From an optimization exercise on the open Yosys and OpenROAD flow, aimed at small area; shortcuts taken in it are not production practice. Where RTL was checked, it was by simulation tests only, not by an equivalence proof against the original. Not every run is shown, and edits may drop behaviour that the tests do not exercise. For run 15, only the layout was checked, not whether the RTL still works. Treat power and IR drop as tool artefacts here; the default activity estimate runs too high for this design.

Run 1, where the registers sit:
The bar under the picture is 20 um long. Other sequential cells in the stronger gray, the rest of the logic in the fainter gray.
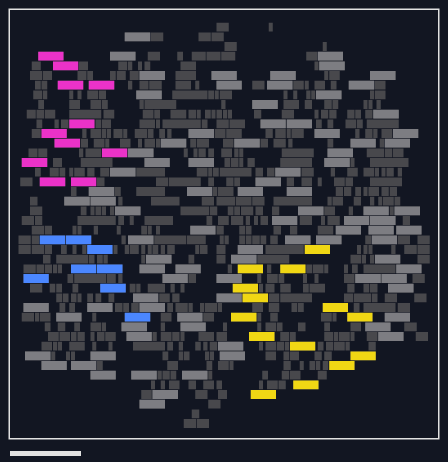
Run 1, routed metal, one color a layer:
Only two layers are drawn.
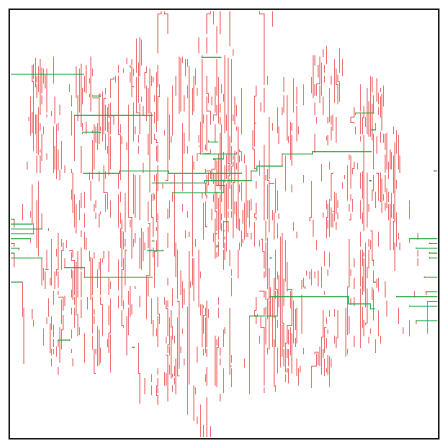
Run 1, M1 wires:
Cells faint in the background.
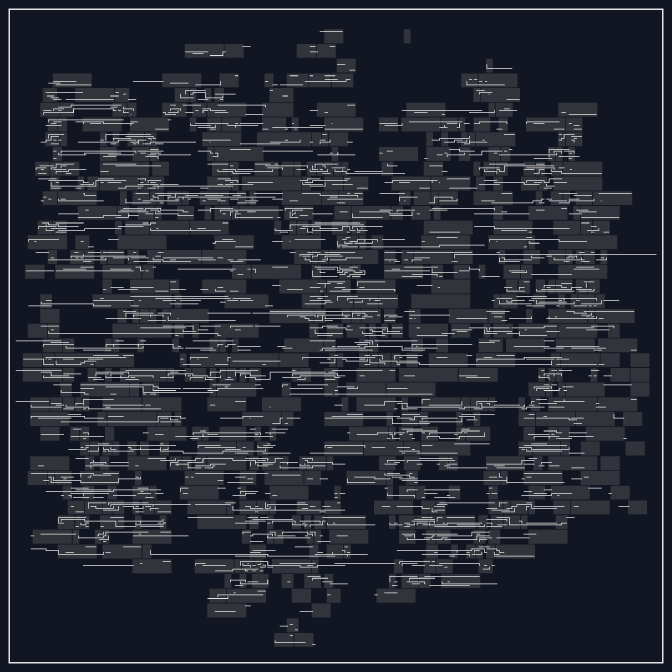
==> design.v <==
`timescale 1ns / 1ns
module Debounce(
    output level_out,
    input clk,
    input rst,
    input n_reset,
    input button_in
    ); 
reg DB_out;
   parameter N = 11 ;      
   reg  [N-1 : 0]  delaycount_reg;                     
   reg  [N-1 : 0]  delaycount_next;
   reg DFF1, DFF2;                                 
   wire q_add;                                     
   wire q_reset;
reg  delay_reg ;  
       always @ ( posedge clk )
       begin
           if(n_reset ==  0 || rst)  
               begin
                   DFF1 <= 1'b0;
                   DFF2 <= 1'b0;
                   delay_reg  <=  1'b0;
                   delaycount_reg <= { N {1'b0} };
               end
           else
               begin
                   DFF1 <= button_in;
                   DFF2 <= DFF1;
                   delaycount_reg <= delaycount_next;
                   delay_reg  <=  DB_out; 
               end
       end
   assign q_reset = (DFF1  ^ DFF2);  
   assign  q_add = ~(delaycount_reg[N-1]);  
   always @ ( q_reset, q_add, delaycount_reg)
       begin
           case( {q_reset , q_add})
               2'b00 :
                       delaycount_next = delaycount_reg;
               2'b01 :
                       delaycount_next = delaycount_reg + 1;
               default :
                       delaycount_next = { N {1'b0} };
           endcase   
       end
   always @ ( posedge clk )
       begin
           if(rst)
                   DB_out <= 1'b0;
           else if(delaycount_reg[N-1] == 1'b1)
                   DB_out <= DFF2;
           else
                   DB_out <= DB_out;
       end
   assign  level_out  =  (delay_reg)  &  (~DB_out);     
endmodule
`timescale 1ns / 1ps
module Random_number_generator(
    output [7:0]    bit_gen_sequence,
    input           clock,
    input           rst,
    input           enable,    
    input           start      
    );
reg [7:0] ran_bits;
reg [7:0] bit_gen_reg;
always @(posedge clock) begin
    if (rst) begin
        ran_bits    <= 0;
        bit_gen_reg <= 0;
        end
    else begin
        if(ran_bits == 8'hff) 
            ran_bits    <= 0;
        else 
            ran_bits    <= ran_bits + 1;
        if((start == 0) && (enable == 1)) 
            bit_gen_reg <= ran_bits;   
        end
    end
assign bit_gen_sequence = bit_gen_reg;
endmodule
`timescale 1ns / 1ps
module Display_flash_bits(          
    output [1:0]    led_flash,
    output          display_done,
    input           clock,
    input           rst,
    input           enable,
    input  [2:0]    bit_count,
    input  [7:0]    bit_gen
    );
parameter JW = 11;
reg [3:0]   i;
reg [JW-1:0] j;
reg [1:0]   led_stat;
reg         done;
assign led_flash    = led_stat;
assign display_done = done;
always @(posedge clock) begin
    if(rst) begin
        led_stat    <= 2'b00;
        i           <= 0;
        j           <= 0;
        done        <= 0;
        end
    else if(enable == 1) begin 
        if(i > bit_count) begin
            done        <= 1;
            led_stat    <= 2'b00;
            i           <= i;
            end
        else begin
            if (j < {JW{1'b1}}) begin
                j       <= j + 1;
                if(j[JW-1] == 1) begin 
                    if(bit_gen[i] == 1) 
                        led_stat    <= 2'b01;   
                    else if(bit_gen[i] == 0) 
                        led_stat    <= 2'b10;    
                    end
                else 
                    led_stat        <= 2'b00;
                end
            else if(j >= {JW{1'b1}}) begin
                i       <= i + 1;
                j       <= 0;
                end
            done    <= 0; 
            end
        end
    else if (enable == 0) begin
        led_stat    <= 2'b00;
        i           <= 0;
        done        <= 0;
        end
    end 
endmodule
module Display_message(
    output [3:0]    an_stat,
    output [6:0]    seg_stat,
    output          display_finish,   
    input           clock,
    input           rst,
    input           start,           
    input           win              
    );
parameter IW = 14;
reg [IW-1:0] i;    
reg [3:0]   an_reg;
reg [6:0]   seg_reg;   
reg         finish;
assign an_stat          = an_reg;
assign seg_stat         = seg_reg; 
assign display_finish   = finish;
always @(posedge clock) begin
    if(start == 0 || rst) begin
        an_reg  <= 4'b1111;
        seg_reg <= 7'b1111111;
        i       <= 0;
        finish  <= 0;
        end
    else if(start == 1) begin
        if(i < {IW{1'b1}}) begin
            case(i[9:8])
                2'b00:  begin
                    an_reg          <= 4'b0111;
                    if(win == 0)    
                        seg_reg     <= 7'b1000111;
                    else 
                        seg_reg     <= 7'b0011001;
                    end
                2'b01:  begin
                    an_reg          <= 4'b1011;
                    if(win == 0)    
                        seg_reg     <= 7'b1000000;
                    else 
                        seg_reg     <= 7'b0000110;
                    end
                2'b10:  begin
                    an_reg          <= 4'b1101;
                    if(win == 0)    
                        seg_reg     <= 7'b0010010;
                    else 
                        seg_reg     <= 7'b0001000;
                    end              
                2'b11:  begin
                    an_reg          <= 4'b1110;
                    if(win == 0)    
                        seg_reg     <= 7'b0000110;
                    else 
                        seg_reg     <= 7'b0001001;
                    end    
                default:begin
                    an_reg          <= 4'b1111;
                    seg_reg         <= 7'b1111111;
                    end
                endcase
            i       <= i + 1;
            finish  <= 0;
            end
        else begin
            an_reg  <= 4'b1111;
            seg_reg <= 7'b1111111;
            finish  <= 1;
            i       <= i;
            end
        end
    end  
 endmodule
`timescale 1ns / 1ps
module Simon(
    output [3:0]    an,
    output [6:0]    seg,
    output [15:0]   led,
    input  [3:0]    sw,
    input           clk,
    input           btnR,      
    input           btnL,      
    input           btnC       
    );
wire        rst = (sw[3] == 0);
wire        right_pressed;
wire        left_pressed;
wire        center_pressed;
reg         resetC;
reg         resetR;
reg         resetL;
wire [7:0]  ran_gen;
reg  [7:0]  bit_gen;
reg         ran_enable;
wire [1:0]  led_flash;
wire        flash_done;
reg         flash_enable;
reg         correct;
reg         ncorrect;
reg         bit_load;
wire [3:0]  an_stat;
wire [6:0]  seg_stat;
wire        display_finish;
reg         display_start;
reg  [2:0]  round;
reg  [2:0]  nround;
reg  [2:0]  count;   
reg  [2:0]  ncount;  
reg  [1:0]  state;
reg  [1:0]  nstate;
reg  [15:0] led_reg;
assign      led = led_reg;
assign      an  = an_stat;
assign      seg = seg_stat;
Debounce                    DR(right_pressed, clk, rst, resetR, btnR);
Debounce                    DL(left_pressed, clk, rst, resetL, btnL);
Debounce                    DC(center_pressed, clk, rst, resetC, btnC);
Random_number_generator     RNG(ran_gen, clk, rst, ran_enable, center_pressed);
Display_flash_bits          DB(led_flash, flash_done, clk, rst, flash_enable, round, bit_gen);
Display_message             DM(an_stat, seg_stat, display_finish, clk, rst, display_start, correct);
always @(posedge clk) begin
    if (sw[3] == 0) begin
        state           <= 2'b00;
        round           <= 3'b000;
        count           <= 3'b000;
        correct         <= 1'b1;
        bit_gen         <= 8'h00;
        end
    else begin
        state           <= nstate;
        round           <= nround;
        count           <= ncount;
        correct         <= ncorrect;
        if (bit_load)
            bit_gen     <= ran_gen;
        end   
    end
always @* begin
    nstate              = state;
    nround              = round;
    ncount              = count;
    ncorrect            = correct;
    bit_load            = 0;
    led_reg [5:4]       = led_flash; 
    led_reg [3]         = 0;
    if (sw[0] == 1)     led_reg [15:8]  = ran_gen;
    else                led_reg [15:8]  = 0;
    if (sw[1] == 1)     led_reg [7:6]   = state;
    else                led_reg [7:6]   = 0;
    if (sw[2] == 1)     led_reg [2:0]   = round;
    else                led_reg [2:0]   = count;
    case (state)
        0: begin
            nround              = 0;
            ncount              = 0;
            resetC              = 1;
            resetR              = 0;
            resetL              = 0;
            ran_enable          = 1;
            ncorrect            = 1;
            flash_enable        = 0;
            display_start       = 0;
            if (center_pressed == 1) begin
                bit_load        = 1;
                nstate          = 1; 
                end
            end
        1: begin
            nround              = round;
            ncount              = 0;
            resetC              = 0;
            resetR              = 0;
            resetL              = 0;
            ran_enable          = 0;
            flash_enable        = 1;
            display_start       = 0;
            if (flash_done == 1) begin
                nstate          = 2;
                end
            else
                nstate          = 1;
            end
        2: begin
            nround              = round;
            ncount              = count;
            resetC              = 0;
            resetR              = 1;
            resetL              = 1;
            ran_enable          = 0;
            flash_enable        = 0;
            display_start       = 0;    
            if ((right_pressed == 1 && bit_gen[count] == 0) || (left_pressed == 1 && bit_gen[count] == 1)) begin
                ncorrect        = 0;
                nstate          = 3;
                end
            else if (right_pressed == 0 && left_pressed == 0)
                nstate          = 2;
            else if (count == round) begin
                if (round == 7) begin
                    ncorrect    = 1;
                    nstate      = 3;
                    end
                else begin
                    nround      = round + 1;
                    nstate      = 1;
                    end 
                end
            else begin
                ncount          = count + 1;
                nstate          = 2;
                end  
            end 
        default: begin
            resetC              = 0;
            resetR              = 0;
            resetL              = 0;
            ran_enable          = 0;
            flash_enable        = 0;
            display_start       = 1;
            if (display_finish == 1) begin
                nstate          = 0;
                end
            else
                nstate          = 3;
            end
        endcase
    end
endmodule
==> run.sh <==
#!/bin/bash
# synth_recipe.tcl (not shown) runs the flow's synth.tcl, then flattens the netlist and writes it again
# the make line also repeats each setting of config.mk as NAME=value (left out here)
make -C /OpenROAD-flow-scripts/flow DESIGN_CONFIG=/design/flow/config.mk WORK_HOME=/design/flow/orfs CLKGATE_MAP_FILE= SYNTH_SCRIPT=/design/flow/synth_recipe.tcl finish
==> config.mk <==
export PLATFORM = sky130hd
export DESIGN_NAME = Simon
export DESIGN_NICKNAME = Simon
export VERILOG_FILES = /design/flow/design.v
export SDC_FILE = /design/flow/constraint.sdc
export NUM_CORES = 4
export LEC_CHECK = 0
export CAP_MARGIN = 20
export CORE_MARGIN = 2
export CORE_UTILIZATION = 40
export SLEW_MARGIN = 20
==> constraint.sdc <==
create_clock -name core_clock -period 10.0 [get_ports {clk}]
set_input_delay 2.0000 -clock core_clock [delete_from_list [all_inputs] [get_ports {clk}]]
set_output_delay 2.0000 -clock core_clock [all_outputs]
set_load 0.01 [all_outputs]
==> impl_metrics.py, run 1 <==
metrics = {
    "sta": {
        "timing.hold.ws_ns": 0.4609,
        "fmax_mhz": 187.4,
        "rsz0062_at_grt": "no",
        "tns_ns": 0,
        "setup_ws_ns": 4.664,
        "fin_crit_sh": 0.5336,
        "fin_crit_ns": 5.336,
        "fin_worst_skew_ns": 0.005821,
        "hold_viol_final": 0,
        "max_slew_margin": 0.5340,
        "drv_slew": 0,
    },
    "grt": {
        "antenna_found_initial": 0,
        "grt_max_degree": 32,
        "overflow": 0,
        "grt_pass1_vias": 4097,
        "grt_pass1_wl_um": 18860,
    },
    "run_status": {
        "status": "no timing/DRC/antenna violations",
    },
    "synthesis": {
        "synth_cells": 603,
        "synth.top_cells.by_area": "dfxtp_1 45%, xor2_1 5.5%, nor2_1 4.9%",
        "muxShareOfSynthArea": 0.05099,
        "synth_nets": 624,
        "yosysMostFrequentCell": "dfxtp_1",
        "yosysTopAreaCell": "dfxtp_1",
        "synth_cell_types": 51,
        "synth_compound_area_frac": 0.1080,
        "syn_avg_cell_area_um2": 8.993,
        "synth_fa_ha_area_frac": 0.03000,
        "synthFlopType": "dfxtp_1",
        "yosys_register_bits": 122,
        "synth_top_family_by_area": "simple AND/OR/NAND/NOR gates",
        "yosys.area_share.simple": 0.2437,
    },
    "detailed_routing": {
        "viasPerCell": 5.174,
        "route.met3.wl_um": 373,
        "first_pass_iters": 4,
        "drt_iter0_markers": 252,
        "highest_layer": "met4",
    },
    "placement": {
        "place_hpwl_um": 7452,
        "place.gp.congestion": 0.7971,
    },
    "min_path": {
        "whs_endpoint": "DB.led_stat[1]$_SDFFE_PP0N_",
    },
    "clock_network": {
        "cts_root_buffer": "clkbuf_16",
        "cts_buffers": 17,
        "clockBufferDepth": 2,
        "tritoncts": "built",
        "htree_levels": 4,
        "cts_setup_buffers": 0,
    },
    "setup_path": {
        "cp.depth": 3,
        "cp_data_required_time_ns": 8.00,
        "cp_max_fo": 3,
        "reg2regPathDepth": 6,
        "end_kind": "output pin",
        "criticalPathCategory": "in2out",
        "crit_top_cell": "clkdlybuf4s50_1",
    },
    "floorplanning": {
        "core_um2": 13240,
        "die-area_um2": 14500,
        "fp-row-count": 42,
        "start_util": 0.4095,
        "pin_count": 35,
    },
    "cells_and_area": {
        "areaGrowthSynthToFinish_pct": 20.35,
        "n_antenna_cell": 0,
        "regMostFlops": "DM.i",
    },
    "job": {
        "cap_viol_max_count": 0,
    },
}
-- 'where the registers sit' (at the start) --
Key: magenta = DB.j [flops 11]; blue = RNG.bit_gen_reg [flops 8, where middle left]; yellow = DM.i [flops 14]
Another 89 sequential cells are not colored.

-- 'routed metal, one color a layer' (at the start) --
Key: green = metal 3 [wire length 373 um]; red = metal 2 [wire length 5180 um]
final wirelength: 10800 um
Vias: 4248
DR WL/cell: 13.15 um
GRT Total Usage: 0.1592

-- 'M1 wires' (at the start) --
601 nets have wire on it. The longest straight run is 37.3 um. The wires run mostly horizontal. The layer holds 46% of the routed length. The layer carries 5020 um of wire.

-- run 1: per-layer routing --
metal  vias to the layer above  track usage
met5                         -            0
met4                         0      0.06686
met3                        22      0.04387
met2                        67       0.2687
met1                      2011       0.1903
li1                       2148            -
-- run 1: through the flow --
step	cells	utilization	cell area, um2
CTS	821	0.4928	6526
global route	821	0.4928	6526
finish	821	0.4928	6526
global placement	790	0.4443	5883
detailed placement	790	0.4443	5883
floorplan	603	-	5423
-- run 1: layout by cell type (no fill, tap or decap), types with 12 or more instances in the layout --
master and instances:
ha_1 13, clkbuf_16 17, dfxtp_1 122, nor2_1 71, and3_1 22, o21ai_0 12, xnor2_1 23, nand2_1 67
xor2_1 34, mux2i_1 13, a21oi_1 31, and2_1 15, clkdlybuf4s50_1 33, nand3_1 40
-- run 1: final cells by class --
class,instances,area (um2)
fill,1264,6716
multi-input combinational,449,2849
sequential,122,2442
clock buffer,23,478.0
timing repair buffer,34,337.8
tap,176,220.2
clock inverter,8,165.2
inverter,9,33.78
==> inputs of run 2 (changes only) <==
==> design.v (replaced) <==
`timescale 1ns / 1ps
module Simon(
    output [3:0]    an,
    output [6:0]    seg,
    output [15:0]   led,
    input  [3:0]    sw,
    input           clk,
    input           btnR,      
    input           btnL,      
    input           btnC       
    );
wire        rst = ~sw[3];
reg  [1:0]  state;
reg  [2:0]  round;
reg  [2:0]  count;
reg  [7:0]  ran_bits;    
reg  [7:0]  bits;        
reg  [10:0] A;
reg  [10:0] B;
reg         P1, P2;      
reg         R1, R2;      
reg         dl;          
reg         dlR;         
reg         dbL, dbR;    
reg         X;           
wire s0 = (state == 2'd0);
wire s1 = (state == 2'd1);
wire s2 = (state == 2'd2);
wire s3 = (state == 2'd3);
wire center_pressed = dl  & ~X;
wire left_pressed   = dl  & ~dbL;
wire right_pressed  = dlR & ~dbR;
wire b          = bits[count];
wire wrong      = (right_pressed & ~b) | (left_pressed & b);
wire any        = right_pressed | left_pressed;
wire last       = (count == round);
wire a_ones     = &A;
wire a_zero     = ~|A;
wire [3:0] top  = B[3:0];
wire flash_done = a_zero & (top == {1'b0, round} + 4'd1);
wire msg_blank  = a_ones & (&top[2:0]);
wire msg_end    = msg_blank & ~top[3];
reg  [1:0]  nstate;
always @* begin
    nstate = state;
    case (state)
        2'd0: if (center_pressed) nstate = 2'd1;
        2'd1: if (flash_done)     nstate = 2'd2;
        2'd2: if (wrong)          nstate = 2'd3;
              else if (any && last) nstate = (round == 3'd7) ? 2'd3 : 2'd1;
        default: if (msg_end)     nstate = 2'd0;
    endcase
end
wire trans = (nstate != state);
wire a_inc = state[0] | ~A[10];
wire b_inc = state[0] ? a_ones : ~B[10];
wire a_clr = ~state[0] & (P1 ^ P2);
wire b_clr = ~state[0] & (R1 ^ R2);
wire l_upd = A[10] | (trans & (&A[9:0]) & ~(P1 ^ P2));
wire r_upd = B[10] | (trans & (&B[9:0]) & ~(R1 ^ R2));
always @(posedge clk) begin
    if (rst) begin
        state    <= 2'd0;
        round    <= 3'd0;
        count    <= 3'd0;
        ran_bits <= 8'd0;
        bits     <= 8'd0;
        A        <= 11'd0;
        B        <= 11'd0;
        P1       <= 1'b0;
        P2       <= 1'b0;
        R1       <= 1'b0;
        R2       <= 1'b0;
        dl       <= 1'b0;
        dlR      <= 1'b0;
        dbL      <= 1'b0;
        dbR      <= 1'b0;
        X        <= 1'b0;
    end else begin
        state    <= nstate;
        ran_bits <= ran_bits + 8'd1;
        if (s0 && !center_pressed)
            bits <= ran_bits;
        case (state)
            2'd0: begin round <= 3'd0; count <= 3'd0; end
            2'd1: count <= 3'd0;
            2'd2: if (!wrong && any) begin
                      if (!last)               count <= count + 3'd1;
                      else if (round != 3'd7)  round <= round + 3'd1;
                  end
            default: ;
        endcase
        if (trans) begin
            A <= {11{nstate[0]}};
            B <= {11{nstate[0]}};
        end else begin
            A <= a_clr ? 11'd0 : A + {10'd0, a_inc};
            B <= b_clr ? 11'd0 : B + {10'd0, b_inc};
        end
        P1  <= s0 ? btnC : (s2 & btnL);
        P2  <= ~state[0] & P1;
        R1  <= s2 & btnR;
        R2  <= s2 & R1;
        dl  <= s0 ? X : (s2 & dbL);
        dlR <= s2 & dbR;
        if (s2 && l_upd) dbL <= P2;
        if (s2 && r_upd) dbR <= R2;
        case (state)
            2'd0: if (A[10]) X <= P2;
            2'd1: ;
            2'd2: X <= ~wrong;
            default: if (msg_end) X <= 1'b0;
        endcase
    end
end
wire lit = s1 & ~top[3] & A[10];
wire fb  = bits[top[2:0]];
wire [1:0] led_flash = lit ? {~fb, fb} : 2'b00;
wire show = s3 & ~msg_blank;
reg  [3:0] an_d;
reg  [6:0] seg_d;
always @* begin
    case (A[9:8])
        2'b00: begin an_d = 4'b0111; seg_d = X ? 7'b0011001 : 7'b1000111; end
        2'b01: begin an_d = 4'b1011; seg_d = X ? 7'b0000110 : 7'b1000000; end
        2'b10: begin an_d = 4'b1101; seg_d = X ? 7'b0001000 : 7'b0010010; end
        default: begin an_d = 4'b1110; seg_d = X ? 7'b0001001 : 7'b0000110; end
    endcase
end
assign an  = show ? an_d  : 4'b1111;
assign seg = show ? seg_d : 7'b1111111;
assign led[15:8] = sw[0] ? bits : 8'd0;
assign led[7:6]  = sw[1] ? state : 2'd0;
assign led[5:4]  = led_flash;
assign led[3]    = 1'b0;
assign led[2:0]  = sw[2] ? round : count;
endmodule
Run 2, routed metal, one color a layer:
Only two layers are drawn.
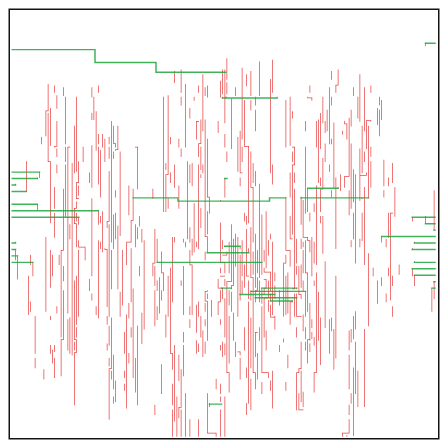
Key: red = metal 2 [wire length 3030 um]; green = metal 3 [wire length 297 um]
GRT Total Usage: 0.1662
DR WL/cell: 13.86 um
final wirelength: 6515 um

==> impl_metrics.py, run 2 <==
metrics = {
    "run_status": {
        "status": "no timing/DRC/antenna violations",
    },
    "cells_and_area": {
        "final_common_cell": "dfxtp_1",
        "multi_input_gates": 266,
        "fin_area_um2": 3433,
        "final_cells": 470,
        "layout.area.top_class": "multi-input gates",
        "n_all_buffers": 34,
        "nClkBuffers": 6,
        "fillCellCount": 712,
        "seq_share": 0.3207,
        "inv_count": 8,
        "multi_input_area_share": 0.5113,
        "final_core_util": 0.4759,
        "areaGrowthSynthToFinish_pct": 15.25,
        "layout.nonclk_buf_frac": 0.09840,
    },
    "sta": {
        "tns_ns": 0,
        "drv_slew": 0,
        "fin_crit_ns": 5.340,
        "timing.hold.ws_ns": 0.4750,
        "setup_ws_ns": 4.660,
        "hold_viol_final": 0,
    },
    "floorplanning": {
        "core_um2": 7214,
        "start_util": 0.4129,
        "die-area_um2": 8154,
        "pin_count": 35,
    },
    "synthesis": {
        "syn_avg_cell_area_um2": 8.610,
        "yosysMostFrequentCell": "dfxtp_1",
        "muxShareOfSynthArea": 0.1054,
        "synth_cells": 346,
        "synthFlopType": "dfxtp_1",
        "yosysTopAreaCell": "dfxtp_1",
        "synth_fa_ha_area_frac": 0.03360,
        "yosys_register_bits": 55,
        "synth_compound_area_frac": 0.1033,
        "synth.top_cells.by_area": "dfxtp_1 37%, mux2i_1 6.4%, xor2_1 5.9%",
    },
    "grt": {
        "antenna_found_initial": 0,
        "grt_max_degree": 23,
        "overflow": 0,
        "grt_pass1_wl_um": 11250,
    },
    "clock_network": {
        "cts_setup_buffers": 0,
        "cts_root_buffer": "clkbuf_8",
        "htree_levels": 2,
    },
    "setup_path": {
        "end_kind": "output pin",
        "criticalPathCategory": "in2out",
    },
    "placement": {
        "place_area_um2": 3348,
        "place.gp.congestion": 0.7954,
        "place_hpwl_um": 4736,
    },
    "detailed_routing": {
        "drt_iter0_markers": 100,
    },
    "job": {
        "cap_viol_max_count": 0,
    },
}
Run 2, M1 wires:
Cells faint in the background.
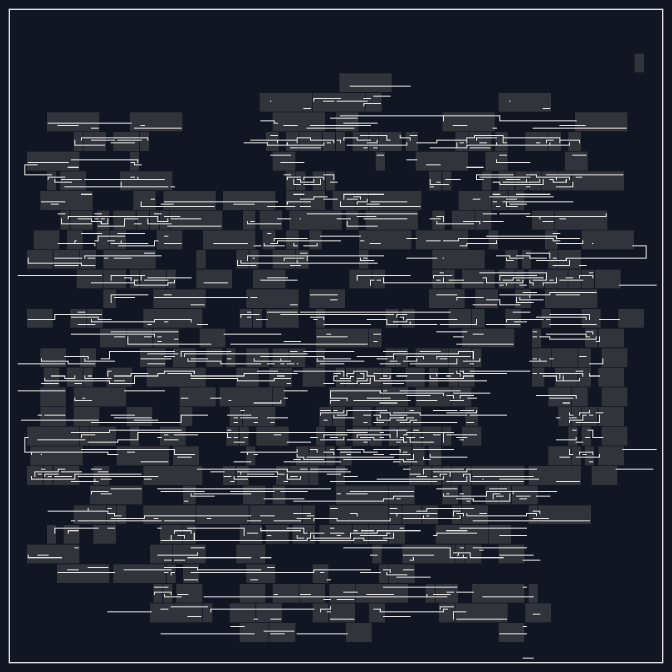
356 nets have wire on it. The wires run mostly horizontal. The longest straight run is 33.6 um. The layer carries 3140 um of wire. The layer holds 48% of the routed length.

[run 2: cells by family (layout without fill, tap and decap cells)]
| logic type | after synthesis | after routing |
|---|---|---|
| xor+xnor | 37 | 37 |
| buf+inv | 25 | 50 |
| other cells | 1 | 1 |
| mux | 26 | 26 |
| compound gates | 53 | 53 |
| flops | 55 | 55 |
| fa+ha+maj | 8 | 8 |
| simple gates | 141 | 141 |
[run 2: per-layer routing]
metal	wire length (um)	GRT usage	vias to the layer above	part of all wire
li1	-	-	1250	-
met1	3141	0.2211	1125	0.48
met2	3030	0.2813	52	0.47
met3	297	0.03172	4	0.046
met4	46	0.03590	0	0.0071
met5	0	0	-	0
[run 2: worst paths after layout]
kind	startpoint	endpoint	slack, ns	cells past startpoint
setup / recovery	sw[2]	led[0]	4.66	3
hold / removal	ran_bits[0]$_SDFF_PN0_	ran_bits[0]$_SDFF_PN0_	0.47	1
setup reg to reg	A[9]$_SDFF_PN0_	B[8]$_SDFF_PN0_	7.33	10
hold reg to reg	ran_bits[0]$_SDFF_PN0_	ran_bits[0]$_SDFF_PN0_	0.47	1
Run 2, IR drop map:
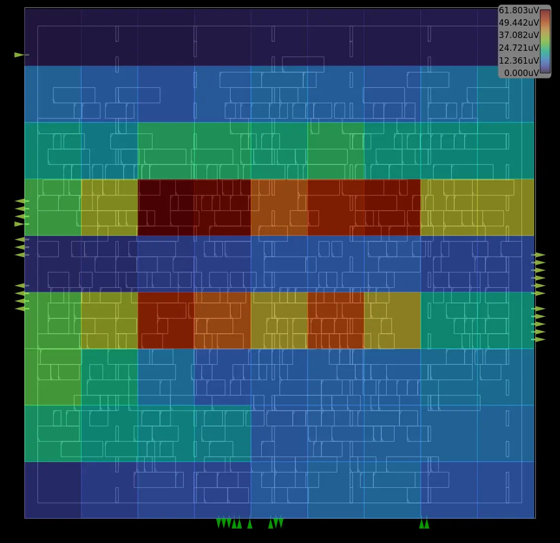

==> inputs of run 3 (changes only) <==
--- a/design.v
+++ b/design.v
@@ -9,14 +9,15 @@
     input           btnL,      
     input           btnC       
     );
+localparam N = 11;      
 wire        rst = ~sw[3];
 reg  [1:0]  state;
 reg  [2:0]  round;
 reg  [2:0]  count;
 reg  [7:0]  ran_bits;    
 reg  [7:0]  bits;        
-reg  [10:0] A;
-reg  [10:0] B;
+reg  [N-1:0] A;
+reg  [N-1:0] B;
 reg         P1, P2;      
 reg         R1, R2;      
 reg         dl;          
@@ -52,12 +53,12 @@
     endcase
 end
 wire trans = (nstate != state);
-wire a_inc = state[0] | ~A[10];
-wire b_inc = state[0] ? a_ones : ~B[10];
+wire a_inc = state[0] | ~A[N-1];
+wire b_inc = state[0] ? a_ones : ~B[N-1];
 wire a_clr = ~state[0] & (P1 ^ P2);
 wire b_clr = ~state[0] & (R1 ^ R2);
-wire l_upd = A[10] | (trans & (&A[9:0]) & ~(P1 ^ P2));
-wire r_upd = B[10] | (trans & (&B[9:0]) & ~(R1 ^ R2));
+wire l_upd = A[N-1] | (trans & (&A[N-2:0]) & ~(P1 ^ P2));
+wire r_upd = B[N-1] | (trans & (&B[N-2:0]) & ~(R1 ^ R2));
 always @(posedge clk) begin
     if (rst) begin
         state    <= 2'd0;
@@ -91,11 +92,11 @@
             default: ;
         endcase
         if (trans) begin
-            A <= {11{nstate[0]}};
-            B <= {11{nstate[0]}};
+            A <= {N{nstate[0]}};
+            B <= {N{nstate[0]}};
         end else begin
-            A <= a_clr ? 11'd0 : A + {10'd0, a_inc};
-            B <= b_clr ? 11'd0 : B + {10'd0, b_inc};
+            A <= a_clr ? {N{1'b0}} : A + {{(N-1){1'b0}}, a_inc};
+            B <= b_clr ? {N{1'b0}} : B + {{(N-1){1'b0}}, b_inc};
         end
         P1  <= s0 ? btnC : (s2 & btnL);
         P2  <= ~state[0] & P1;
@@ -106,21 +107,21 @@
         if (s2 && l_upd) dbL <= P2;
         if (s2 && r_upd) dbR <= R2;
         case (state)
-            2'd0: if (A[10]) X <= P2;
+            2'd0: if (A[N-1]) X <= P2;
             2'd1: ;
             2'd2: X <= ~wrong;
             default: if (msg_end) X <= 1'b0;
         endcase
     end
 end
-wire lit = s1 & ~top[3] & A[10];
+wire lit = s1 & ~top[3] & A[N-1];
 wire fb  = bits[top[2:0]];
 wire [1:0] led_flash = lit ? {~fb, fb} : 2'b00;
 wire show = s3 & ~msg_blank;
 reg  [3:0] an_d;
 reg  [6:0] seg_d;
 always @* begin
-    case (A[9:8])
+    case (A[N-2:N-3])
         2'b00: begin an_d = 4'b0111; seg_d = X ? 7'b0011001 : 7'b1000111; end
         2'b01: begin an_d = 4'b1011; seg_d = X ? 7'b0000110 : 7'b1000000; end
         2'b10: begin an_d = 4'b1101; seg_d = X ? 7'b0001000 : 7'b0010010; end
==> flow/run.sh (new file) <==
#!/bin/bash
set -euo pipefail
export BUFFER_PORTS_ARGS="-buffer_cell sky130_fd_sc_hd__buf_1"
bash standard.sh > standard_flow.log 2>&1
==> standard.sh (new file) <==
#!/bin/bash
# synth_recipe.tcl (not shown) runs the flow's synth.tcl, then flattens the netlist and writes it again
# the make line also repeats each setting of config.mk as NAME=value (left out here)
make -C /OpenROAD-flow-scripts/flow DESIGN_CONFIG=/design/flow/config.mk WORK_HOME=/design/flow/orfs CLKGATE_MAP_FILE= SYNTH_SCRIPT=/design/flow/synth_recipe.tcl "${@:-finish}"
removed: run.sh
Run 3, IR drop map:
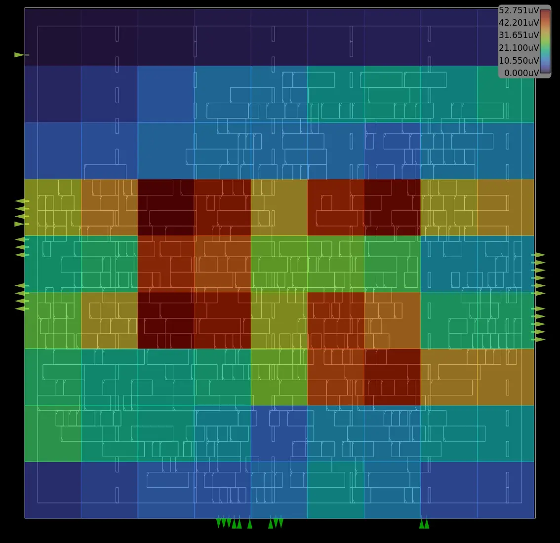

==> impl_metrics.py, run 3 <==
metrics = {
    "run_status": {
        "status": "no timing/DRC/antenna violations",
    },
    "setup_path": {
        "reg2regPathDepth": 10,
        "cp-endpoint": "led[0]",
        "end_kind": "output pin",
        "criticalPathCategory": "in2out",
        "start_kind": "input pin",
        "r2r-end": "B[10]$_SDFF_PN0_",
        "startpoint": "sw[2]",
        "cp_max_fo": 3,
        "reg2reg_setup_slack_ns": 7.45,
        "cp_data_required_time_ns": 8.00,
        "reg2reg_from": "A[9]$_SDFF_PN0_",
    },
    "grt": {
        "overflow": 0,
        "track_usage": 0.1605,
        "antenna_found_initial": 0,
        "grt_pass1_wl_um": 10850,
        "grt_max_degree": 23,
        "grt_pass1_vias": 2291,
    },
    "min_path": {
        "hold_path.class": "reg2reg",
        "hp-start": "ran_bits[0]$_SDFF_PN0_",
        "whs_endpoint": "ran_bits[0]$_SDFF_PN0_",
    },
    "cells_and_area": {
        "final_common_cell": "dfxtp_1",
        "final_core_util": 0.4539,
        "layout_common_cells": "55 x dfxtp_1, 36 x nor2_1, 33 x buf_1",
        "n_antenna_cell": 0,
        "regArea_um2": 1101,
        "multi_input_comb_area_um2": 1755,
        "layout-drive-gt1-share": 0.05121,
        "areaGrowthSynthToFinish_pct": 9.912,
    },
    "detailed_routing": {
        "wl_per_cell_um": 13.24,
        "dr_total_vias": 2430,
        "finalWirelength_um": 6222,
        "viasPerCell": 5.170,
        "drt_iter0_markers": 123,
    },
    "job": {
        "cap_viol_max_count": 0,
    },
    "synthesis": {
        "async_flop_share": 0,
        "yosysMostFrequentCell": "dfxtp_1",
        "yosysTopAreaCell": "dfxtp_1",
        "yosys_register_bits": 55,
        "synth_nets": 362,
        "synthFlopType": "dfxtp_1",
        "synth_cells": 346,
        "synth.top_cells.by_area": "dfxtp_1 37%, mux2i_1 6.4%, xor2_1 5.9%",
        "synth_cell_types": 45,
        "syn_avg_cell_area_um2": 8.610,
    },
    "floorplanning": {
        "fp-row-count": 31,
        "core_um2": 7214,
    },
    "sta": {
        "fmax_mhz": 216.7,
        "setup_ws_ns": 5.386,
        "fin_crit_sh": 0.4614,
        "rsz0062_at_grt": "no",
        "max_slew_margin": 0.5163,
        "hold_viol_final": 0,
        "tns_ns": 0,
        "fin_crit_ns": 4.614,
        "timing.hold.ws_ns": 0.4801,
        "fin_worst_skew_ns": 0.008333,
        "setup_viol": 0,
    },
    "clock_network": {
        "cts_buffers": 5,
        "cts_root_buffer": "clkbuf_8",
        "clockBufferDepth": 2,
        "htree_levels": 2,
        "cts_setup_buffers": 0,
    },
    "placement": {
        "place.gp.congestion": 0.8087,
    },
}
Run 3, routed metal, one color a layer:
Only two layers are drawn.
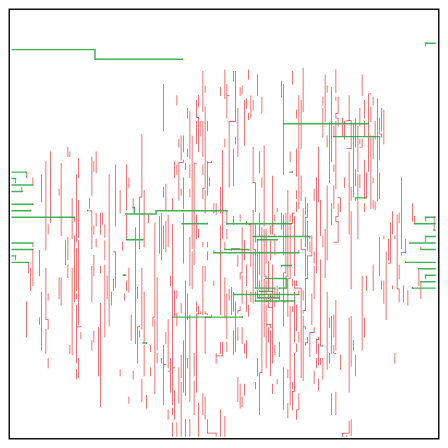
Key: green = metal 3 [wire length 296 um]; red = metal 2 [wire length 2860 um]

[run 3: cell counts after synthesis]
Identical to the previous run, type by type.
[run 3: worst max-delay path, stage by stage]
cell and delay [ns]:
buf_1 0.14, mux2_2 0.35, buf_1 0.13
[run 3: area by class of cell]
cell class                 count  share of cell area
sequential                    55              0.3363
timing repair buffer          34             0.04012
inverter                       8            0.009171
multi-input combinational    266              0.5361
clock inverter                 2             0.01834
clock buffer                   6             0.02216
tap                           99             0.03783
[run 3: logic make-up (layout without fill, tap and decap cells)]
family,count (synthesis),after routing,share of synthesized area
AO/OA/AOI/OAI,53,53,0.1033
XOR/XNOR,37,37,0.1088
adder cells (fa/ha/maj),8,8,0.03360
buffers and inverters,25,50,0.04116
flip-flops,55,55,0.3696
multiplexers,26,26,0.1054
other,1,1,0.001259
AND/OR/NAND/NOR,141,141,0.2369
[run 3: through the flow]
step                      cell area [um2]  std cells
after floorplan                      2979        346
after global placement               3142        462
after detailed placement             3142        462
after CTS                            3274        470
after global routing                 3274        470
final                                3274        470
[run 3: metal layers]
metal	track usage	part of all wire	vias to the layer above
met5	0	0	-
met4	0.04872	0.014	0
met3	0.03088	0.047	9
met2	0.2607	0.46	61
met1	0.2169	0.48	1108
li1	-	-	1252
Run 3, where the registers sit:
The bar under the picture is 20 um long. Other sequential cells in the stronger gray, the rest of the logic in the fainter gray.
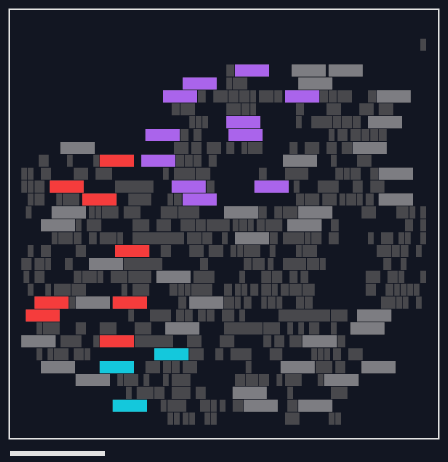

==> inputs of run 4 (changes only) <==
==> flow/run.sh (replaced) <==
#!/bin/bash
set -euo pipefail
export BUFFER_PORTS_ARGS="-buffer_cell sky130_fd_sc_hd__buf_1"
export RECOVER_POWER=100
bash standard.sh > standard_flow.log 2>&1
Run 4, where the registers sit:
The bar under the picture is 20 um long. Other sequential cells in the stronger gray, the rest of the logic in the fainter gray.
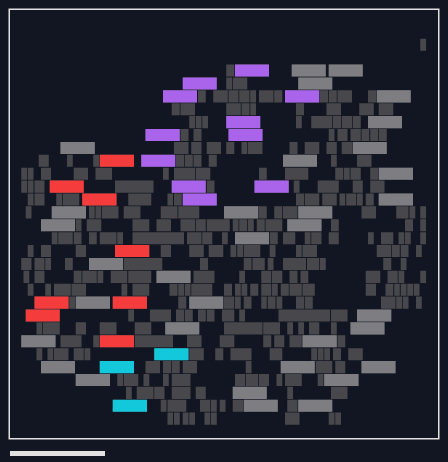
Key: red = bits [flops 8]; cyan = count [flops 3]; purple = B [flops 11]
fin util: 0.4532
Reg area: 1101 um2
fraction of area in registers: 0.3368

==> impl_metrics.py, run 4 <==
metrics = {
    "cells_and_area": {
        "fillCellCount": 753,
        "layout_common_cells": "55 x dfxtp_1, 36 x nor2_1, 31 x o21ai_0, 31 x buf_1, 29 x nand2_1",
        "multi_input_comb_area_um2": 1750,
        "n_antenna_cell": 0,
        "areaGrowthSynthToFinish_pct": 9.744,
        "final_cells": 470,
        "final_common_cell": "dfxtp_1",
        "fin_area_um2": 3269,
        "clock_area_frac": 0.04057,
        "inv_count": 8,
        "n_sequential_cell": 55,
        "nClkBuffers": 6,
        "layout.nonclk_buf_frac": 0.04018,
        "n_all_buffers": 34,
        "multi_input_area_share": 0.5354,
        "layout.area.top_class": "multi-input gates",
        "multi_input_gates": 266,
        "layout-drive-gt1-share": 0.04852,
        "top_regs": "A: 11 flops, B: 11 flops",
    },
    "setup_path": {
        "start_kind": "input pin",
        "crit_family": "multiplexers",
        "end_kind": "output pin",
        "crit_slowest_cell": "mux2_2",
        "cp_max_fo": 3,
        "criticalPathCategory": "in2out",
        "cp_cell_sequence": "buf_1 -> mux2_2 -> buf_1",
        "cp_num_buf_inv": 2,
        "crit_top_cell": "buf_1",
        "cp_data_required_time_ns": 8.00,
        "cp_slowest_stage_delay_ns": 0.34,
    },
    "placement": {
        "place.gp.congestion": 0.8087,
        "dpl_worst_slack_ns": 5.388,
        "place_hpwl_um": 4496,
        "place_area_um2": 3142,
        "dp.cells": 462,
    },
    "grt": {
        "overflow": 0,
        "use_met1": 0.2169,
        "grt_pass1_wl_um": 10850,
        "antenna_found_initial": 0,
        "track_usage": 0.1605,
        "top_usage_layer": "met2",
        "grt_max_degree": 23,
        "met3_usage": 0.03088,
        "grt_pass1_vias": 2291,
        "grtUsageMet2": 0.2607,
    },
    "detailed_routing": {
        "finalWirelength_um": 6233,
        "highest_layer": "met4",
        "route.met2.wl_um": 2851,
        "wl_met1_um": 2995,
        "first_pass_iters": 4,
        "viasPerCell": 5.213,
        "dr_total_vias": 2450,
        "wl_per_cell_um": 13.26,
        "route.met3.wl_um": 297,
        "drt_iter0_markers": 114,
    },
    "synthesis": {
        "synth_nets": 362,
        "synth_cells": 346,
        "synthFlopType": "dfxtp_1",
        "yosys_register_bits": 55,
        "yosysWarnings": 1,
        "async_flop_share": 0,
        "synth.top_cells.by_area": "dfxtp_1 37%, mux2i_1 6.4%, xor2_1 5.9%",
        "yosysMostFrequentCell": "dfxtp_1",
        "yosysTopAreaCellShare": 0.3696,
        "synth_cell_types": 45,
        "yosysTopAreaCell": "dfxtp_1",
        "syn_avg_cell_area_um2": 8.610,
    },
    "sta": {
        "drv_slew": 0,
        "fin_worst_skew_ns": 0.009294,
        "setup_ws_ns": 5.387,
        "fin_crit_ns": 4.613,
        "tightest_slew_ns": 0.7214,
        "fin_crit_sh": 0.4613,
        "tns_ns": 0,
        "timing.hold.ws_ns": 0.4809,
        "max_slew_margin": 0.5168,
        "setup_viol": 0,
        "fmax_mhz": 216.8,
        "hold_viol_final": 0,
        "rsz0062_at_grt": "no",
    },
    "min_path": {
        "hold_path.class": "reg2reg",
    },
    "floorplanning": {
        "fp-row-count": 31,
        "die-area_um2": 8154,
        "core_um2": 7214,
        "start_util": 0.4129,
        "pin_count": 35,
        "taps": 99,
    },
    "clock_network": {
        "cts_buffers": 5,
        "htree_levels": 2,
        "tritoncts": "built",
        "cts_root_buffer": "clkbuf_8",
        "clockBufferDepth": 2,
        "cts_setup_buffers": 0,
    },
    "job": {
        "cap_viol_max_count": 0,
    },
    "run_status": {
        "status": "no timing/DRC/antenna violations",
    },
}
Run 4, routed metal, one color a layer:
Only two layers are drawn.
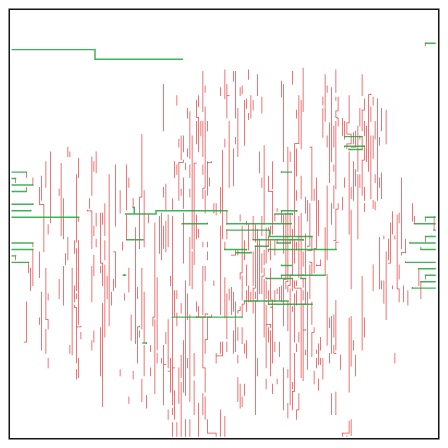
Key: red = metal 2 [wire length 2850 um]; green = metal 3 [wire length 298 um]

-- run 4: cell types whose count changed in the layout (fill, tap and decap cells not counted), moves of 2 or more --
| cell | delta |
|---|---|
| o21ai_0 | +2 |
| o21ai_1 | -2 |
| clkbuf_1 | +2 |
| and2_0 | +8 |
| buf_1 | -2 |
| and2_1 | -8 |
-- run 4: worst paths after layout --
kind | start | to | slack, ns | cells after the start
setup / recovery | sw[2] | led[0] | 5.39 | 3
hold / removal | ran_bits[0]$_SDFF_PN0_ | ran_bits[0]$_SDFF_PN0_ | 0.48 | 1
setup reg to reg | A[9]$_SDFF_PN0_ | B[10]$_SDFF_PN0_ | 7.45 | 10
hold reg to reg | ran_bits[0]$_SDFF_PN0_ | ran_bits[0]$_SDFF_PN0_ | 0.48 | 1
-- run 4: kinds of logic after synthesis --
logic type / Yosys count / synth area share
fa+ha+maj: 8 / 0.03360
xor+xnor: 37 / 0.1088
flops: 55 / 0.3696
buf+inv: 25 / 0.04116
compound gates: 53 / 0.1033
simple gates: 141 / 0.2369
other cells: 1 / 0.001259
mux: 26 / 0.1054
==> inputs of run 5 (changes only) <==
==> flow/run.sh (replaced) <==
#!/bin/bash
set -euo pipefail
export BUFFER_PORTS_ARGS="-buffer_cell sky130_fd_sc_hd__buf_1"
bash standard.sh > standard_flow.log 2>&1
--- a/config.mk
+++ b/config.mk
@@ -8,4 +8,6 @@
 export CAP_MARGIN = 20
 export CORE_MARGIN = 2
 export CORE_UTILIZATION = 40
+export CTS_CLUSTER_DIAMETER = 300
+export CTS_CLUSTER_SIZE = 60
 export SLEW_MARGIN = 20
Run 5, PDN straps and rails:
The bar under the picture is 20 um long. Pins as bars on the die edge.
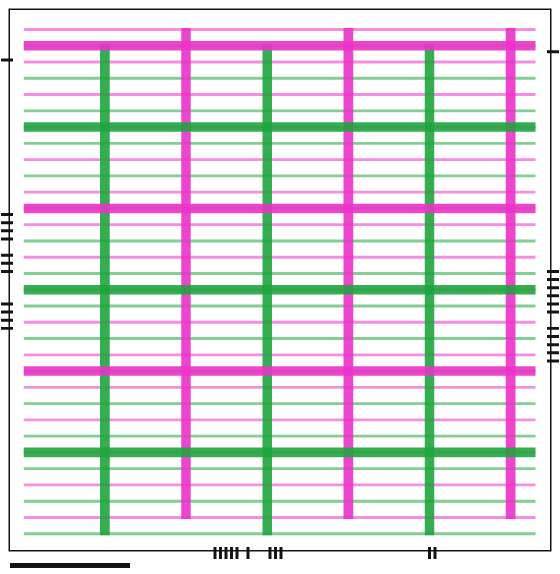
Key: green = VSS; magenta = VDD
35 signal pins sit on the boundary. 6 straps on met5. 6 straps on met4. The core has 31 rows.
Die H: 90.30 um
core box area: 7214 um2
die width: 90.30 um

Run 5, M1 wires:
Cells faint in the background.
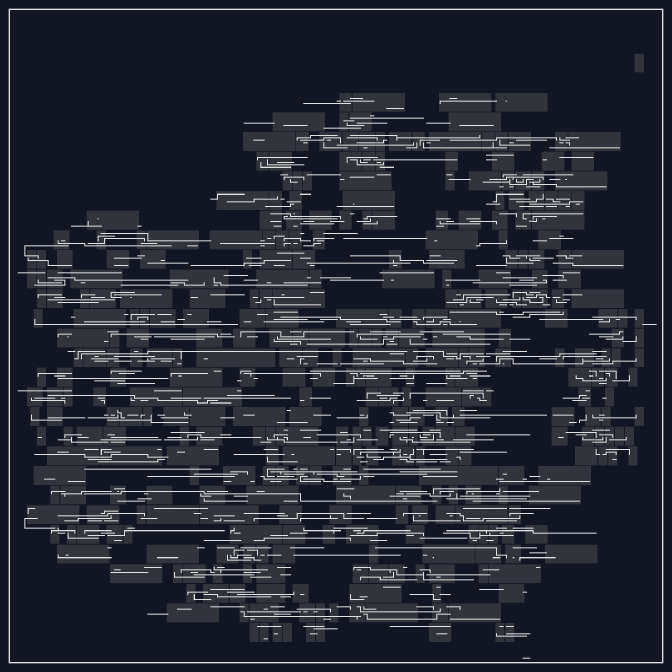
The longest straight run is 35.9 um. The wires run mostly horizontal. The layer carries 2980 um of wire.
M1 GR Usage: 0.2169
Vias: 2430
final wirelength: 6222 um

==> impl_metrics.py, run 5 <==
metrics = {
    "grt": {
        "grt_max_degree": 23,
        "grt_pass1_vias": 2291,
        "antenna_found_initial": 0,
        "overflow": 0,
    },
    "setup_path": {
        "crit_family": "multiplexers",
        "reg2reg_from": "A[9]$_SDFF_PN0_",
        "crit_top_cell": "buf_1",
        "reg2reg_setup_slack_ns": 7.45,
        "r2r-end": "B[10]$_SDFF_PN0_",
        "cp_slowest_stage_delay_ns": 0.35,
        "reg2regPathDepth": 10,
        "cp_data_required_time_ns": 8.00,
        "end_kind": "output pin",
        "start_kind": "input pin",
    },
    "job": {
        "cap_viol_max_count": 0,
    },
    "cells_and_area": {
        "n_antenna_cell": 0,
        "nClkBuffers": 6,
        "final_core_util": 0.4539,
        "regArea_um2": 1101,
        "top_regs": "A: 11 flops, B: 11 flops",
        "layout.area.top_class": "multi-input gates",
        "final_common_cell": "dfxtp_1",
    },
    "min_path": {
        "hp-start": "ran_bits[0]$_SDFF_PN0_",
        "whs_endpoint": "ran_bits[0]$_SDFF_PN0_",
        "min_path_cells": 1,
    },
    "placement": {
        "dp.cells": 462,
        "place_area_um2": 3142,
        "dpl_worst_slack_ns": 5.388,
        "place_hpwl_um": 4496,
    },
    "sta": {
        "timing.hold.ws_ns": 0.4801,
        "tns_ns": 0,
        "fin_crit_ns": 4.614,
        "rsz0062_at_grt": "no",
        "fin_worst_skew_ns": 0.008333,
        "setup_ws_ns": 5.386,
        "hold_viol_final": 0,
        "tightest_slew_ns": 0.7221,
        "fin_crit_sh": 0.4614,
    },
    "floorplanning": {
        "taps": 99,
    },
    "run_status": {
        "status": "no timing/DRC/antenna violations",
    },
    "clock_network": {
        "clockBufferDepth": 2,
    },
    "synthesis": {
        "async_flop_share": 0,
        "synth_cells": 346,
        "syn_avg_cell_area_um2": 8.610,
    },
}
## run 5: cells by family (layout without fill, tap and decap cells)
kind of cell / after synthesis / count (layout) / synth area share
adders and majority gates: 8 / 8 / 0.03360
DFF: 55 / 55 / 0.3696
xor gates and xnor gates: 37 / 37 / 0.1088
AOI/OAI and AO/OA: 53 / 53 / 0.1033
other: 1 / 1 / 0.001259
buffers and inverters: 25 / 50 / 0.04116
and+or+nand+nor: 141 / 141 / 0.2369
muxes: 26 / 26 / 0.1054
## run 5: worst reg2reg max path, delay by kind of cell, from the launching register on
kind,cells,cell delay (ns)
AOI/OAI and AO/OA,2,0.22
adders and majority gates,2,0.43
and+or+nand+nor,5,1.11
DFF,1,0.56
xor gates and xnor gates,1,0.12
## run 5: routing by layer
| metal | global-route usage | part of all wire | vias up |
|---|---|---|---|
| li1 | - | - | 1252 |
| met5 | 0 | 0 | - |
| met4 | 0.04872 | 0.014 | 0 |
| met1 | 0.2169 | 0.48 | 1108 |
| met2 | 0.2607 | 0.46 | 61 |
| met3 | 0.03088 | 0.047 | 9 |
==> inputs of run 6 (changes only) <==
==> flow/run.sh (replaced) <==
#!/bin/bash
# The standard layout with two changes:
#  - port buffers use the smallest buffer cell (every port still gets one);
#  - after floorplan, the combinational logic is re-mapped for area with
#    OpenROAD's restructure (ABC); registers are left as synthesis made them.
set -euo pipefail
export BUFFER_PORTS_ARGS="-buffer_cell sky130_fd_sc_hd__buf_1"
export POST_FLOORPLAN_TCL="$(pwd)/flow/restructure.tcl"
export CTS_ARGS="-sink_clustering_enable -repair_clock_nets -dont_use_dummy_load"
bash standard.sh > standard_flow.log 2>&1
==> flow/restructure.tcl (new file) <==
# Re-map the combinational logic for area (registers are not touched).
set rmp_lib [lindex $::env(LIB_FILES) 0]
set rmp_lo "[lindex $::env(TIELO_CELL_AND_PORT) 0]/[lindex $::env(TIELO_CELL_AND_PORT) 1]"
set rmp_hi "[lindex $::env(TIEHI_CELL_AND_PORT) 0]/[lindex $::env(TIEHI_CELL_AND_PORT) 1]"
set rmp_dir $::env(OBJECTS_DIR)/restructure
file mkdir $rmp_dir
puts "restructure: before"
report_design_area
restructure -target area -liberty_file $rmp_lib -tielo_port $rmp_lo -tiehi_port $rmp_hi \
  -work_dir $rmp_dir -abc_logfile $::env(LOG_DIR)/2_1_restructure_abc.log
puts "restructure: after"
report_design_area
--- a/config.mk
+++ b/config.mk
@@ -8,6 +8,4 @@
 export CAP_MARGIN = 20
 export CORE_MARGIN = 2
 export CORE_UTILIZATION = 40
-export CTS_CLUSTER_DIAMETER = 300
-export CTS_CLUSTER_SIZE = 60
 export SLEW_MARGIN = 20
Run 6, IR drop map:
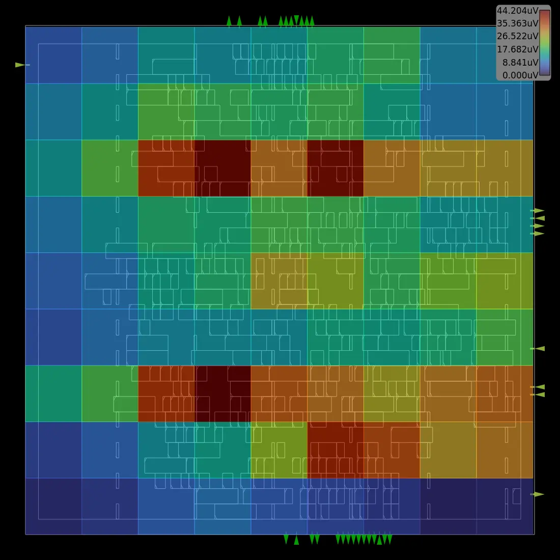

==> impl_metrics.py, run 6 <==
metrics = {
    "run_status": {
        "status": "no timing/DRC/antenna violations",
    },
    "cells_and_area": {
        "final_core_util": 0.4091,
        "layout-drive-gt1-share": 0.01563,
        "final_cells": 483,
        "final_common_cell": "clkinv_1",
        "n_antenna_cell": 0,
        "top_regs": "A: 11 flops, B: 11 flops",
    },
    "floorplanning": {
        "fp.dieH_um": 90.30,
        "pin_count": 35,
    },
    "placement": {
        "place_area_um2": 2883,
        "place_hpwl_um": 4887,
    },
    "setup_path": {
        "cp_data_required_time_ns": 8.00,
        "reg2reg_from": "state[0]$_SDFF_PN0_",
        "cp_max_fo": 10,
        "cp_cell_sequence": "clkinv_1 -> or3_1 -> nand4b_1 -> o311ai_0 -> clkinv_1 -> o311ai_0 -> buf_1",
        "crit_slowest_cell": "o311ai_0",
        "startpoint": "A[5]$_SDFF_PN0_",
        "start_kind": "flop",
        "cp_num_buf_inv": 3,
        "end_kind": "output pin",
    },
    "synthesis": {
        "synth_xor_area_frac": 0.1088,
        "yosysTopAreaCell": "dfxtp_1",
        "yosys.area_share.simple": 0.2369,
        "yosysMostFrequentCell": "dfxtp_1",
        "yosys_register_bits": 55,
        "synth_cell_types": 45,
        "synthFlopType": "dfxtp_1",
    },
    "sta": {
        "setup_ws_ns": 5.344,
        "hold_viol_final": 0,
        "fmax_mhz": 214.8,
    },
    "detailed_routing": {
        "route.met3.wl_um": 271,
        "viasPerCell": 5.385,
        "wl_per_cell_um": 13.39,
    },
    "grt": {
        "overflow": 0,
        "grt_pass1_wl_um": 11210,
        "use_met1": 0.2353,
        "grt_pass1_vias": 2347,
    },
    "clock_network": {
        "cts_setup_buffers": 0,
    },
    "job": {
        "cap_viol_max_count": 0,
    },
}
Run 6, where the registers sit:
The bar under the picture is 20 um long. Other sequential cells in the stronger gray, the rest of the logic in the fainter gray.
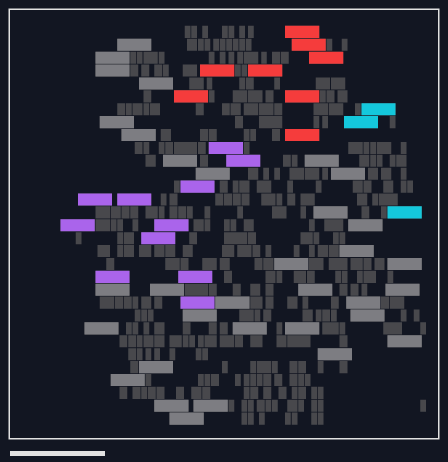
Key: purple = B [flops 11]; cyan = count [flops 3]; red = bits [flops 8]
Another 33 sequential cells are not colored.

[run 6: cell types whose count changed in the layout (fill, tap and decap cells not counted), sizes merged, moves of 7 or more]
cell / before / now
clkinv: 1 / 60
mux2i: 20 / 0
xor2: 20 / 0
o21ai: 32 / 48
nand2: 29 / 15
xnor2: 17 / 3
o22ai: 0 / 13
and2: 13 / 2
nand3: 19 / 8
o221ai: 0 / 10
nor3: 6 / 15
ha: 8 / 0
inv: 7 / 0
[run 6: layout make-up]
class,count,area [um2]
well taps,99,123.9
flip-flops and latches,55,1101
fillers,781,4263
clock buffers,5,68.82
multi-input cells,230,1301
repair buffers,34,131.4
inverters,60,225.2
[run 6: path summary, 6_finish.rpt]
kind	to	slack, ns	depth (start not counted)
setup / recovery	seg[0]	5.34	7
hold / removal	R2$_SDFF_PN0_	0.45	2
setup reg to reg	B[6]$_SDFF_PN0_	5.91	10
hold reg to reg	R2$_SDFF_PN0_	0.45	2
==> inputs of run 7 (changes only) <==
--- a/config.mk
+++ b/config.mk
@@ -7,5 +7,5 @@
 export LEC_CHECK = 0
 export CAP_MARGIN = 20
 export CORE_MARGIN = 2
-export CORE_UTILIZATION = 40
+export CORE_UTILIZATION = 70
 export SLEW_MARGIN = 20
Run 7, where the registers sit:
The bar under the picture is 20 um long. Other sequential cells in the stronger gray, the rest of the logic in the fainter gray.
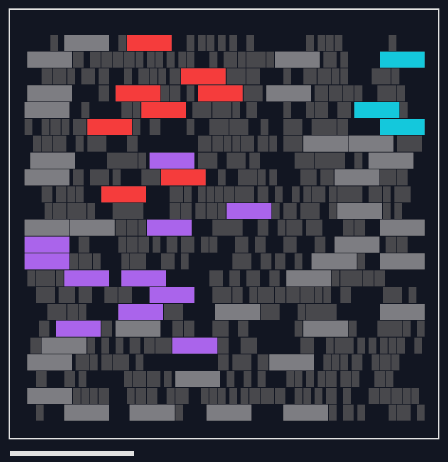
Key: red = bits [flops 8]; cyan = count [flops 3]; purple = B [flops 11]
Another 33 sequential cells are not colored.
fraction of area in registers: 0.3810

==> impl_metrics.py, run 7 <==
metrics = {
    "detailed_routing": {
        "first_pass_iters": 5,
        "route.met3.wl_um": 346,
        "highest_layer": "met4",
        "finalWirelength_um": 6093,
        "drc_errors": 0,
        "wl_met1_um": 2953,
        "route.met2.wl_um": 2729,
        "drt_iter0_markers": 179,
    },
    "sta": {
        "max_slew_margin": 0.3629,
        "rsz0062_at_grt": "no",
        "timing.hold.ws_ns": 0.4486,
        "setup_viol": 0,
        "fin_crit_sh": 0.4632,
        "tightest_slew_ns": 0.9316,
        "setup_ws_ns": 5.368,
        "fin_worst_skew_ns": 0.02777,
        "drv_slew": 0,
        "hold_viol_final": 0,
        "tns_ns": 0,
        "fmax_mhz": 215.9,
    },
    "cells_and_area": {
        "final_core_util": 0.7123,
        "inv_count": 60,
        "final_cells": 434,
        "layout.area.top_class": "multi-input gates",
        "multi_input_comb_area_um2": 1301,
        "n_all_buffers": 34,
        "fin_area_um2": 2890,
        "layout-drive-gt1-share": 0.01563,
        "clock_area_frac": 0.02381,
        "final_common_cell": "clkinv_1",
        "layout_common_cells": "60 x clkinv_1, 55 x dfxtp_1, 47 x o21ai_0",
        "fillCellCount": 369,
        "n_antenna_cell": 0,
        "n_sequential_cell": 55,
        "top_regs": "A: 11 flops, B: 11 flops",
        "multi_input_area_share": 0.4502,
        "layout.nonclk_buf_frac": 0.04545,
        "multi_input_gates": 230,
        "areaGrowthSynthToFinish_pct": -2.982,
    },
    "setup_path": {
        "start_kind": "flop",
        "criticalPathCategory": "reg2out",
        "crit_family": "compound AO/OA/AOI/OAI gates",
        "cp_cell_sequence": "clkinv_1 -> or3_1 -> nand4b_1 -> o311ai_0 -> clkinv_1 -> o311ai_0 -> buf_1",
        "cp_num_buf_inv": 3,
        "cp_slowest_stage_delay_ns": 0.49,
        "crit_slowest_cell": "o311ai_0",
        "end_kind": "output pin",
        "cp_data_required_time_ns": 8.00,
        "cp_max_fo": 10,
    },
    "synthesis": {
        "synth_nets": 362,
        "yosysMostFrequentCell": "dfxtp_1",
        "synth_cells": 346,
        "yosysTopAreaCellShare": 0.3696,
        "yosysWarnings": 1,
        "synth.top_cells.by_area": "dfxtp_1 37%, mux2i_1 6.4%, xor2_1 5.9%",
        "synthFlopType": "dfxtp_1",
        "synth_cell_types": 45,
    },
    "floorplanning": {
        "die_w_um": 69.24,
        "taps": 50,
        "start_util": 0.7342,
        "pin_count": 35,
        "die-area_um2": 4793,
        "fp-row-count": 23,
        "fp.dieH_um": 69.24,
        "core_um2": 4058,
    },
    "grt": {
        "track_usage": 0.2635,
        "grt_pass1_wl_um": 10480,
        "antenna_found_initial": 0,
        "grt_pass1_vias": 2330,
        "overflow": 0,
        "grt_max_degree": 23,
    },
    "clock_network": {
        "cts_buffers": 5,
        "cts.reportedPaths.clkPinSlew_ns": 0.09,
        "cts_root_buffer": "clkbuf_8",
        "cts_resized": 0,
        "cts_setup_buffers": 0,
        "clockBufferDepth": 2,
        "tritoncts": "built",
    },
    "run_status": {
        "status": "no timing/DRC/antenna violations",
    },
    "job": {
        "cap_viol_max_count": 0,
    },
    "placement": {
        "place.gp.congestion": 0.8634,
        "dp.cells": 429,
        "place_area_um2": 2821,
        "place_hpwl_um": 4549,
    },
    "min_path": {
        "hold_path.class": "reg2reg",
    },
}
Run 7, routed metal, one color a layer:
Only two layers are drawn.
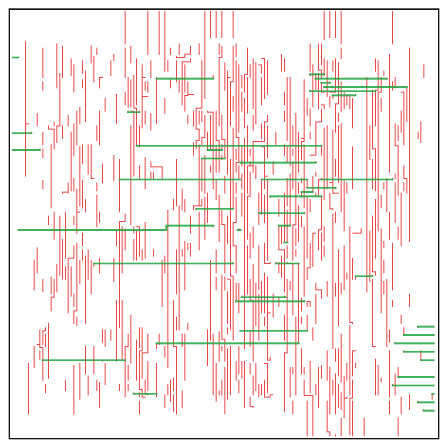
Vias: 2637
DR WL/cell: 14.04 um

## run 7: final timing paths
check / start / to / slack (ns) / depth (start not counted)
hold / removal: P1$_SDFF_PN0_ / P2$_SDFF_PN0_ / 0.45 / 2
setup / recovery: A[5]$_SDFF_PN0_ / seg[0] / 5.37 / 7
hold reg to reg: P1$_SDFF_PN0_ / P2$_SDFF_PN0_ / 0.45 / 2
setup reg to reg: state[0]$_SDFF_PN0_ / B[6]$_SDFF_PN0_ / 5.90 / 10
## run 7: logic make-up after synthesis
family,count (synthesis),share of synthesized area
multiplexers,26,0.1054
adder cells (fa/ha/maj),8,0.03360
AND/OR/NAND/NOR,141,0.2369
flip-flops,55,0.3696
XOR/XNOR,37,0.1088
other,1,0.001259
buffers and inverters,25,0.04116
AO/OA/AOI/OAI,53,0.1033
## run 7: per-layer routing
| metal | vias to the layer above | GRT usage |
|---|---|---|
| met5 | - | 0 |
| li1 | 1332 | - |
| met4 | 0 | 0.06536 |
| met2 | 76 | 0.4188 |
| met1 | 1221 | 0.3708 |
| met3 | 8 | 0.05087 |
==> inputs of run 8 (changes only) <==
--- a/flow/run.sh
+++ b/flow/run.sh
@@ -6,5 +6,5 @@
 set -euo pipefail
 export BUFFER_PORTS_ARGS="-buffer_cell sky130_fd_sc_hd__buf_1"
 export POST_FLOORPLAN_TCL="$(pwd)/flow/restructure.tcl"
-export CTS_ARGS="-sink_clustering_enable -repair_clock_nets -dont_use_dummy_load"
+export CTS_ARGS="-sink_clustering_enable -repair_clock_nets -dont_use_dummy_load -root_buf sky130_fd_sc_hd__clkbuf_8 -buf_list sky130_fd_sc_hd__clkbuf_4"
 bash standard.sh > standard_flow.log 2>&1
Run 8, PDN straps and rails:
The bar under the picture is 20 um long. Pins as bars on the die edge.
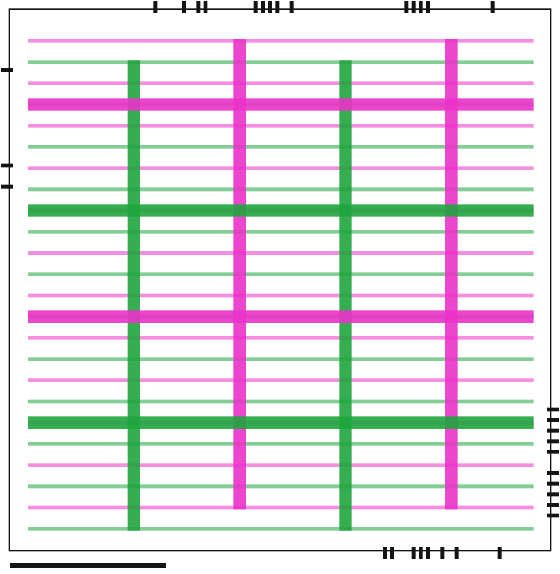
die width: 69.24 um
core box area: 4058 um2
Die H: 69.24 um

==> impl_metrics.py, run 8 <==
metrics = {
    "synthesis": {
        "synth_compound_area_frac": 0.1033,
        "synth_cells": 346,
        "synth_nets": 362,
        "yosysTopAreaCell": "dfxtp_1",
        "synth.top_cells.by_area": "dfxtp_1 37%, mux2i_1 6.4%, xor2_1 5.9%",
        "yosysMostFrequentCell": "dfxtp_1",
        "yosysWarnings": 1,
        "yosys.area_share.simple": 0.2369,
        "synth-edff-count": 0,
        "synth_commonest_cells": "55 x dfxtp_1, 36 x nor2_1, 29 x nand2_1, 29 x o21ai_0, 20 x xor2_1",
        "muxShareOfSynthArea": 0.1054,
        "syn_avg_cell_area_um2": 8.610,
        "synth_xor_area_frac": 0.1088,
        "async_flop_share": 0,
        "synth_fa_ha_area_frac": 0.03360,
        "synth_top_family_by_area": "simple AND/OR/NAND/NOR gates",
        "yosys_register_bits": 55,
        "synthFlopType": "dfxtp_1",
        "synth_cell_types": 45,
        "yosysTopAreaCellShare": 0.3696,
    },
    "cells_and_area": {
        "final_core_util": 0.7123,
        "layout-drive-gt1-share": 0.01563,
        "final_common_cell": "clkinv_1",
        "fin_area_um2": 2890,
        "layout_common_cells": "60 x clkinv_1, 55 x dfxtp_1, 47 x o21ai_0",
        "multi_input_comb_area_um2": 1301,
        "regArea_um2": 1101,
        "fillCellCount": 369,
        "areaGrowthSynthToFinish_pct": -2.982,
        "final_cells": 434,
        "n_antenna_cell": 0,
        "top_regs": "A: 11 flops, B: 11 flops",
    },
    "clock_network": {
        "cts.reportedPaths.clkPinSlew_ns": 0.09,
        "cts_root_buffer": "clkbuf_8",
        "cts_resized": 0,
        "tritoncts": "built",
        "cts_setup_buffers": 0,
        "htree_levels": 2,
        "clockBufferDepth": 2,
        "cts_buffers": 5,
        "cts-hold-fix-buffers": 0,
    },
    "placement": {
        "place_area_um2": 2821,
        "place_hpwl_um": 4549,
        "dp.cells": 429,
        "io_buffers": 33,
        "dpl_worst_slack_ns": 5.430,
        "place.gp.congestion": 0.8634,
    },
    "floorplanning": {
        "start_util": 0.7342,
        "pin_count": 35,
        "fp-row-count": 23,
        "die-area_um2": 4793,
    },
    "sta": {
        "timing.hold.ws_ns": 0.4486,
        "max_slew_margin": 0.3629,
        "tightest_slew_ns": 0.9316,
        "fin_worst_skew_ns": 0.02777,
        "drv_slew": 0,
        "fmax_mhz": 215.9,
        "tns_ns": 0,
        "fin_crit_ns": 4.632,
        "rsz0062_at_grt": "no",
        "setup_ws_ns": 5.368,
        "hold_viol_final": 0,
        "fin_crit_sh": 0.4632,
        "setup_viol": 0,
    },
    "min_path": {
        "hold_path.class": "reg2reg",
        "min_path_cells": 2,
        "whs_endpoint": "P2$_SDFF_PN0_",
        "hp-start": "P1$_SDFF_PN0_",
    },
    "setup_path": {
        "crit_family": "compound AO/OA/AOI/OAI gates",
        "end_kind": "output pin",
        "startpoint": "A[5]$_SDFF_PN0_",
        "cp_max_fo": 10,
        "r2r-end": "B[6]$_SDFF_PN0_",
        "cp_slowest_stage_delay_ns": 0.49,
        "start_kind": "flop",
        "worst_ep_arrival_time_ns": 2.63,
        "criticalPathCategory": "reg2out",
        "cp_data_required_time_ns": 8.00,
        "cp_num_buf_inv": 3,
        "reg2reg_from": "state[0]$_SDFF_PN0_",
        "reg2reg_setup_slack_ns": 5.90,
        "cp_cell_sequence": "clkinv_1 -> or3_1 -> nand4b_1 -> o311ai_0 -> clkinv_1 -> o311ai_0 -> buf_1",
        "reg2regPathDepth": 10,
        "crit_slowest_cell": "o311ai_0",
    },
    "grt": {
        "grt_pass1_wl_um": 10480,
        "antenna_found_initial": 0,
        "track_usage": 0.2635,
        "grt_max_degree": 23,
        "grt_pass1_vias": 2330,
        "overflow": 0,
    },
    "detailed_routing": {
        "first_pass_iters": 5,
        "drt_iter0_markers": 179,
        "wl_per_cell_um": 14.04,
        "dr_total_vias": 2637,
        "drc_errors": 0,
        "viasPerCell": 6.076,
        "ant_nets": 0,
        "finalWirelength_um": 6093,
    },
    "job": {
        "cap_viol_max_count": 0,
    },
    "run_status": {
        "status": "no timing/DRC/antenna violations",
    },
}
Run 8, IR drop map:
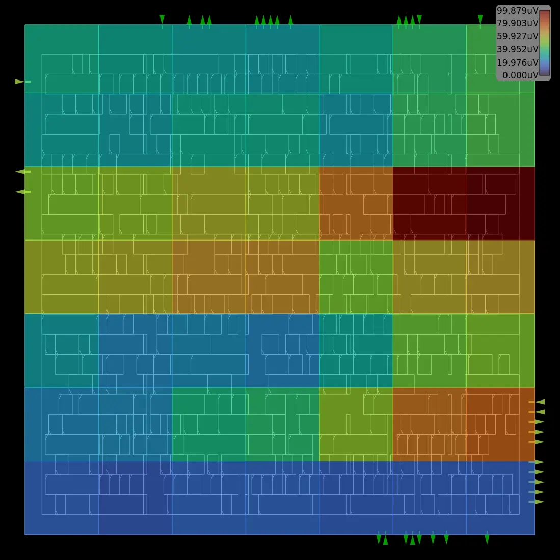

run 8: cell counts in the layout (fill, tap and decap cells not counted):
Identical to the previous run, type by type.
run 8: layout make-up:
cell class | instances | share of cell area
multi-input combinational | 230 | 0.4502
sequential | 55 | 0.3810
inverter | 60 | 0.07792
timing repair buffer | 34 | 0.04545
clock buffer | 5 | 0.02381
tap | 50 | 0.02165
run 8: cell families after synthesis:
kind of cell / count (synthesis)
buf+inv: 25
other cells: 1
fa+ha+maj: 8
xor+xnor: 37
simple gates: 141
flops: 55
compound gates: 53
mux: 26
run 8: how the worst max path moves through the flow:
stage / endpoint / slack (ns) / depth (start not counted)
floorplan: led[0] / 5.66 / 1
global placement: led[15] / 5.46 / 4
detailed placement: led[9] / 5.43 / 4
CTS: seg[0] / 5.34 / 7
global route: seg[0] / 5.08 / 7
finish: seg[0] / 5.37 / 7
run 8: per-layer routing:
layer / vias up / track usage / wire (um)
met2: 76 / 0.4188 / 2729
met3: 8 / 0.05087 / 346
met5: - / 0 / 0
met4: 0 / 0.06536 / 63
li1: 1332 / - / -
met1: 1221 / 0.3708 / 2953
==> inputs of run 9 (changes only) <==
--- a/flow/run.sh
+++ b/flow/run.sh
@@ -6,5 +6,5 @@
 set -euo pipefail
 export BUFFER_PORTS_ARGS="-buffer_cell sky130_fd_sc_hd__buf_1"
 export POST_FLOORPLAN_TCL="$(pwd)/flow/restructure.tcl"
-export CTS_ARGS="-sink_clustering_enable -repair_clock_nets -dont_use_dummy_load -root_buf sky130_fd_sc_hd__clkbuf_8 -buf_list sky130_fd_sc_hd__clkbuf_4"
+export CTS_ARGS="-repair_clock_nets -dont_use_dummy_load"
 bash standard.sh > standard_flow.log 2>&1
--- a/config.mk
+++ b/config.mk
@@ -7,5 +7,5 @@
 export LEC_CHECK = 0
 export CAP_MARGIN = 20
 export CORE_MARGIN = 2
-export CORE_UTILIZATION = 70
+export CORE_UTILIZATION = 40
 export SLEW_MARGIN = 20
Run 9, M1 wires:
Cells faint in the background.
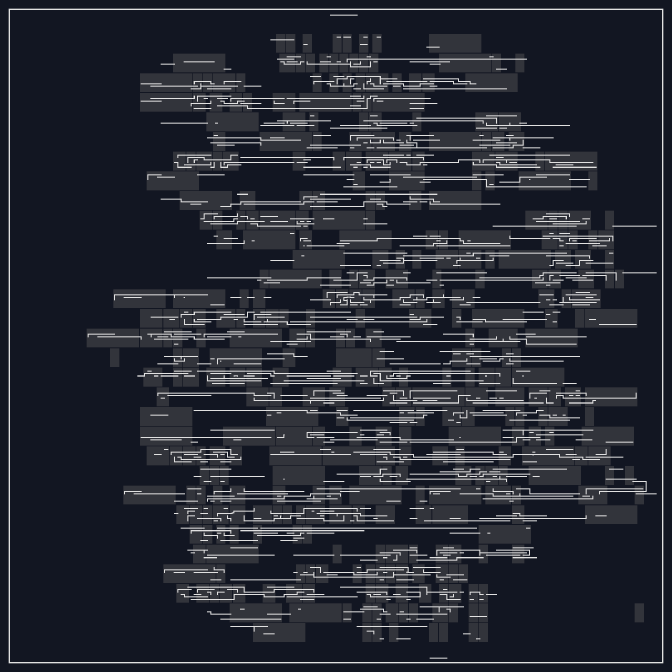
final wirelength: 6466 um
M1 GR Usage: 0.2353

Run 9, routed metal, one color a layer:
Only two layers are drawn.
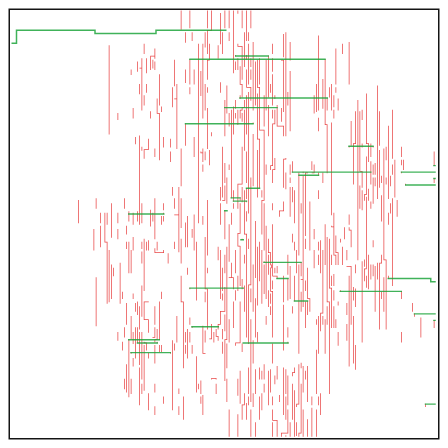
Key: green = metal 3 [wire length 271 um]; red = metal 2 [wire length 2890 um]

==> impl_metrics.py, run 9 <==
metrics = {
    "grt": {
        "grt_max_degree": 23,
        "antenna_found_initial": 0,
        "grt_pass1_wl_um": 11210,
        "overflow": 0,
        "track_usage": 0.1663,
        "grt_pass1_vias": 2347,
    },
    "setup_path": {
        "cp_max_fo": 10,
        "start_kind": "flop",
        "worst_ep_arrival_time_ns": 2.66,
        "cp_slowest_stage_delay_ns": 0.52,
        "crit_family": "compound AO/OA/AOI/OAI gates",
        "reg2reg_from": "state[0]$_SDFF_PN0_",
        "crit_slowest_cell": "o311ai_0",
        "r2r-end": "B[6]$_SDFF_PN0_",
        "end_kind": "output pin",
        "cp_data_required_time_ns": 8.00,
        "cp_cell_sequence": "clkinv_1 -> or3_1 -> nand4b_1 -> o311ai_0 -> clkinv_1 -> o311ai_0 -> buf_1",
        "criticalPathCategory": "reg2out",
        "reg2regPathDepth": 10,
        "reg2reg_setup_slack_ns": 5.91,
        "cp_num_buf_inv": 3,
    },
    "floorplanning": {
        "die-area_um2": 8154,
        "pin_count": 35,
        "die_w_um": 90.30,
        "taps": 99,
        "start_util": 0.4129,
        "fp.dieH_um": 90.30,
    },
    "detailed_routing": {
        "wl_per_cell_um": 13.39,
        "drt_iter0_markers": 160,
        "first_pass_iters": 4,
        "viasPerCell": 5.385,
        "dr_total_vias": 2601,
        "drc_errors": 0,
    },
    "placement": {
        "dpl_worst_slack_ns": 5.444,
        "place_hpwl_um": 4887,
        "place.gp.congestion": 0.8340,
        "io_buffers": 33,
    },
    "min_path": {
        "whs_endpoint": "R2$_SDFF_PN0_",
        "min_path_cells": 2,
        "hp-start": "R1$_SDFF_PN0_",
    },
    "synthesis": {
        "yosysWarnings": 1,
        "synth.top_cells.by_area": "dfxtp_1 37%, mux2i_1 6.4%, xor2_1 5.9%",
        "syn_avg_cell_area_um2": 8.610,
        "synth_xor_area_frac": 0.1088,
        "synthFlopType": "dfxtp_1",
        "yosys_register_bits": 55,
        "synth_fa_ha_area_frac": 0.03360,
        "synth-edff-count": 0,
        "synth_nets": 362,
        "yosysTopAreaCell": "dfxtp_1",
        "synth_cell_types": 45,
        "synth_top_family_by_area": "simple AND/OR/NAND/NOR gates",
        "yosys.area_share.simple": 0.2369,
        "synth_compound_area_frac": 0.1033,
        "async_flop_share": 0,
        "synth_commonest_cells": "55 x dfxtp_1, 36 x nor2_1, 29 x nand2_1, 29 x o21ai_0, 20 x xor2_1",
        "muxShareOfSynthArea": 0.1054,
        "yosysMostFrequentCell": "dfxtp_1",
    },
    "cells_and_area": {
        "clock_area_frac": 0.02331,
        "n_sequential_cell": 55,
        "nClkBuffers": 5,
        "inv_count": 60,
        "multi_input_comb_area_um2": 1301,
        "n_all_buffers": 34,
        "top_regs": "A: 11 flops, B: 11 flops",
        "seq_share": 0.3730,
        "layout.nonclk_buf_frac": 0.04451,
        "fillCellCount": 781,
        "final_common_cell": "clkinv_1",
        "layout.area.top_class": "multi-input gates",
        "final_core_util": 0.4091,
        "multi_input_area_share": 0.4409,
        "multi_input_gates": 230,
        "n_antenna_cell": 0,
        "regArea_um2": 1101,
        "areaGrowthSynthToFinish_pct": -0.9240,
    },
    "clock_network": {
        "htree_levels": 2,
        "cts_resized": 0,
        "cts_root_buffer": "clkbuf_8",
        "cts_setup_buffers": 0,
        "cts.reportedPaths.clkPinSlew_ns": 0.09,
        "cts-hold-fix-buffers": 0,
        "clockBufferDepth": 2,
        "tritoncts": "built",
    },
    "sta": {
        "fin_crit_ns": 4.656,
        "fmax_mhz": 214.8,
        "tightest_slew_ns": 1.027,
        "hold_viol_final": 0,
        "tns_ns": 0,
        "fin_worst_skew_ns": 0.01926,
        "rsz0062_at_grt": "no",
        "max_slew_margin": 0.3084,
        "setup_viol": 0,
    },
    "job": {
        "cap_viol_max_count": 0,
    },
    "run_status": {
        "status": "no timing/DRC/antenna violations",
    },
}
## run 9: cell counts after synthesis
Identical to the previous run, type by type.
## run 9: routing by layer
layer / part of all wire / up-vias / GRT usage
met5: 0 / - / 0
met4: 0.013 / 0 / 0.05000
met3: 0.042 / 6 / 0.02922
met2: 0.45 / 54 / 0.2594
met1: 0.50 / 1199 / 0.2353
li1: - / 1342 / -
## run 9: how the worst max path moves through the flow
stage,from,endpoint,slack (ns),cells after the start
4_1_cts,A[5]$_SDFF_PN0_,seg[0],5.31,7
5_1_grt,A[8]$_SDFF_PN0_,seg[0],5.02,7
2_1_floorplan,sw[2],led[0],5.66,1
3_5_place_dp,sw[2],led[2],5.44,4
6_report,A[5]$_SDFF_PN0_,seg[0],5.34,7
3_3_place_gp,sw[2],led[0],5.48,4
## run 9: stage by stage
stage	instance area, um2	instances	hold WS, ns
finish	2952	483	0.4514
global route	2952	483	0.4745
CTS	2952	483	0.4530
detailed placement	2883	478	0.4432
global placement	2883	478	0.4393
floorplan	2979	346	0.4249
==> inputs of run 10 (changes only) <==
--- a/flow/run.sh
+++ b/flow/run.sh
@@ -6,5 +6,4 @@
 set -euo pipefail
 export BUFFER_PORTS_ARGS="-buffer_cell sky130_fd_sc_hd__buf_1"
 export POST_FLOORPLAN_TCL="$(pwd)/flow/restructure.tcl"
-export CTS_ARGS="-repair_clock_nets -dont_use_dummy_load"
 bash standard.sh > standard_flow.log 2>&1
Run 10, where the registers sit:
The bar under the picture is 20 um long. Other sequential cells in the stronger gray, the rest of the logic in the fainter gray.
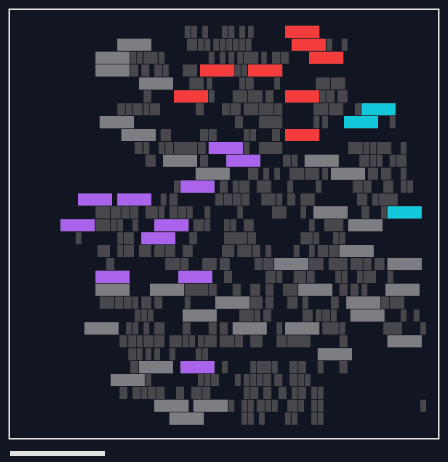
Key: red = bits [flops 8]; cyan = count [flops 3]; purple = B [flops 11]
Another 33 sequential cells are not colored.

==> impl_metrics.py, run 10 <==
metrics = {
    "sta": {
        "fin_worst_skew_ns": 0.006697,
        "tns_ns": 0,
        "tightest_slew_ns": 1.003,
        "max_slew_margin": 0.3243,
        "drv_slew": 0,
        "fmax_mhz": 215.6,
        "hold_viol_final": 0,
        "fin_crit_ns": 4.637,
    },
    "synthesis": {
        "synth_nets": 362,
        "yosys.area_share.simple": 0.2369,
        "synth.top_cells.by_area": "dfxtp_1 37%, mux2i_1 6.4%, xor2_1 5.9%",
        "synth_commonest_cells": "55 x dfxtp_1, 36 x nor2_1, 29 x nand2_1, 29 x o21ai_0, 20 x xor2_1",
        "synth_top_family_by_area": "simple AND/OR/NAND/NOR gates",
        "yosysMostFrequentCell": "dfxtp_1",
        "synth_fa_ha_area_frac": 0.03360,
        "synth_compound_area_frac": 0.1033,
        "synth_xor_area_frac": 0.1088,
        "yosysTopAreaCellShare": 0.3696,
        "syn_avg_cell_area_um2": 8.610,
        "synth_cell_types": 45,
        "muxShareOfSynthArea": 0.1054,
    },
    "detailed_routing": {
        "route.met3.wl_um": 263,
        "drt_iter0_markers": 196,
        "viasPerCell": 5.366,
        "wl_met1_um": 3310,
    },
    "floorplanning": {
        "start_util": 0.4129,
        "taps": 99,
        "pin_count": 35,
        "fp-row-count": 31,
        "die-area_um2": 8154,
        "core_um2": 7214,
    },
    "placement": {
        "io_buffers": 33,
        "place.gp.congestion": 0.8340,
    },
    "cells_and_area": {
        "multi_input_gates": 230,
        "clock_area_frac": 0.03193,
        "regArea_um2": 1101,
        "layout_common_cells": "60 x clkinv_1, 55 x dfxtp_1, 48 x o21ai_0",
        "inv_count": 60,
    },
    "grt": {
        "use_met1": 0.2353,
        "grt_pass1_vias": 2342,
    },
    "setup_path": {
        "startpoint": "A[5]$_SDFF_PN0_",
        "cp_max_fo": 10,
        "worst_ep_arrival_time_ns": 2.64,
        "cp-endpoint": "seg[0]",
        "start_kind": "flop",
        "cp_slowest_stage_delay_ns": 0.50,
        "reg2regPathDepth": 10,
    },
    "clock_network": {
        "htree_levels": 2,
        "cts_resized": 0,
        "cts_buffers": 5,
    },
    "job": {
        "cap_viol_max_count": 0,
    },
    "run_status": {
        "status": "no timing/DRC/antenna violations",
    },
}
Run 10, IR drop map:
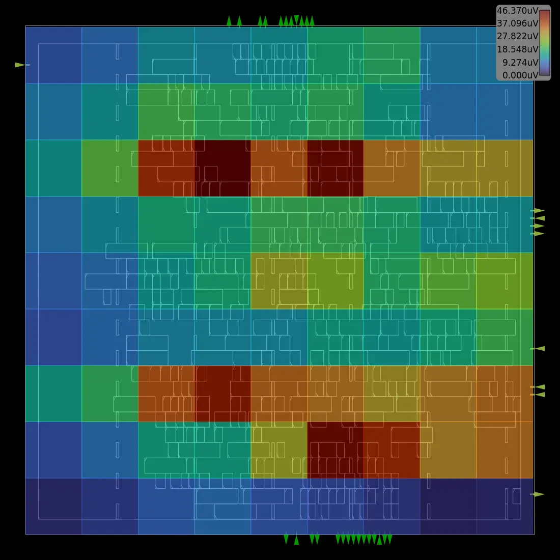

[run 10: worst min-delay path by stage]
stage,depth (start not counted),start,to,slack [ns]
floorplan,1,ran_bits[0]$_SDFF_PN0_,ran_bits[0]$_SDFF_PN0_,0.42
finish,2,R1$_SDFF_PN0_,R2$_SDFF_PN0_,0.45
detailed placement,2,R1$_SDFF_PN0_,R2$_SDFF_PN0_,0.44
global route,2,R1$_SDFF_PN0_,R2$_SDFF_PN0_,0.48
global placement,2,R1$_SDFF_PN0_,R2$_SDFF_PN0_,0.44
CTS,2,R1$_SDFF_PN0_,R2$_SDFF_PN0_,0.46
[run 10: stage by stage]
stage | area [um2] | util | instances | setup slack [ns] | hold slack, ns
3_3_place_gp | 2883 | 0.3996 | 478 | 5.484 | 0.4393
6_report | 2978 | 0.4128 | 486 | 5.363 | 0.4542
4_1_cts | 2978 | 0.4128 | 486 | 5.300 | 0.4554
2_1_floorplan | 2979 | - | 346 | 5.665 | 0.4249
5_1_grt | 2978 | 0.4128 | 486 | 5.013 | 0.4765
3_5_place_dp | 2883 | 0.3996 | 478 | 5.444 | 0.4432
Run 10, PDN straps and rails:
The bar under the picture is 20 um long. Pins as bars on the die edge.
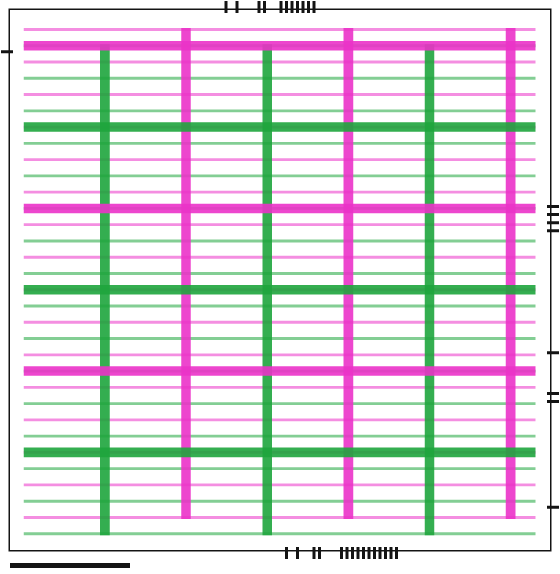

==> inputs of run 11 (changes only) <==
--- a/design.v
+++ b/design.v
@@ -10,6 +10,7 @@
     input           btnC       
     );
 localparam N = 11;      
+localparam LW = N - 3;  
 wire        rst = ~sw[3];
 reg  [1:0]  state;
 reg  [2:0]  round;
@@ -35,8 +36,24 @@
 wire wrong      = (right_pressed & ~b) | (left_pressed & b);
 wire any        = right_pressed | left_pressed;
 wire last       = (count == round);
-wire a_ones     = &A;
-wire a_zero     = ~|A;
+wire [LW-1:0] lo = A[LW-1:0];
+wire lo_zero = ~|lo;
+wire lo_last = lo[LW-1] & ~|lo[LW-2:0];       
+wire lo_fb;
+generate
+    if (LW == 8)      assign lo_fb = lo[7] ^ lo[5] ^ lo[4] ^ lo[3] ^ ~|lo[6:0];
+    else if (LW == 3) assign lo_fb = lo[2] ^ lo[1] ^ ~|lo[1:0];
+    else if (LW == 2) assign lo_fb = lo[1] ^ lo[0] ^ ~lo[0];
+    else              assign lo_fb = ~lo[0];
+endgenerate
+wire [LW-1:0] lo_next;
+generate
+    if (LW > 1) assign lo_next = {lo[LW-2:0], lo_fb};
+    else        assign lo_next = lo_fb;
+endgenerate
+wire [2:0] hi = A[N-1:N-3];
+wire a_ones     = lo_last & (&hi);
+wire a_zero     = lo_zero & ~|hi;
 wire [3:0] top  = B[3:0];
 wire flash_done = a_zero & (top == {1'b0, round} + 4'd1);
 wire msg_blank  = a_ones & (&top[2:0]);
@@ -53,11 +70,15 @@
     endcase
 end
 wire trans = (nstate != state);
-wire a_inc = state[0] | ~A[N-1];
-wire b_inc = state[0] ? a_ones : ~B[N-1];
 wire a_clr = ~state[0] & (P1 ^ P2);
 wire b_clr = ~state[0] & (R1 ^ R2);
-wire l_upd = A[N-1] | (trans & (&A[N-2:0]) & ~(P1 ^ P2));
+wire [2:0] hi_inc = hi + {2'd0, lo_last};
+wire [2:0] hi_next = {hi_inc[2] | (hi[2] & ~state[0]), hi_inc[1:0]};
+wire b_cin = ~state[0] | a_ones;
+wire [N-1:0] b_inc = B + {{(N-1){1'b0}}, b_cin};
+wire [N-1:0] b_next = {b_inc[N-1] | (B[N-1] & ~state[0]), b_inc[N-2:0]};
+wire a_almost = lo_last & hi[1] & hi[0];           
+wire l_upd = A[N-1] | (trans & a_almost & ~(P1 ^ P2));
 wire r_upd = B[N-1] | (trans & (&B[N-2:0]) & ~(R1 ^ R2));
 always @(posedge clk) begin
     if (rst) begin
@@ -66,8 +87,8 @@
         count    <= 3'd0;
         ran_bits <= 8'd0;
         bits     <= 8'd0;
-        A        <= 11'd0;
-        B        <= 11'd0;
+        A        <= {N{1'b0}};
+        B        <= {N{1'b0}};
         P1       <= 1'b0;
         P2       <= 1'b0;
         R1       <= 1'b0;
@@ -92,11 +113,11 @@
             default: ;
         endcase
         if (trans) begin
-            A <= {N{nstate[0]}};
+            A <= {{(N-LW){nstate[0]}}, nstate[0], {(LW-1){1'b0}}};
             B <= {N{nstate[0]}};
         end else begin
-            A <= a_clr ? {N{1'b0}} : A + {{(N-1){1'b0}}, a_inc};
-            B <= b_clr ? {N{1'b0}} : B + {{(N-1){1'b0}}, b_inc};
+            A <= a_clr ? {N{1'b0}} : {hi_next, lo_next};
+            B <= b_clr ? {N{1'b0}} : b_next;
         end
         P1  <= s0 ? btnC : (s2 & btnL);
         P2  <= ~state[0] & P1;
--- a/flow/run.sh
+++ b/flow/run.sh
@@ -6,4 +6,5 @@
 set -euo pipefail
 export BUFFER_PORTS_ARGS="-buffer_cell sky130_fd_sc_hd__buf_1"
 export POST_FLOORPLAN_TCL="$(pwd)/flow/restructure.tcl"
+export CTS_ARGS="-sink_clustering_enable -repair_clock_nets -dont_use_dummy_load"
 bash standard.sh > standard_flow.log 2>&1
Run 11, PDN straps and rails:
The bar under the picture is 20 um long. Pins as bars on the die edge.
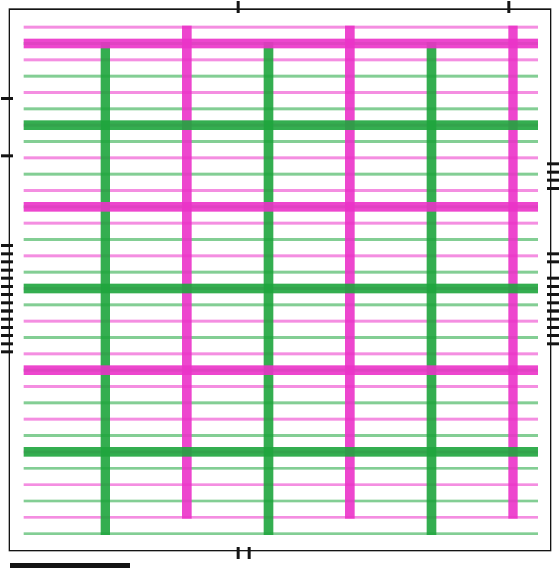
die width: 89.88 um
Die H: 89.88 um

Run 11, M1 wires:
Cells faint in the background.
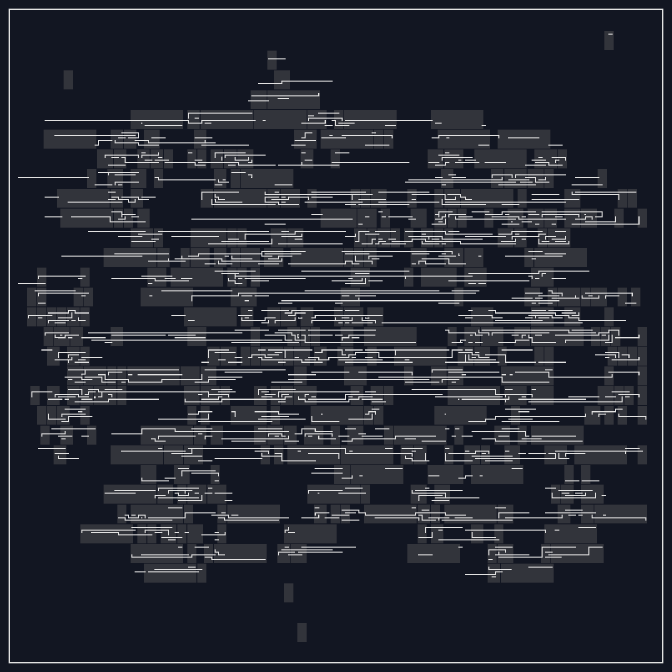
The layer carries 3150 um of wire. The layer holds 51% of the routed length.

==> impl_metrics.py, run 11 <==
metrics = {
    "min_path": {
        "whs_endpoint": "P2$_SDFF_PN0_",
        "min_path_cells": 2,
        "hp-start": "P1$_SDFF_PN0_",
    },
    "run_status": {
        "status": "no timing/DRC/antenna violations",
    },
    "detailed_routing": {
        "wl_met1_um": 3148,
        "ant_nets": 0,
        "dr_total_vias": 2495,
        "route.met3.wl_um": 379,
        "route.met2.wl_um": 2608,
        "first_pass_iters": 4,
        "wl_per_cell_um": 13.04,
        "finalWirelength_um": 6168,
        "viasPerCell": 5.275,
    },
    "setup_path": {
        "end_kind": "output pin",
        "cp_cell_sequence": "clkinv_1 -> nand4_1 -> nor4_1 -> nor2b_1 -> nand2_1 -> nor2_1 -> clkinv_1 -> nor2_1 -> clkinv_1 -> nor4_1 -> nor3_1 -> o311ai_0 -> buf_1",
        "cp_num_buf_inv": 4,
        "cp_slowest_stage_delay_ns": 0.44,
        "cp_data_required_time_ns": 8.00,
        "reg2regPathDepth": 17,
        "reg2reg_setup_slack_ns": 6.25,
    },
    "floorplanning": {
        "die-area_um2": 8078,
        "core_um2": 7214,
    },
    "synthesis": {
        "async_flop_share": 0,
        "yosysWarnings": 1,
        "synth_nets": 358,
        "yosys.area_share.simple": 0.2706,
        "synth-edff-count": 0,
        "muxShareOfSynthArea": 0.07337,
        "synth_fa_ha_area_frac": 0.03393,
        "yosys_register_bits": 55,
        "synth_xor_area_frac": 0.09203,
        "synth_top_family_by_area": "simple AND/OR/NAND/NOR gates",
        "synth_cells": 342,
        "yosysMostFrequentCell": "dfxtp_1",
        "synthFlopType": "dfxtp_1",
    },
    "job": {
        "cap_viol_max_count": 0,
    },
    "grt": {
        "top_usage_layer": "met1",
        "grt_pass1_wl_um": 10490,
        "met3_usage": 0.04023,
        "overflow": 0,
        "track_usage": 0.1558,
        "grt_max_degree": 30,
    },
    "clock_network": {
        "cts_root_buffer": "clkbuf_8",
        "cts.reportedPaths.clkPinSlew_ns": 0.11,
        "clockBufferDepth": 2,
    },
    "sta": {
        "hold_viol_final": 0,
        "fmax_mhz": 193.7,
        "rsz0062_at_grt": "no",
        "fin_worst_skew_ns": 0.02586,
        "fin_crit_sh": 0.5162,
    },
    "cells_and_area": {
        "fin_area_um2": 2882,
        "final_common_cell": "clkinv_1",
    },
    "placement": {
        "place.gp.congestion": 0.8523,
        "place_hpwl_um": 4613,
        "place_area_um2": 2813,
        "io_buffers": 33,
    },
}
-- run 11: worst max path at each step --
stage                               start  endpoint  slack [ns]  cells past startpoint
after floorplan                     sw[2]    led[0]        5.66                      1
after global placement              sw[0]   led[12]        5.48                      4
final                     A[3]$_SDFF_PP0_    seg[0]        4.84                     13
after detailed placement  A[3]$_SDFF_PP0_    seg[0]        5.23                     13
after global routing      A[3]$_SDFF_PP0_    seg[0]        4.44                     13
after CTS                 A[3]$_SDFF_PP0_    seg[0]        4.87                     13
-- run 11: cell type report --
class	instances	area [um2]
well taps	99	123.9
inverters	57	214.0
flip-flops and latches	55	1101
fillers	770	4333
repair buffers	33	123.9
clock buffers	5	68.82
multi-input cells	224	1250
-- run 11: metrics by stage --
step           utilization  hold WS (ns)  instances
2_1_floorplan            -        0.4327        342
3_3_place_gp        0.3899        0.4150        468
3_5_place_dp        0.3899        0.4148        468
4_1_cts             0.3994        0.4275        473
5_1_grt             0.3994        0.4406        473
6_report            0.3994        0.4271        473
==> inputs of run 12 (changes only) <==
--- a/design.v
+++ b/design.v
@@ -76,7 +76,7 @@
 wire [2:0] hi_next = {hi_inc[2] | (hi[2] & ~state[0]), hi_inc[1:0]};
 wire b_cin = ~state[0] | a_ones;
 wire [N-1:0] b_inc = B + {{(N-1){1'b0}}, b_cin};
-wire [N-1:0] b_next = {b_inc[N-1] | (B[N-1] & ~state[0]), b_inc[N-2:0]};
+wire [N-1:0] b_next = {b_inc[N-1] | B[N-1], b_inc[N-2:0]};
 wire a_almost = lo_last & hi[1] & hi[0];           
 wire l_upd = A[N-1] | (trans & a_almost & ~(P1 ^ P2));
 wire r_upd = B[N-1] | (trans & (&B[N-2:0]) & ~(R1 ^ R2));
@@ -113,8 +113,8 @@
             default: ;
         endcase
         if (trans) begin
-            A <= {{(N-LW){nstate[0]}}, nstate[0], {(LW-1){1'b0}}};
-            B <= {N{nstate[0]}};
+            A <= {{(N-LW){~state[0]}}, ~state[0], {(LW-1){1'b0}}};
+            B <= {{(N-4){1'b0}}, {4{~state[0]}}};
         end else begin
             A <= a_clr ? {N{1'b0}} : {hi_next, lo_next};
             B <= b_clr ? {N{1'b0}} : b_next;
--- a/config.mk
+++ b/config.mk
@@ -5,6 +5,7 @@
 export SDC_FILE = /design/flow/constraint.sdc
 export NUM_CORES = 4
 export LEC_CHECK = 0
+export ABC_AREA = 1
 export CAP_MARGIN = 20
 export CORE_MARGIN = 2
 export CORE_UTILIZATION = 40
Run 12, M1 wires:
Cells faint in the background.
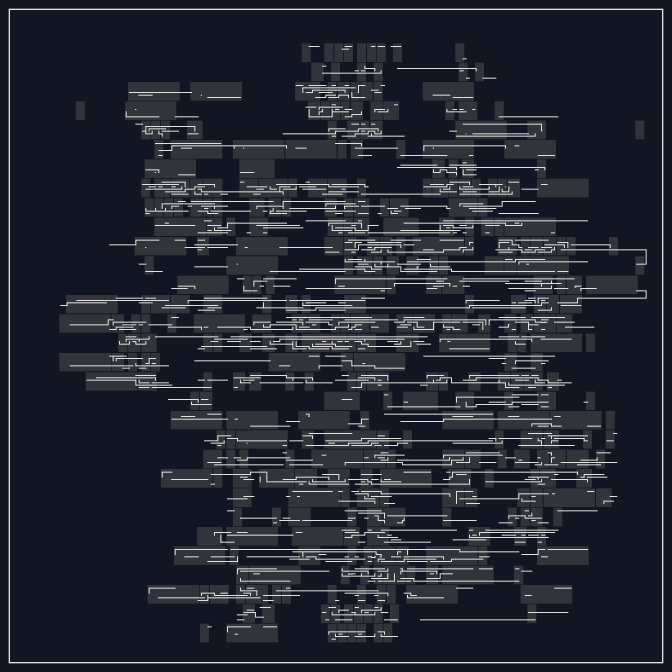
The longest straight run is 32.2 um. The wires run mostly horizontal. The layer carries 2910 um of wire. The layer holds 47% of the routed length. 354 nets have wire on it.
M1 GR Usage: 0.1920
Vias: 2495

==> impl_metrics.py, run 12 <==
metrics = {
    "run_status": {
        "status": "no timing/DRC/antenna violations",
    },
    "setup_path": {
        "crit_slowest_cell": "nor3_1",
        "cp_num_buf_inv": 3,
        "criticalPathCategory": "reg2out",
        "start_kind": "flop",
        "end_kind": "output pin",
        "crit_family": "simple AND/OR/NAND/NOR gates",
        "worst_ep_arrival_time_ns": 2.70,
        "cp_data_required_time_ns": 8.00,
        "cp_max_fo": 10,
        "cp_cell_sequence": "clkinv_1 -> nand4_1 -> or4_1 -> nor2_1 -> nand2_1 -> nor4_1 -> nor3_1 -> clkinv_1 -> a311o_1 -> buf_1",
    },
    "grt": {
        "grtUsageMet2": 0.2463,
        "grt_max_degree": 28,
        "antenna_found_initial": 0,
        "met3_usage": 0.03369,
        "grt_pass1_vias": 2262,
        "overflow": 0,
        "grt_pass1_wl_um": 10220,
        "track_usage": 0.1497,
    },
    "detailed_routing": {
        "wl_per_cell_um": 13.12,
        "finalWirelength_um": 6205,
        "drc_errors": 0,
        "route.met2.wl_um": 2887,
        "highest_layer": "met4",
        "first_pass_iters": 4,
        "wl_met1_um": 2907,
        "drt_iter0_markers": 203,
        "route.met3.wl_um": 290,
        "viasPerCell": 5.275,
        "ant_nets": 0,
    },
    "sta": {
        "setup_ws_ns": 5.301,
        "tightest_slew_ns": 0.9104,
        "hold_viol_final": 0,
        "drv_slew": 0,
        "fin_worst_skew_ns": 0.01440,
        "fmax_mhz": 212.8,
        "timing.hold.ws_ns": 0.4368,
        "tns_ns": 0,
        "fin_crit_sh": 0.4699,
        "setup_viol": 0,
        "fin_crit_ns": 4.699,
    },
    "synthesis": {
        "synth_nets": 461,
        "yosys_register_bits": 55,
        "yosysTopAreaCell": "dfxtp_1",
        "yosysMostFrequentCell": "nand2_1",
        "syn_avg_cell_area_um2": 6.911,
        "synth_commonest_cells": "88 x nand2_1, 57 x inv_1, 55 x dfxtp_1",
        "async_flop_share": 0,
        "yosysWarnings": 1,
        "synth_cell_types": 40,
        "synthFlopType": "dfxtp_1",
        "yosysTopAreaCellShare": 0.3580,
        "synth.top_cells.by_area": "dfxtp_1 36%, nand2_1 11%, inv_1 7.0%",
        "synth-edff-count": 0,
        "synth_cells": 445,
    },
    "cells_and_area": {
        "layout-drive-gt1-share": 0.01872,
        "final_core_util": 0.3932,
        "fin_area_um2": 2883,
        "final_cells": 473,
        "final_common_cell": "clkinv_1",
        "layout_common_cells": "58 x clkinv_1, 57 x nor2_1, 55 x dfxtp_1",
        "n_antenna_cell": 0,
        "top_regs": "A: 11 flops, B: 11 flops",
    },
    "floorplanning": {
        "core_um2": 7331,
        "pin_count": 35,
        "start_util": 0.4195,
        "die_w_um": 91.69,
        "fp-row-count": 31,
    },
    "clock_network": {
        "cts.reportedPaths.clkPinSlew_ns": 0.10,
        "cts_root_buffer": "clkbuf_8",
        "cts-hold-fix-buffers": 0,
        "cts_setup_buffers": 0,
        "cts_sinks": 55,
        "cts_buffers": 5,
        "cts_resized": 0,
        "clockBufferDepth": 2,
    },
    "placement": {
        "dp.cells": 468,
        "io_buffers": 33,
        "dpl_worst_slack_ns": 5.367,
        "place.gp.congestion": 0.8513,
        "place_hpwl_um": 4724,
        "place_area_um2": 2814,
    },
    "min_path": {
        "hold_path.class": "reg2reg",
    },
}
Run 12, IR drop map:
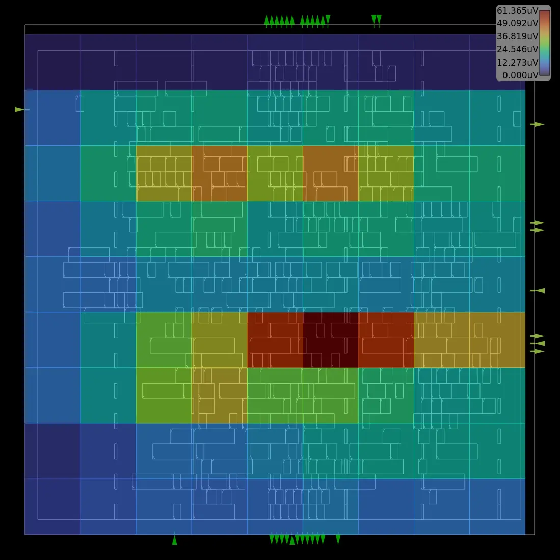

-- run 12: layout make-up --
class,count,area (um2)
well taps,99,123.9
clock buffers,5,68.82
flip-flops and latches,55,1101
inverters,58,217.7
multi-input cells,221,1232
fillers,774,4448
repair buffers,35,138.9
-- run 12: final timing paths --
path	start	slack, ns	end	cells past startpoint
setup / recovery	A[5]$_SDFF_PP0_	5.30	seg[0]	10
hold / removal	A[1]$_SDFF_PP0_	0.44	A[2]$_SDFF_PP0_	2
setup reg to reg	state[0]$_SDFF_PN0_	6.33	dbL$_SDFFE_PN0P_	12
hold reg to reg	A[1]$_SDFF_PP0_	0.44	A[2]$_SDFF_PP0_	2
-- run 12: kinds of logic (layout without fill, tap and decap cells) --
family / count (synthesis) / in the layout / share of synthesized area
and+or+nand+nor: 204 / 115 / 0.3214
buffers and inverters: 90 / 98 / 0.1176
AOI/OAI and AO/OA: 73 / 104 / 0.1294
DFF: 55 / 55 / 0.3580
xor gates and xnor gates: 14 / 0 / 0.03987
adders and majority gates: 8 / 0 / 0.03255
other: 1 / 2 / 0.001219
Run 12, PDN straps and rails:
The bar under the picture is 20 um long. Pins as bars on the die edge.
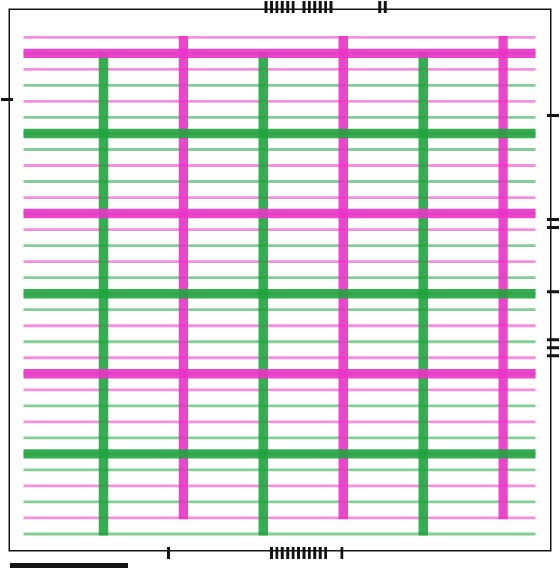

==> inputs of run 13 (changes only) <==
--- a/config.mk
+++ b/config.mk
@@ -5,7 +5,6 @@
 export SDC_FILE = /design/flow/constraint.sdc
 export NUM_CORES = 4
 export LEC_CHECK = 0
-export ABC_AREA = 1
 export CAP_MARGIN = 20
 export CORE_MARGIN = 2
 export CORE_UTILIZATION = 40
Run 13, PDN straps and rails:
The bar under the picture is 20 um long. Pins as bars on the die edge.
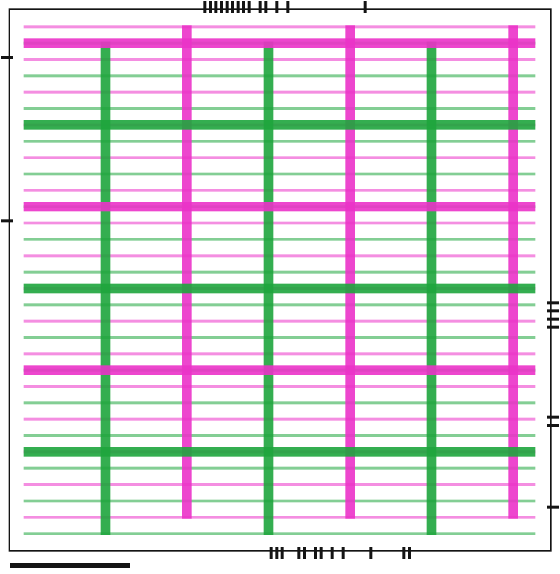
Key: green = VSS; magenta = VDD
The core has 31 rows. 6 straps on met5. 6 straps on met4. 35 signal pins sit on the boundary. 32 met1 rails follow the rows.

Run 13, IR drop map:
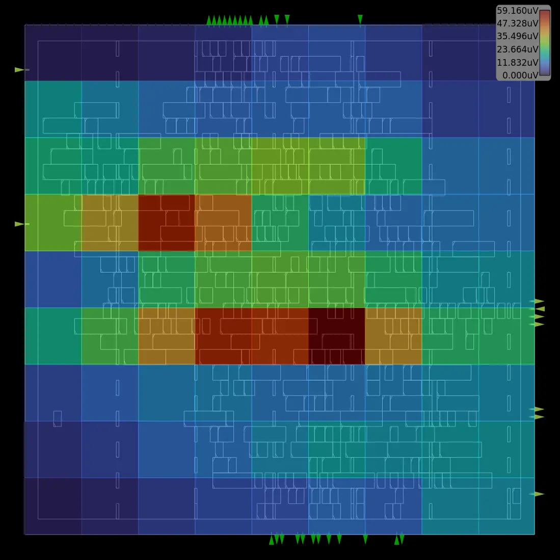

==> impl_metrics.py, run 13 <==
metrics = {
    "clock_network": {
        "cts_resized": 0,
        "tritoncts": "built",
        "cts.reportedPaths.clkPinSlew_ns": 0.10,
        "htree_levels": 2,
        "cts_sinks": 55,
        "cts_buffers": 5,
        "cts_setup_buffers": 0,
        "cts_root_buffer": "clkbuf_8",
        "cts-hold-fix-buffers": 0,
    },
    "setup_path": {
        "worst_ep_arrival_time_ns": 2.75,
        "crit_slowest_cell": "dfxtp_1",
        "end_kind": "output pin",
        "crit_top_cell": "nor2_1",
        "start_kind": "flop",
        "cp_cell_sequence": "nor4_1 -> nand4_1 -> nor2_1 -> nand2_1 -> nor2_1 -> clkinv_1 -> nor2_1 -> clkinv_1 -> nor2_1 -> nor2_1 -> o311ai_0 -> buf_1",
        "crit_family": "simple AND/OR/NAND/NOR gates",
        "cp_max_fo": 8,
    },
    "placement": {
        "io_buffers": 33,
        "dpl_worst_slack_ns": 5.419,
        "dp.cells": 464,
        "place_hpwl_um": 4395,
        "place.gp.congestion": 0.8389,
    },
    "synthesis": {
        "syn_avg_cell_area_um2": 8.987,
        "yosysMostFrequentCell": "dfxtp_1",
        "async_flop_share": 0,
        "yosysTopAreaCell": "dfxtp_1",
        "synth_top_family_by_area": "simple AND/OR/NAND/NOR gates",
        "synth_commonest_cells": "55 x dfxtp_1, 24 x and2_1, 23 x nor2_1",
        "synthFlopType": "dfxtp_1",
        "yosysWarnings": 1,
        "synth_xor_area_frac": 0.08913,
        "synth_nets": 344,
        "synth_fa_ha_area_frac": 0.03396,
        "synth_compound_area_frac": 0.1099,
        "yosys_register_bits": 55,
        "synth.top_cells.by_area": "dfxtp_1 37%, xnor2_1 5.3%, and2_1 5.1%",
        "synth_cell_types": 51,
        "yosysTopAreaCellShare": 0.3735,
    },
    "detailed_routing": {
        "dr_total_vias": 2383,
        "drc_errors": 0,
        "first_pass_iters": 4,
        "route.met2.wl_um": 2629,
        "finalWirelength_um": 5871,
        "ant_nets": 0,
        "wl_met1_um": 2893,
        "route.met3.wl_um": 254,
        "wl_per_cell_um": 12.52,
        "viasPerCell": 5.081,
    },
    "floorplanning": {
        "fp.dieH_um": 89.85,
        "pin_count": 35,
        "die_w_um": 89.85,
        "fp-row-count": 31,
    },
    "grt": {
        "grtUsageMet2": 0.2285,
        "met3_usage": 0.03269,
        "track_usage": 0.1494,
        "use_met1": 0.2099,
        "grt_pass1_vias": 2122,
        "antenna_found_initial": 0,
    },
    "cells_and_area": {
        "final_cells": 469,
        "areaGrowthSynthToFinish_pct": -4.160,
        "layout_common_cells": "64 x clkinv_1, 55 x dfxtp_1, 52 x nor2_1",
        "fillCellCount": 768,
        "final_common_cell": "clkinv_1",
        "n_antenna_cell": 0,
    },
    "sta": {
        "tns_ns": 0,
        "tightest_slew_ns": 0.7533,
        "rsz0062_at_grt": "no",
        "max_slew_margin": 0.4945,
        "fin_crit_ns": 4.751,
        "setup_ws_ns": 5.249,
        "fin_worst_skew_ns": 0.01979,
        "fin_crit_sh": 0.4751,
        "fmax_mhz": 210.5,
        "drv_slew": 0,
    },
    "run_status": {
        "status": "no timing/DRC/antenna violations",
    },
    "min_path": {
        "hold_path.class": "reg2reg",
    },
}
==> run 13: path summary, 6_finish.rpt <==
path	startpoint	to	slack, ns	cells past startpoint
worst max-delay path	A[0]$_SDFF_PP0_	seg[0]	5.25	12
worst max register to register	A[0]$_SDFF_PP0_	B[9]$_SDFF_PP0_	6.16	22
worst min register to register	A[5]$_SDFF_PP0_	A[6]$_SDFF_PP0_	0.46	2
worst min-delay path	A[5]$_SDFF_PP0_	A[6]$_SDFF_PP0_	0.46	2
==> run 13: through the flow <==
step	area (um2)	hold slack (ns)
6_report	2825	0.4562
5_1_grt	2825	0.4841
4_1_cts	2825	0.4602
3_5_place_dp	2756	0.4438
3_3_place_gp	2756	0.4357
2_1_floorplan	2948	0.4200
==> run 13: area by class of cell <==
| type | instances | area (um2) | share of cell area |
|---|---|---|---|
| inverter | 64 | 240.2 | 0.08503 |
| clock buffer | 5 | 68.82 | 0.02436 |
| sequential | 55 | 1101 | 0.3897 |
| timing repair buffer | 34 | 131.4 | 0.04650 |
| multi-input combinational | 212 | 1160 | 0.4105 |
| tap | 99 | 123.9 | 0.04384 |
==> inputs of run 14 (changes only) <==
--- a/flow/run.sh
+++ b/flow/run.sh
@@ -5,6 +5,6 @@
 #    OpenROAD's restructure (ABC); registers are left as synthesis made them.
 set -euo pipefail
 export BUFFER_PORTS_ARGS="-buffer_cell sky130_fd_sc_hd__buf_1"
-export POST_FLOORPLAN_TCL="$(pwd)/flow/restructure.tcl"
+export PRE_FLOORPLAN_TCL="$(pwd)/flow/restructure.tcl"
 export CTS_ARGS="-sink_clustering_enable -repair_clock_nets -dont_use_dummy_load"
 bash standard.sh > standard_flow.log 2>&1
==> impl_metrics.py, run 14 <==
metrics = {
    "floorplanning": {
        "start_util": 0.4169,
        "die_w_um": 83.02,
        "fp.dieH_um": 83.02,
        "fp-row-count": 28,
    },
    "run_status": {
        "status": "aborted with a tool error",
        "lastStage": "2_1_floorplan",
        "error": "[ERROR EST-0104] inconsistent parasitics state",
    },
    "synthesis": {
        "netlist_area_um2": 2497,
        "yosysWarnings": 1,
        "syn_avg_cell_area_um2": 7.568,
        "synth_cells": 330,
    },
}
==> inputs of run 15 (changes only) <==
--- a/design.v
+++ b/design.v
@@ -88,13 +88,9 @@
         ran_bits <= 8'd0;
         bits     <= 8'd0;
         A        <= {N{1'b0}};
-        B        <= {N{1'b0}};
         P1       <= 1'b0;
         P2       <= 1'b0;
-        R1       <= 1'b0;
-        R2       <= 1'b0;
         dl       <= 1'b0;
-        dlR      <= 1'b0;
         dbL      <= 1'b0;
         dbR      <= 1'b0;
         X        <= 1'b0;
@@ -112,19 +108,13 @@
                   end
             default: ;
         endcase
-        if (trans) begin
+        if (trans)
             A <= {{(N-LW){~state[0]}}, ~state[0], {(LW-1){1'b0}}};
-            B <= {{(N-4){1'b0}}, {4{~state[0]}}};
-        end else begin
+        else
             A <= a_clr ? {N{1'b0}} : {hi_next, lo_next};
-            B <= b_clr ? {N{1'b0}} : b_next;
-        end
         P1  <= s0 ? btnC : (s2 & btnL);
         P2  <= ~state[0] & P1;
-        R1  <= s2 & btnR;
-        R2  <= s2 & R1;
         dl  <= s0 ? X : (s2 & dbL);
-        dlR <= s2 & dbR;
         if (s2 && l_upd) dbL <= P2;
         if (s2 && r_upd) dbR <= R2;
         case (state)
@@ -134,6 +124,15 @@
             default: if (msg_end) X <= 1'b0;
         endcase
     end
+end
+always @(posedge clk) begin
+    if (trans)
+        B <= {{(N-4){1'b0}}, {4{~state[0]}}};
+    else
+        B <= b_clr ? {N{1'b0}} : b_next;
+    R1  <= s2 & btnR;
+    R2  <= s2 & R1;
+    dlR <= s2 & dbR;
 end
 wire lit = s1 & ~top[3] & A[N-1];
 wire fb  = bits[top[2:0]];
--- a/flow/run.sh
+++ b/flow/run.sh
@@ -5,6 +5,6 @@
 #    OpenROAD's restructure (ABC); registers are left as synthesis made them.
 set -euo pipefail
 export BUFFER_PORTS_ARGS="-buffer_cell sky130_fd_sc_hd__buf_1"
-export PRE_FLOORPLAN_TCL="$(pwd)/flow/restructure.tcl"
+export POST_FLOORPLAN_TCL="$(pwd)/flow/restructure.tcl"
 export CTS_ARGS="-sink_clustering_enable -repair_clock_nets -dont_use_dummy_load"
 bash standard.sh > standard_flow.log 2>&1
Run 15, where the registers sit:
The bar under the picture is 20 um long. Other sequential cells in the stronger gray, the rest of the logic in the fainter gray.
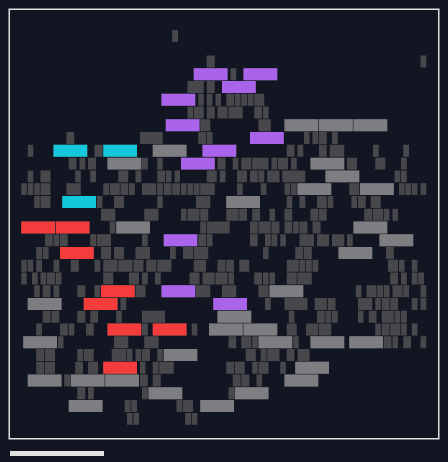
Key: purple = B [flops 11]; cyan = count [flops 3]; red = bits [flops 8]
Another 33 sequential cells are not colored.

==> impl_metrics.py, run 15 <==
metrics = {
    "run_status": {
        "status": "no timing/DRC/antenna violations",
    },
    "sta": {
        "rsz0062_at_grt": "no",
        "fin_crit_ns": 4.816,
        "fin_worst_skew_ns": 0.02509,
        "drv_slew": 0,
        "setup_viol": 0,
        "tns_ns": 0,
        "fmax_mhz": 207.6,
        "hold_viol_final": 0,
        "setup_ws_ns": 5.184,
        "max_slew_margin": 0.3005,
        "tightest_slew_ns": 1.045,
        "timing.hold.ws_ns": 0.4257,
        "fin_crit_sh": 0.4816,
    },
    "synthesis": {
        "synthFlopType": "dfxtp_1",
        "yosys_register_bits": 55,
        "synth_cells": 326,
        "synth_fa_ha_area_frac": 0.03289,
        "synth_commonest_cells": "55 x dfxtp_1, 26 x nand2_1, 25 x and2_1",
        "synth-edff-count": 0,
        "synth_cell_types": 52,
        "muxShareOfSynthArea": 0.09539,
        "yosysTopAreaCell": "dfxtp_1",
        "netlist_area_um2": 3043,
        "yosysWarnings": 1,
        "synth_xor_area_frac": 0.08923,
        "synth.top_cells.by_area": "dfxtp_1 36%, and2_1 5.1%, xnor2_1 4.9%",
        "yosys.area_share.simple": 0.2796,
        "syn_avg_cell_area_um2": 9.334,
        "yosysTopAreaCellShare": 0.3618,
        "yosysMostFrequentCell": "dfxtp_1",
        "synth_compound_area_frac": 0.1090,
        "async_flop_share": 0,
        "synth_top_family_by_area": "simple AND/OR/NAND/NOR gates",
        "synth_nets": 342,
    },
    "floorplanning": {
        "fp.dieH_um": 91.22,
        "fp-row-count": 31,
        "pin_count": 35,
        "core_um2": 7292,
        "die-area_um2": 8321,
        "start_util": 0.4173,
        "die_w_um": 91.22,
    },
    "setup_path": {
        "reg2reg_from": "count[1]$_SDFFE_PN0P_",
        "start_kind": "flop",
        "criticalPathCategory": "reg2out",
        "cp_num_buf_inv": 2,
        "r2r-end": "A[4]$_SDFF_PP0_",
        "cp_data_required_time_ns": 8.00,
        "cp_cell_sequence": "clkinv_1 -> nor3_1 -> o311ai_0 -> buf_1",
        "crit_family": "flip-flops",
        "worst_ep_arrival_time_ns": 2.82,
        "crit_slowest_cell": "dfxtp_1",
        "cp_max_fo": 20,
        "reg2regPathDepth": 13,
        "cp_slowest_stage_delay_ns": 0.76,
        "reg2reg_setup_slack_ns": 6.26,
    },
    "cells_and_area": {
        "areaGrowthSynthToFinish_pct": -5.551,
        "fin_area_um2": 2874,
        "final_cells": 474,
        "layout_common_cells": "56 x clkinv_1, 55 x dfxtp_1, 49 x nor2_1",
        "final_core_util": 0.3941,
        "top_regs": "A: 11 flops, B: 11 flops",
        "n_antenna_cell": 0,
        "layout-drive-gt1-share": 0.01333,
        "fillCellCount": 810,
        "final_common_cell": "clkinv_1",
    },
    "grt": {
        "grt_pass1_wl_um": 10430,
        "grt_max_degree": 26,
        "track_usage": 0.1530,
        "antenna_found_initial": 0,
        "overflow": 0,
        "grt_pass1_vias": 2200,
    },
    "placement": {
        "place.gp.congestion": 0.8216,
        "io_buffers": 33,
        "dpl_worst_slack_ns": 5.415,
        "dp.cells": 469,
        "place_area_um2": 2805,
        "place_hpwl_um": 4475,
    },
    "clock_network": {
        "htree_levels": 2,
        "cts_resized": 0,
        "cts_setup_buffers": 0,
        "cts-hold-fix-buffers": 0,
        "cts_sinks": 55,
        "tritoncts": "built",
        "cts.reportedPaths.clkPinSlew_ns": 0.10,
        "clockBufferDepth": 2,
        "cts_buffers": 5,
        "cts_root_buffer": "clkbuf_8",
    },
    "detailed_routing": {
        "route.met2.wl_um": 2522,
        "dr_total_vias": 2479,
        "wl_per_cell_um": 12.66,
        "ant_nets": 0,
        "route.met3.wl_um": 393,
        "drt_iter0_markers": 162,
        "drc_errors": 0,
        "viasPerCell": 5.230,
        "finalWirelength_um": 6000,
        "first_pass_iters": 4,
        "highest_layer": "met4",
        "wl_met1_um": 2985,
    },
    "min_path": {
        "hold_path.class": "reg2reg",
        "whs_endpoint": "A[1]$_SDFF_PP0_",
        "hp-start": "A[0]$_SDFF_PP0_",
        "min_path_cells": 2,
    },
    "job": {
        "cap_viol_max_count": 0,
    },
}
Run 15, routed metal, one color a layer:
Only two layers are drawn.
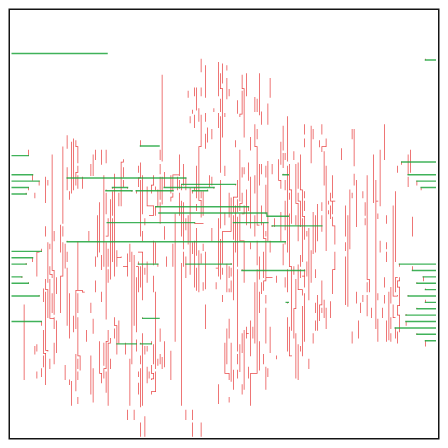
Key: red = metal 2 [wire length 2520 um]; green = metal 3 [wire length 393 um]

[run 15: layer usage]
layer	vias up	track usage
li1	1298	-
met1	1102	0.2188
met3	8	0.02573
met2	71	0.2309
met5	-	0
met4	0	0.05682
[run 15: worst max-delay path by stage]
| stage | startpoint | end | depth (start not counted) |
|---|---|---|---|
| after floorplan | sw[2] | led[0] | 1 |
| after global routing | state[0]$_SDFF_PN0_ | seg[0] | 4 |
| final | state[0]$_SDFF_PN0_ | seg[0] | 4 |
| after detailed placement | sw[0] | led[9] | 4 |
| after CTS | state[0]$_SDFF_PN0_ | seg[0] | 4 |
| after global placement | sw[0] | led[10] | 4 |
[run 15: layout make-up]
class	instances	area, um2	share of cell area
timing repair buffer	33	123.9	0.04310
clock buffer	5	68.82	0.02394
tap	99	123.9	0.04310
sequential	55	1101	0.3831
inverter	56	210.2	0.07314
multi-input combinational	226	1246	0.4336

==> screenshots <==
M1 wires.
Cells faint in the background.
panel A
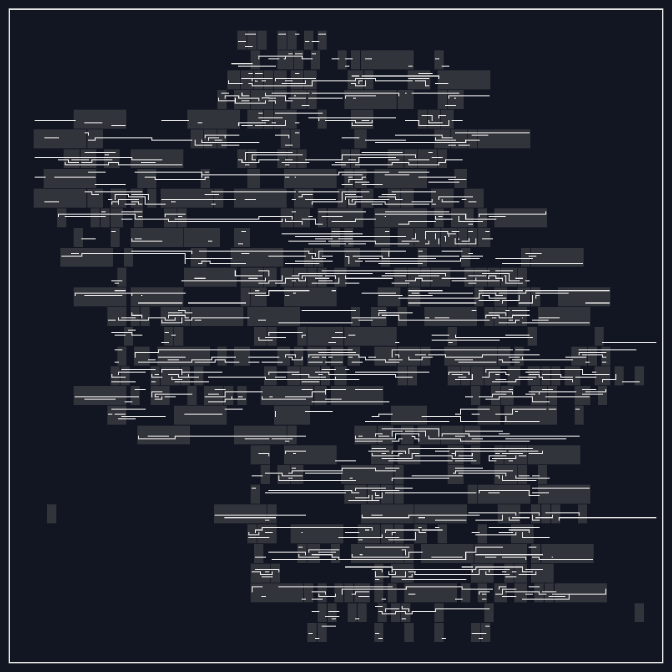
panel B
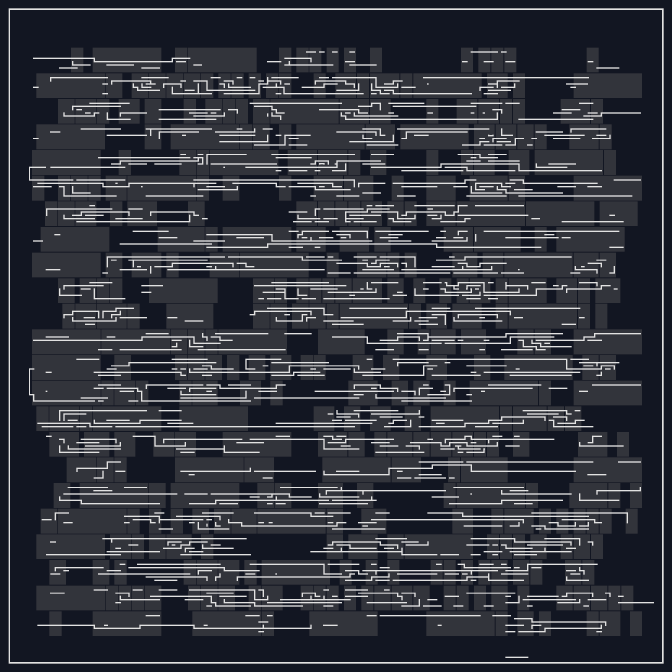
panel C
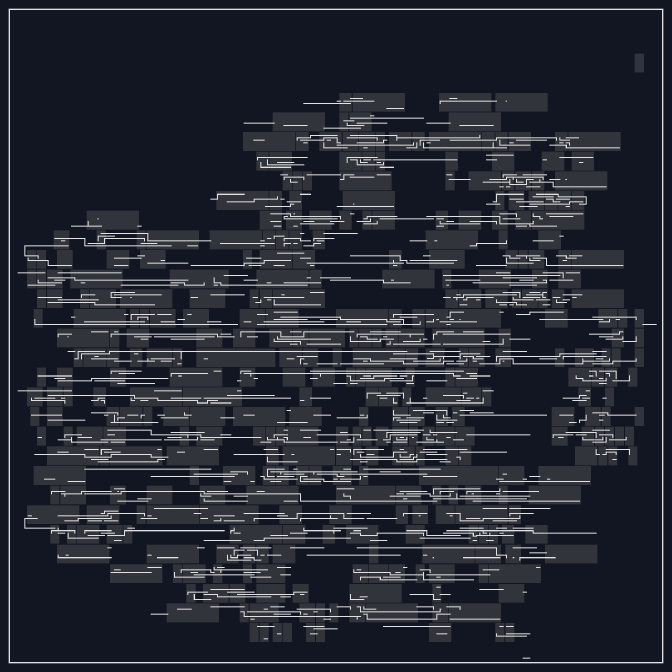
panel D
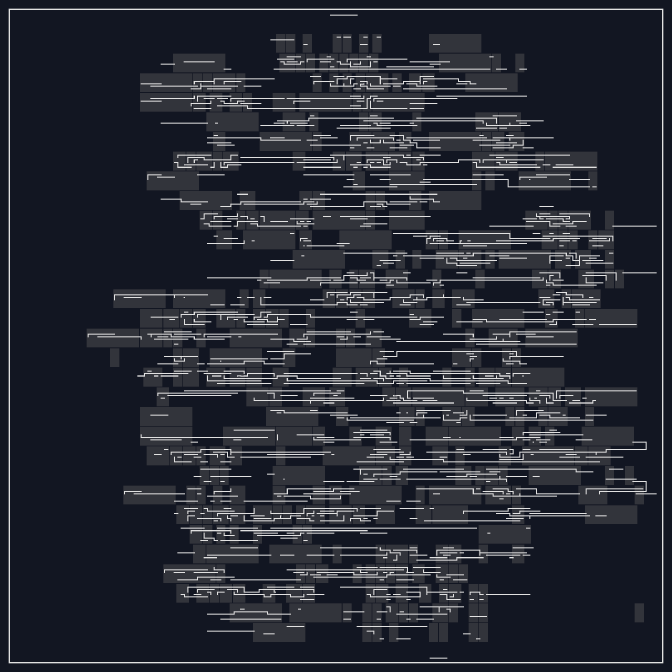
panel E
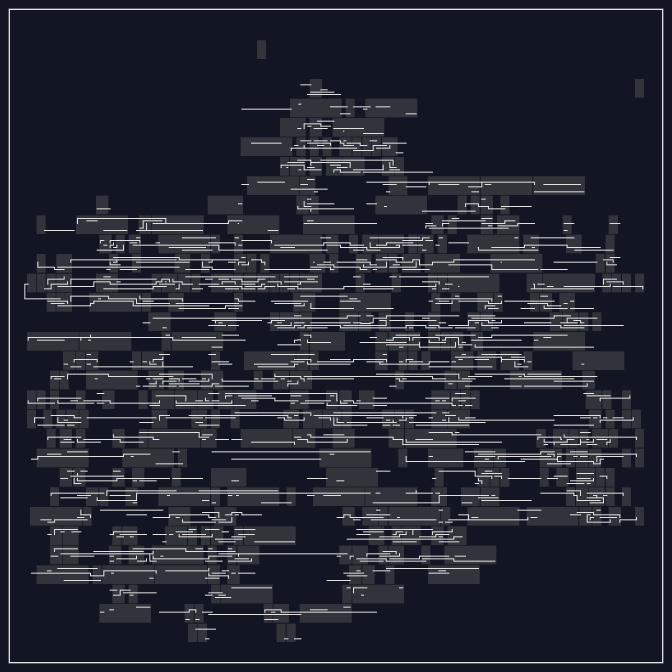
Panel D comes from run 10.
Panel B comes from run 7.
Panel A comes from run 13.
Panel E comes from run 15.
Panel C comes from run 4.

Key to panel E:
The wires run mostly horizontal. The layer holds 50% of the routed length.


==> screenshots <==
IR drop map.
picture 1
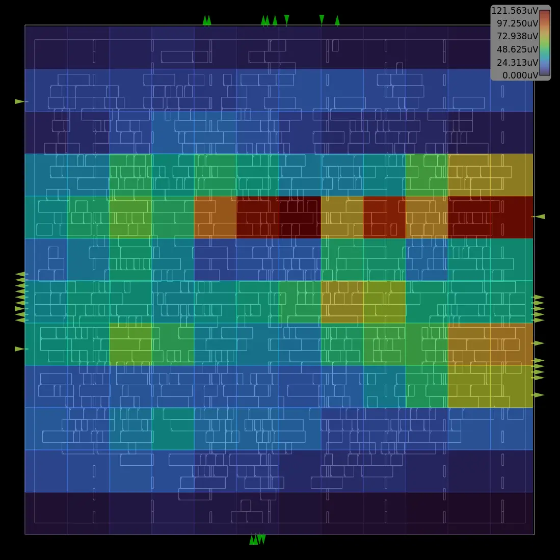
picture 2
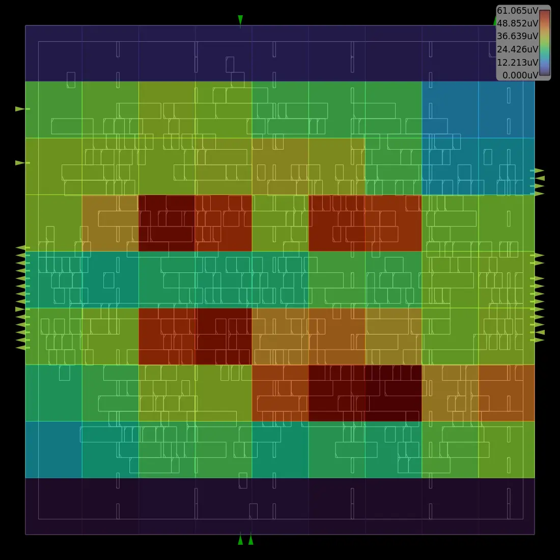
picture 3
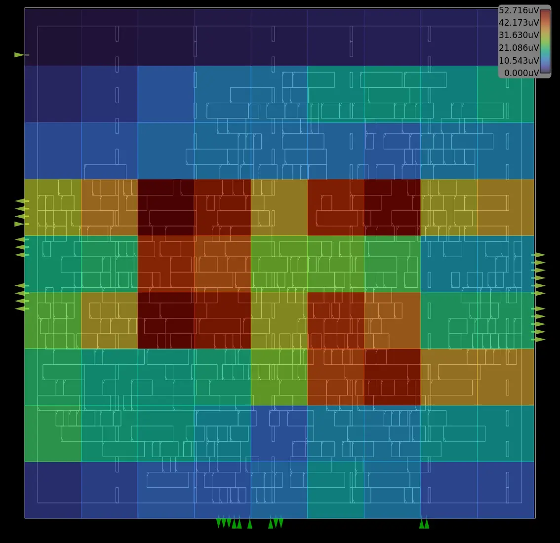
run 4 -> picture 3
run 1 -> picture 1
run 11 -> picture 2

[separate check: timing with driven ports]
The results above use ideal ports. As a check the final layouts listed here were re-extracted and re-timed, cells and wires unchanged. Step 1, drivers: a clkbuf_16 drives clk and a buf_2 each remaining input, both assumed. Step 2 moves the port delays by t, midway between the first and last clock arrival at a register: inputs arrive t later, outputs are due t later. That takes back most of the time a late clock gives input paths. a / b / c = ideal ports / drivers / drivers and shift; a / b = the first two.
run | t (ns) | setup slack, ns | worst hold slack (ns) | worst register clock-pin slew, ns
run 1 | 0.448 | 4.664 / 4.638 / 4.638 | 0.461 / 0.461 / 0.461 | 0.05 / 0.05
run 2 | 0.327 | 4.660 / 4.637 / 4.637 | 0.475 / 0.475 / 0.475 | 0.10 / 0.10
run 3 | 0.333 | 5.386 / 5.365 / 5.365 | 0.480 / 0.480 / 0.480 | 0.10 / 0.10
run 4 | 0.335 | 5.387 / 5.366 / 5.366 | 0.481 / 0.481 / 0.481 | 0.10 / 0.10
run 5 | 0.333 | 5.386 / 5.365 / 5.365 | 0.480 / 0.480 / 0.480 | 0.10 / 0.10
run 6 | 0.332 | 5.344 / 5.312 / 5.410 | 0.451 / 0.451 / 0.451 | 0.09 / 0.09
run 7 | 0.324 | 5.368 / 5.342 / 5.407 | 0.449 / 0.449 / 0.449 | 0.10 / 0.10
run 8 | 0.324 | 5.368 / 5.342 / 5.407 | 0.449 / 0.449 / 0.449 | 0.10 / 0.10
run 9 | 0.332 | 5.344 / 5.312 / 5.410 | 0.451 / 0.451 / 0.451 | 0.09 / 0.09
run 10 | 0.339 | 5.363 / 5.331 / 5.410 | 0.454 / 0.454 / 0.454 | 0.10 / 0.10
run 11 | 0.331 | 4.838 / 4.813 / 5.144 | 0.427 / 0.427 / 0.427 | 0.11 / 0.11
run 12 | 0.337 | 5.301 / 5.269 / 5.349 | 0.437 / 0.437 / 0.437 | 0.10 / 0.10
run 13 | 0.324 | 5.249 / 5.219 / 5.392 | 0.456 / 0.456 / 0.456 | 0.10 / 0.10
run 15 | 0.339 | 5.184 / 5.154 / 5.405 | 0.426 / 0.426 / 0.426 | 0.10 / 0.10
After both steps setup and hold are still met in every run listed. For run 1, which loses most, drivers alone change the setup slack by -0.026 ns; drivers and shift together by -0.026 ns.
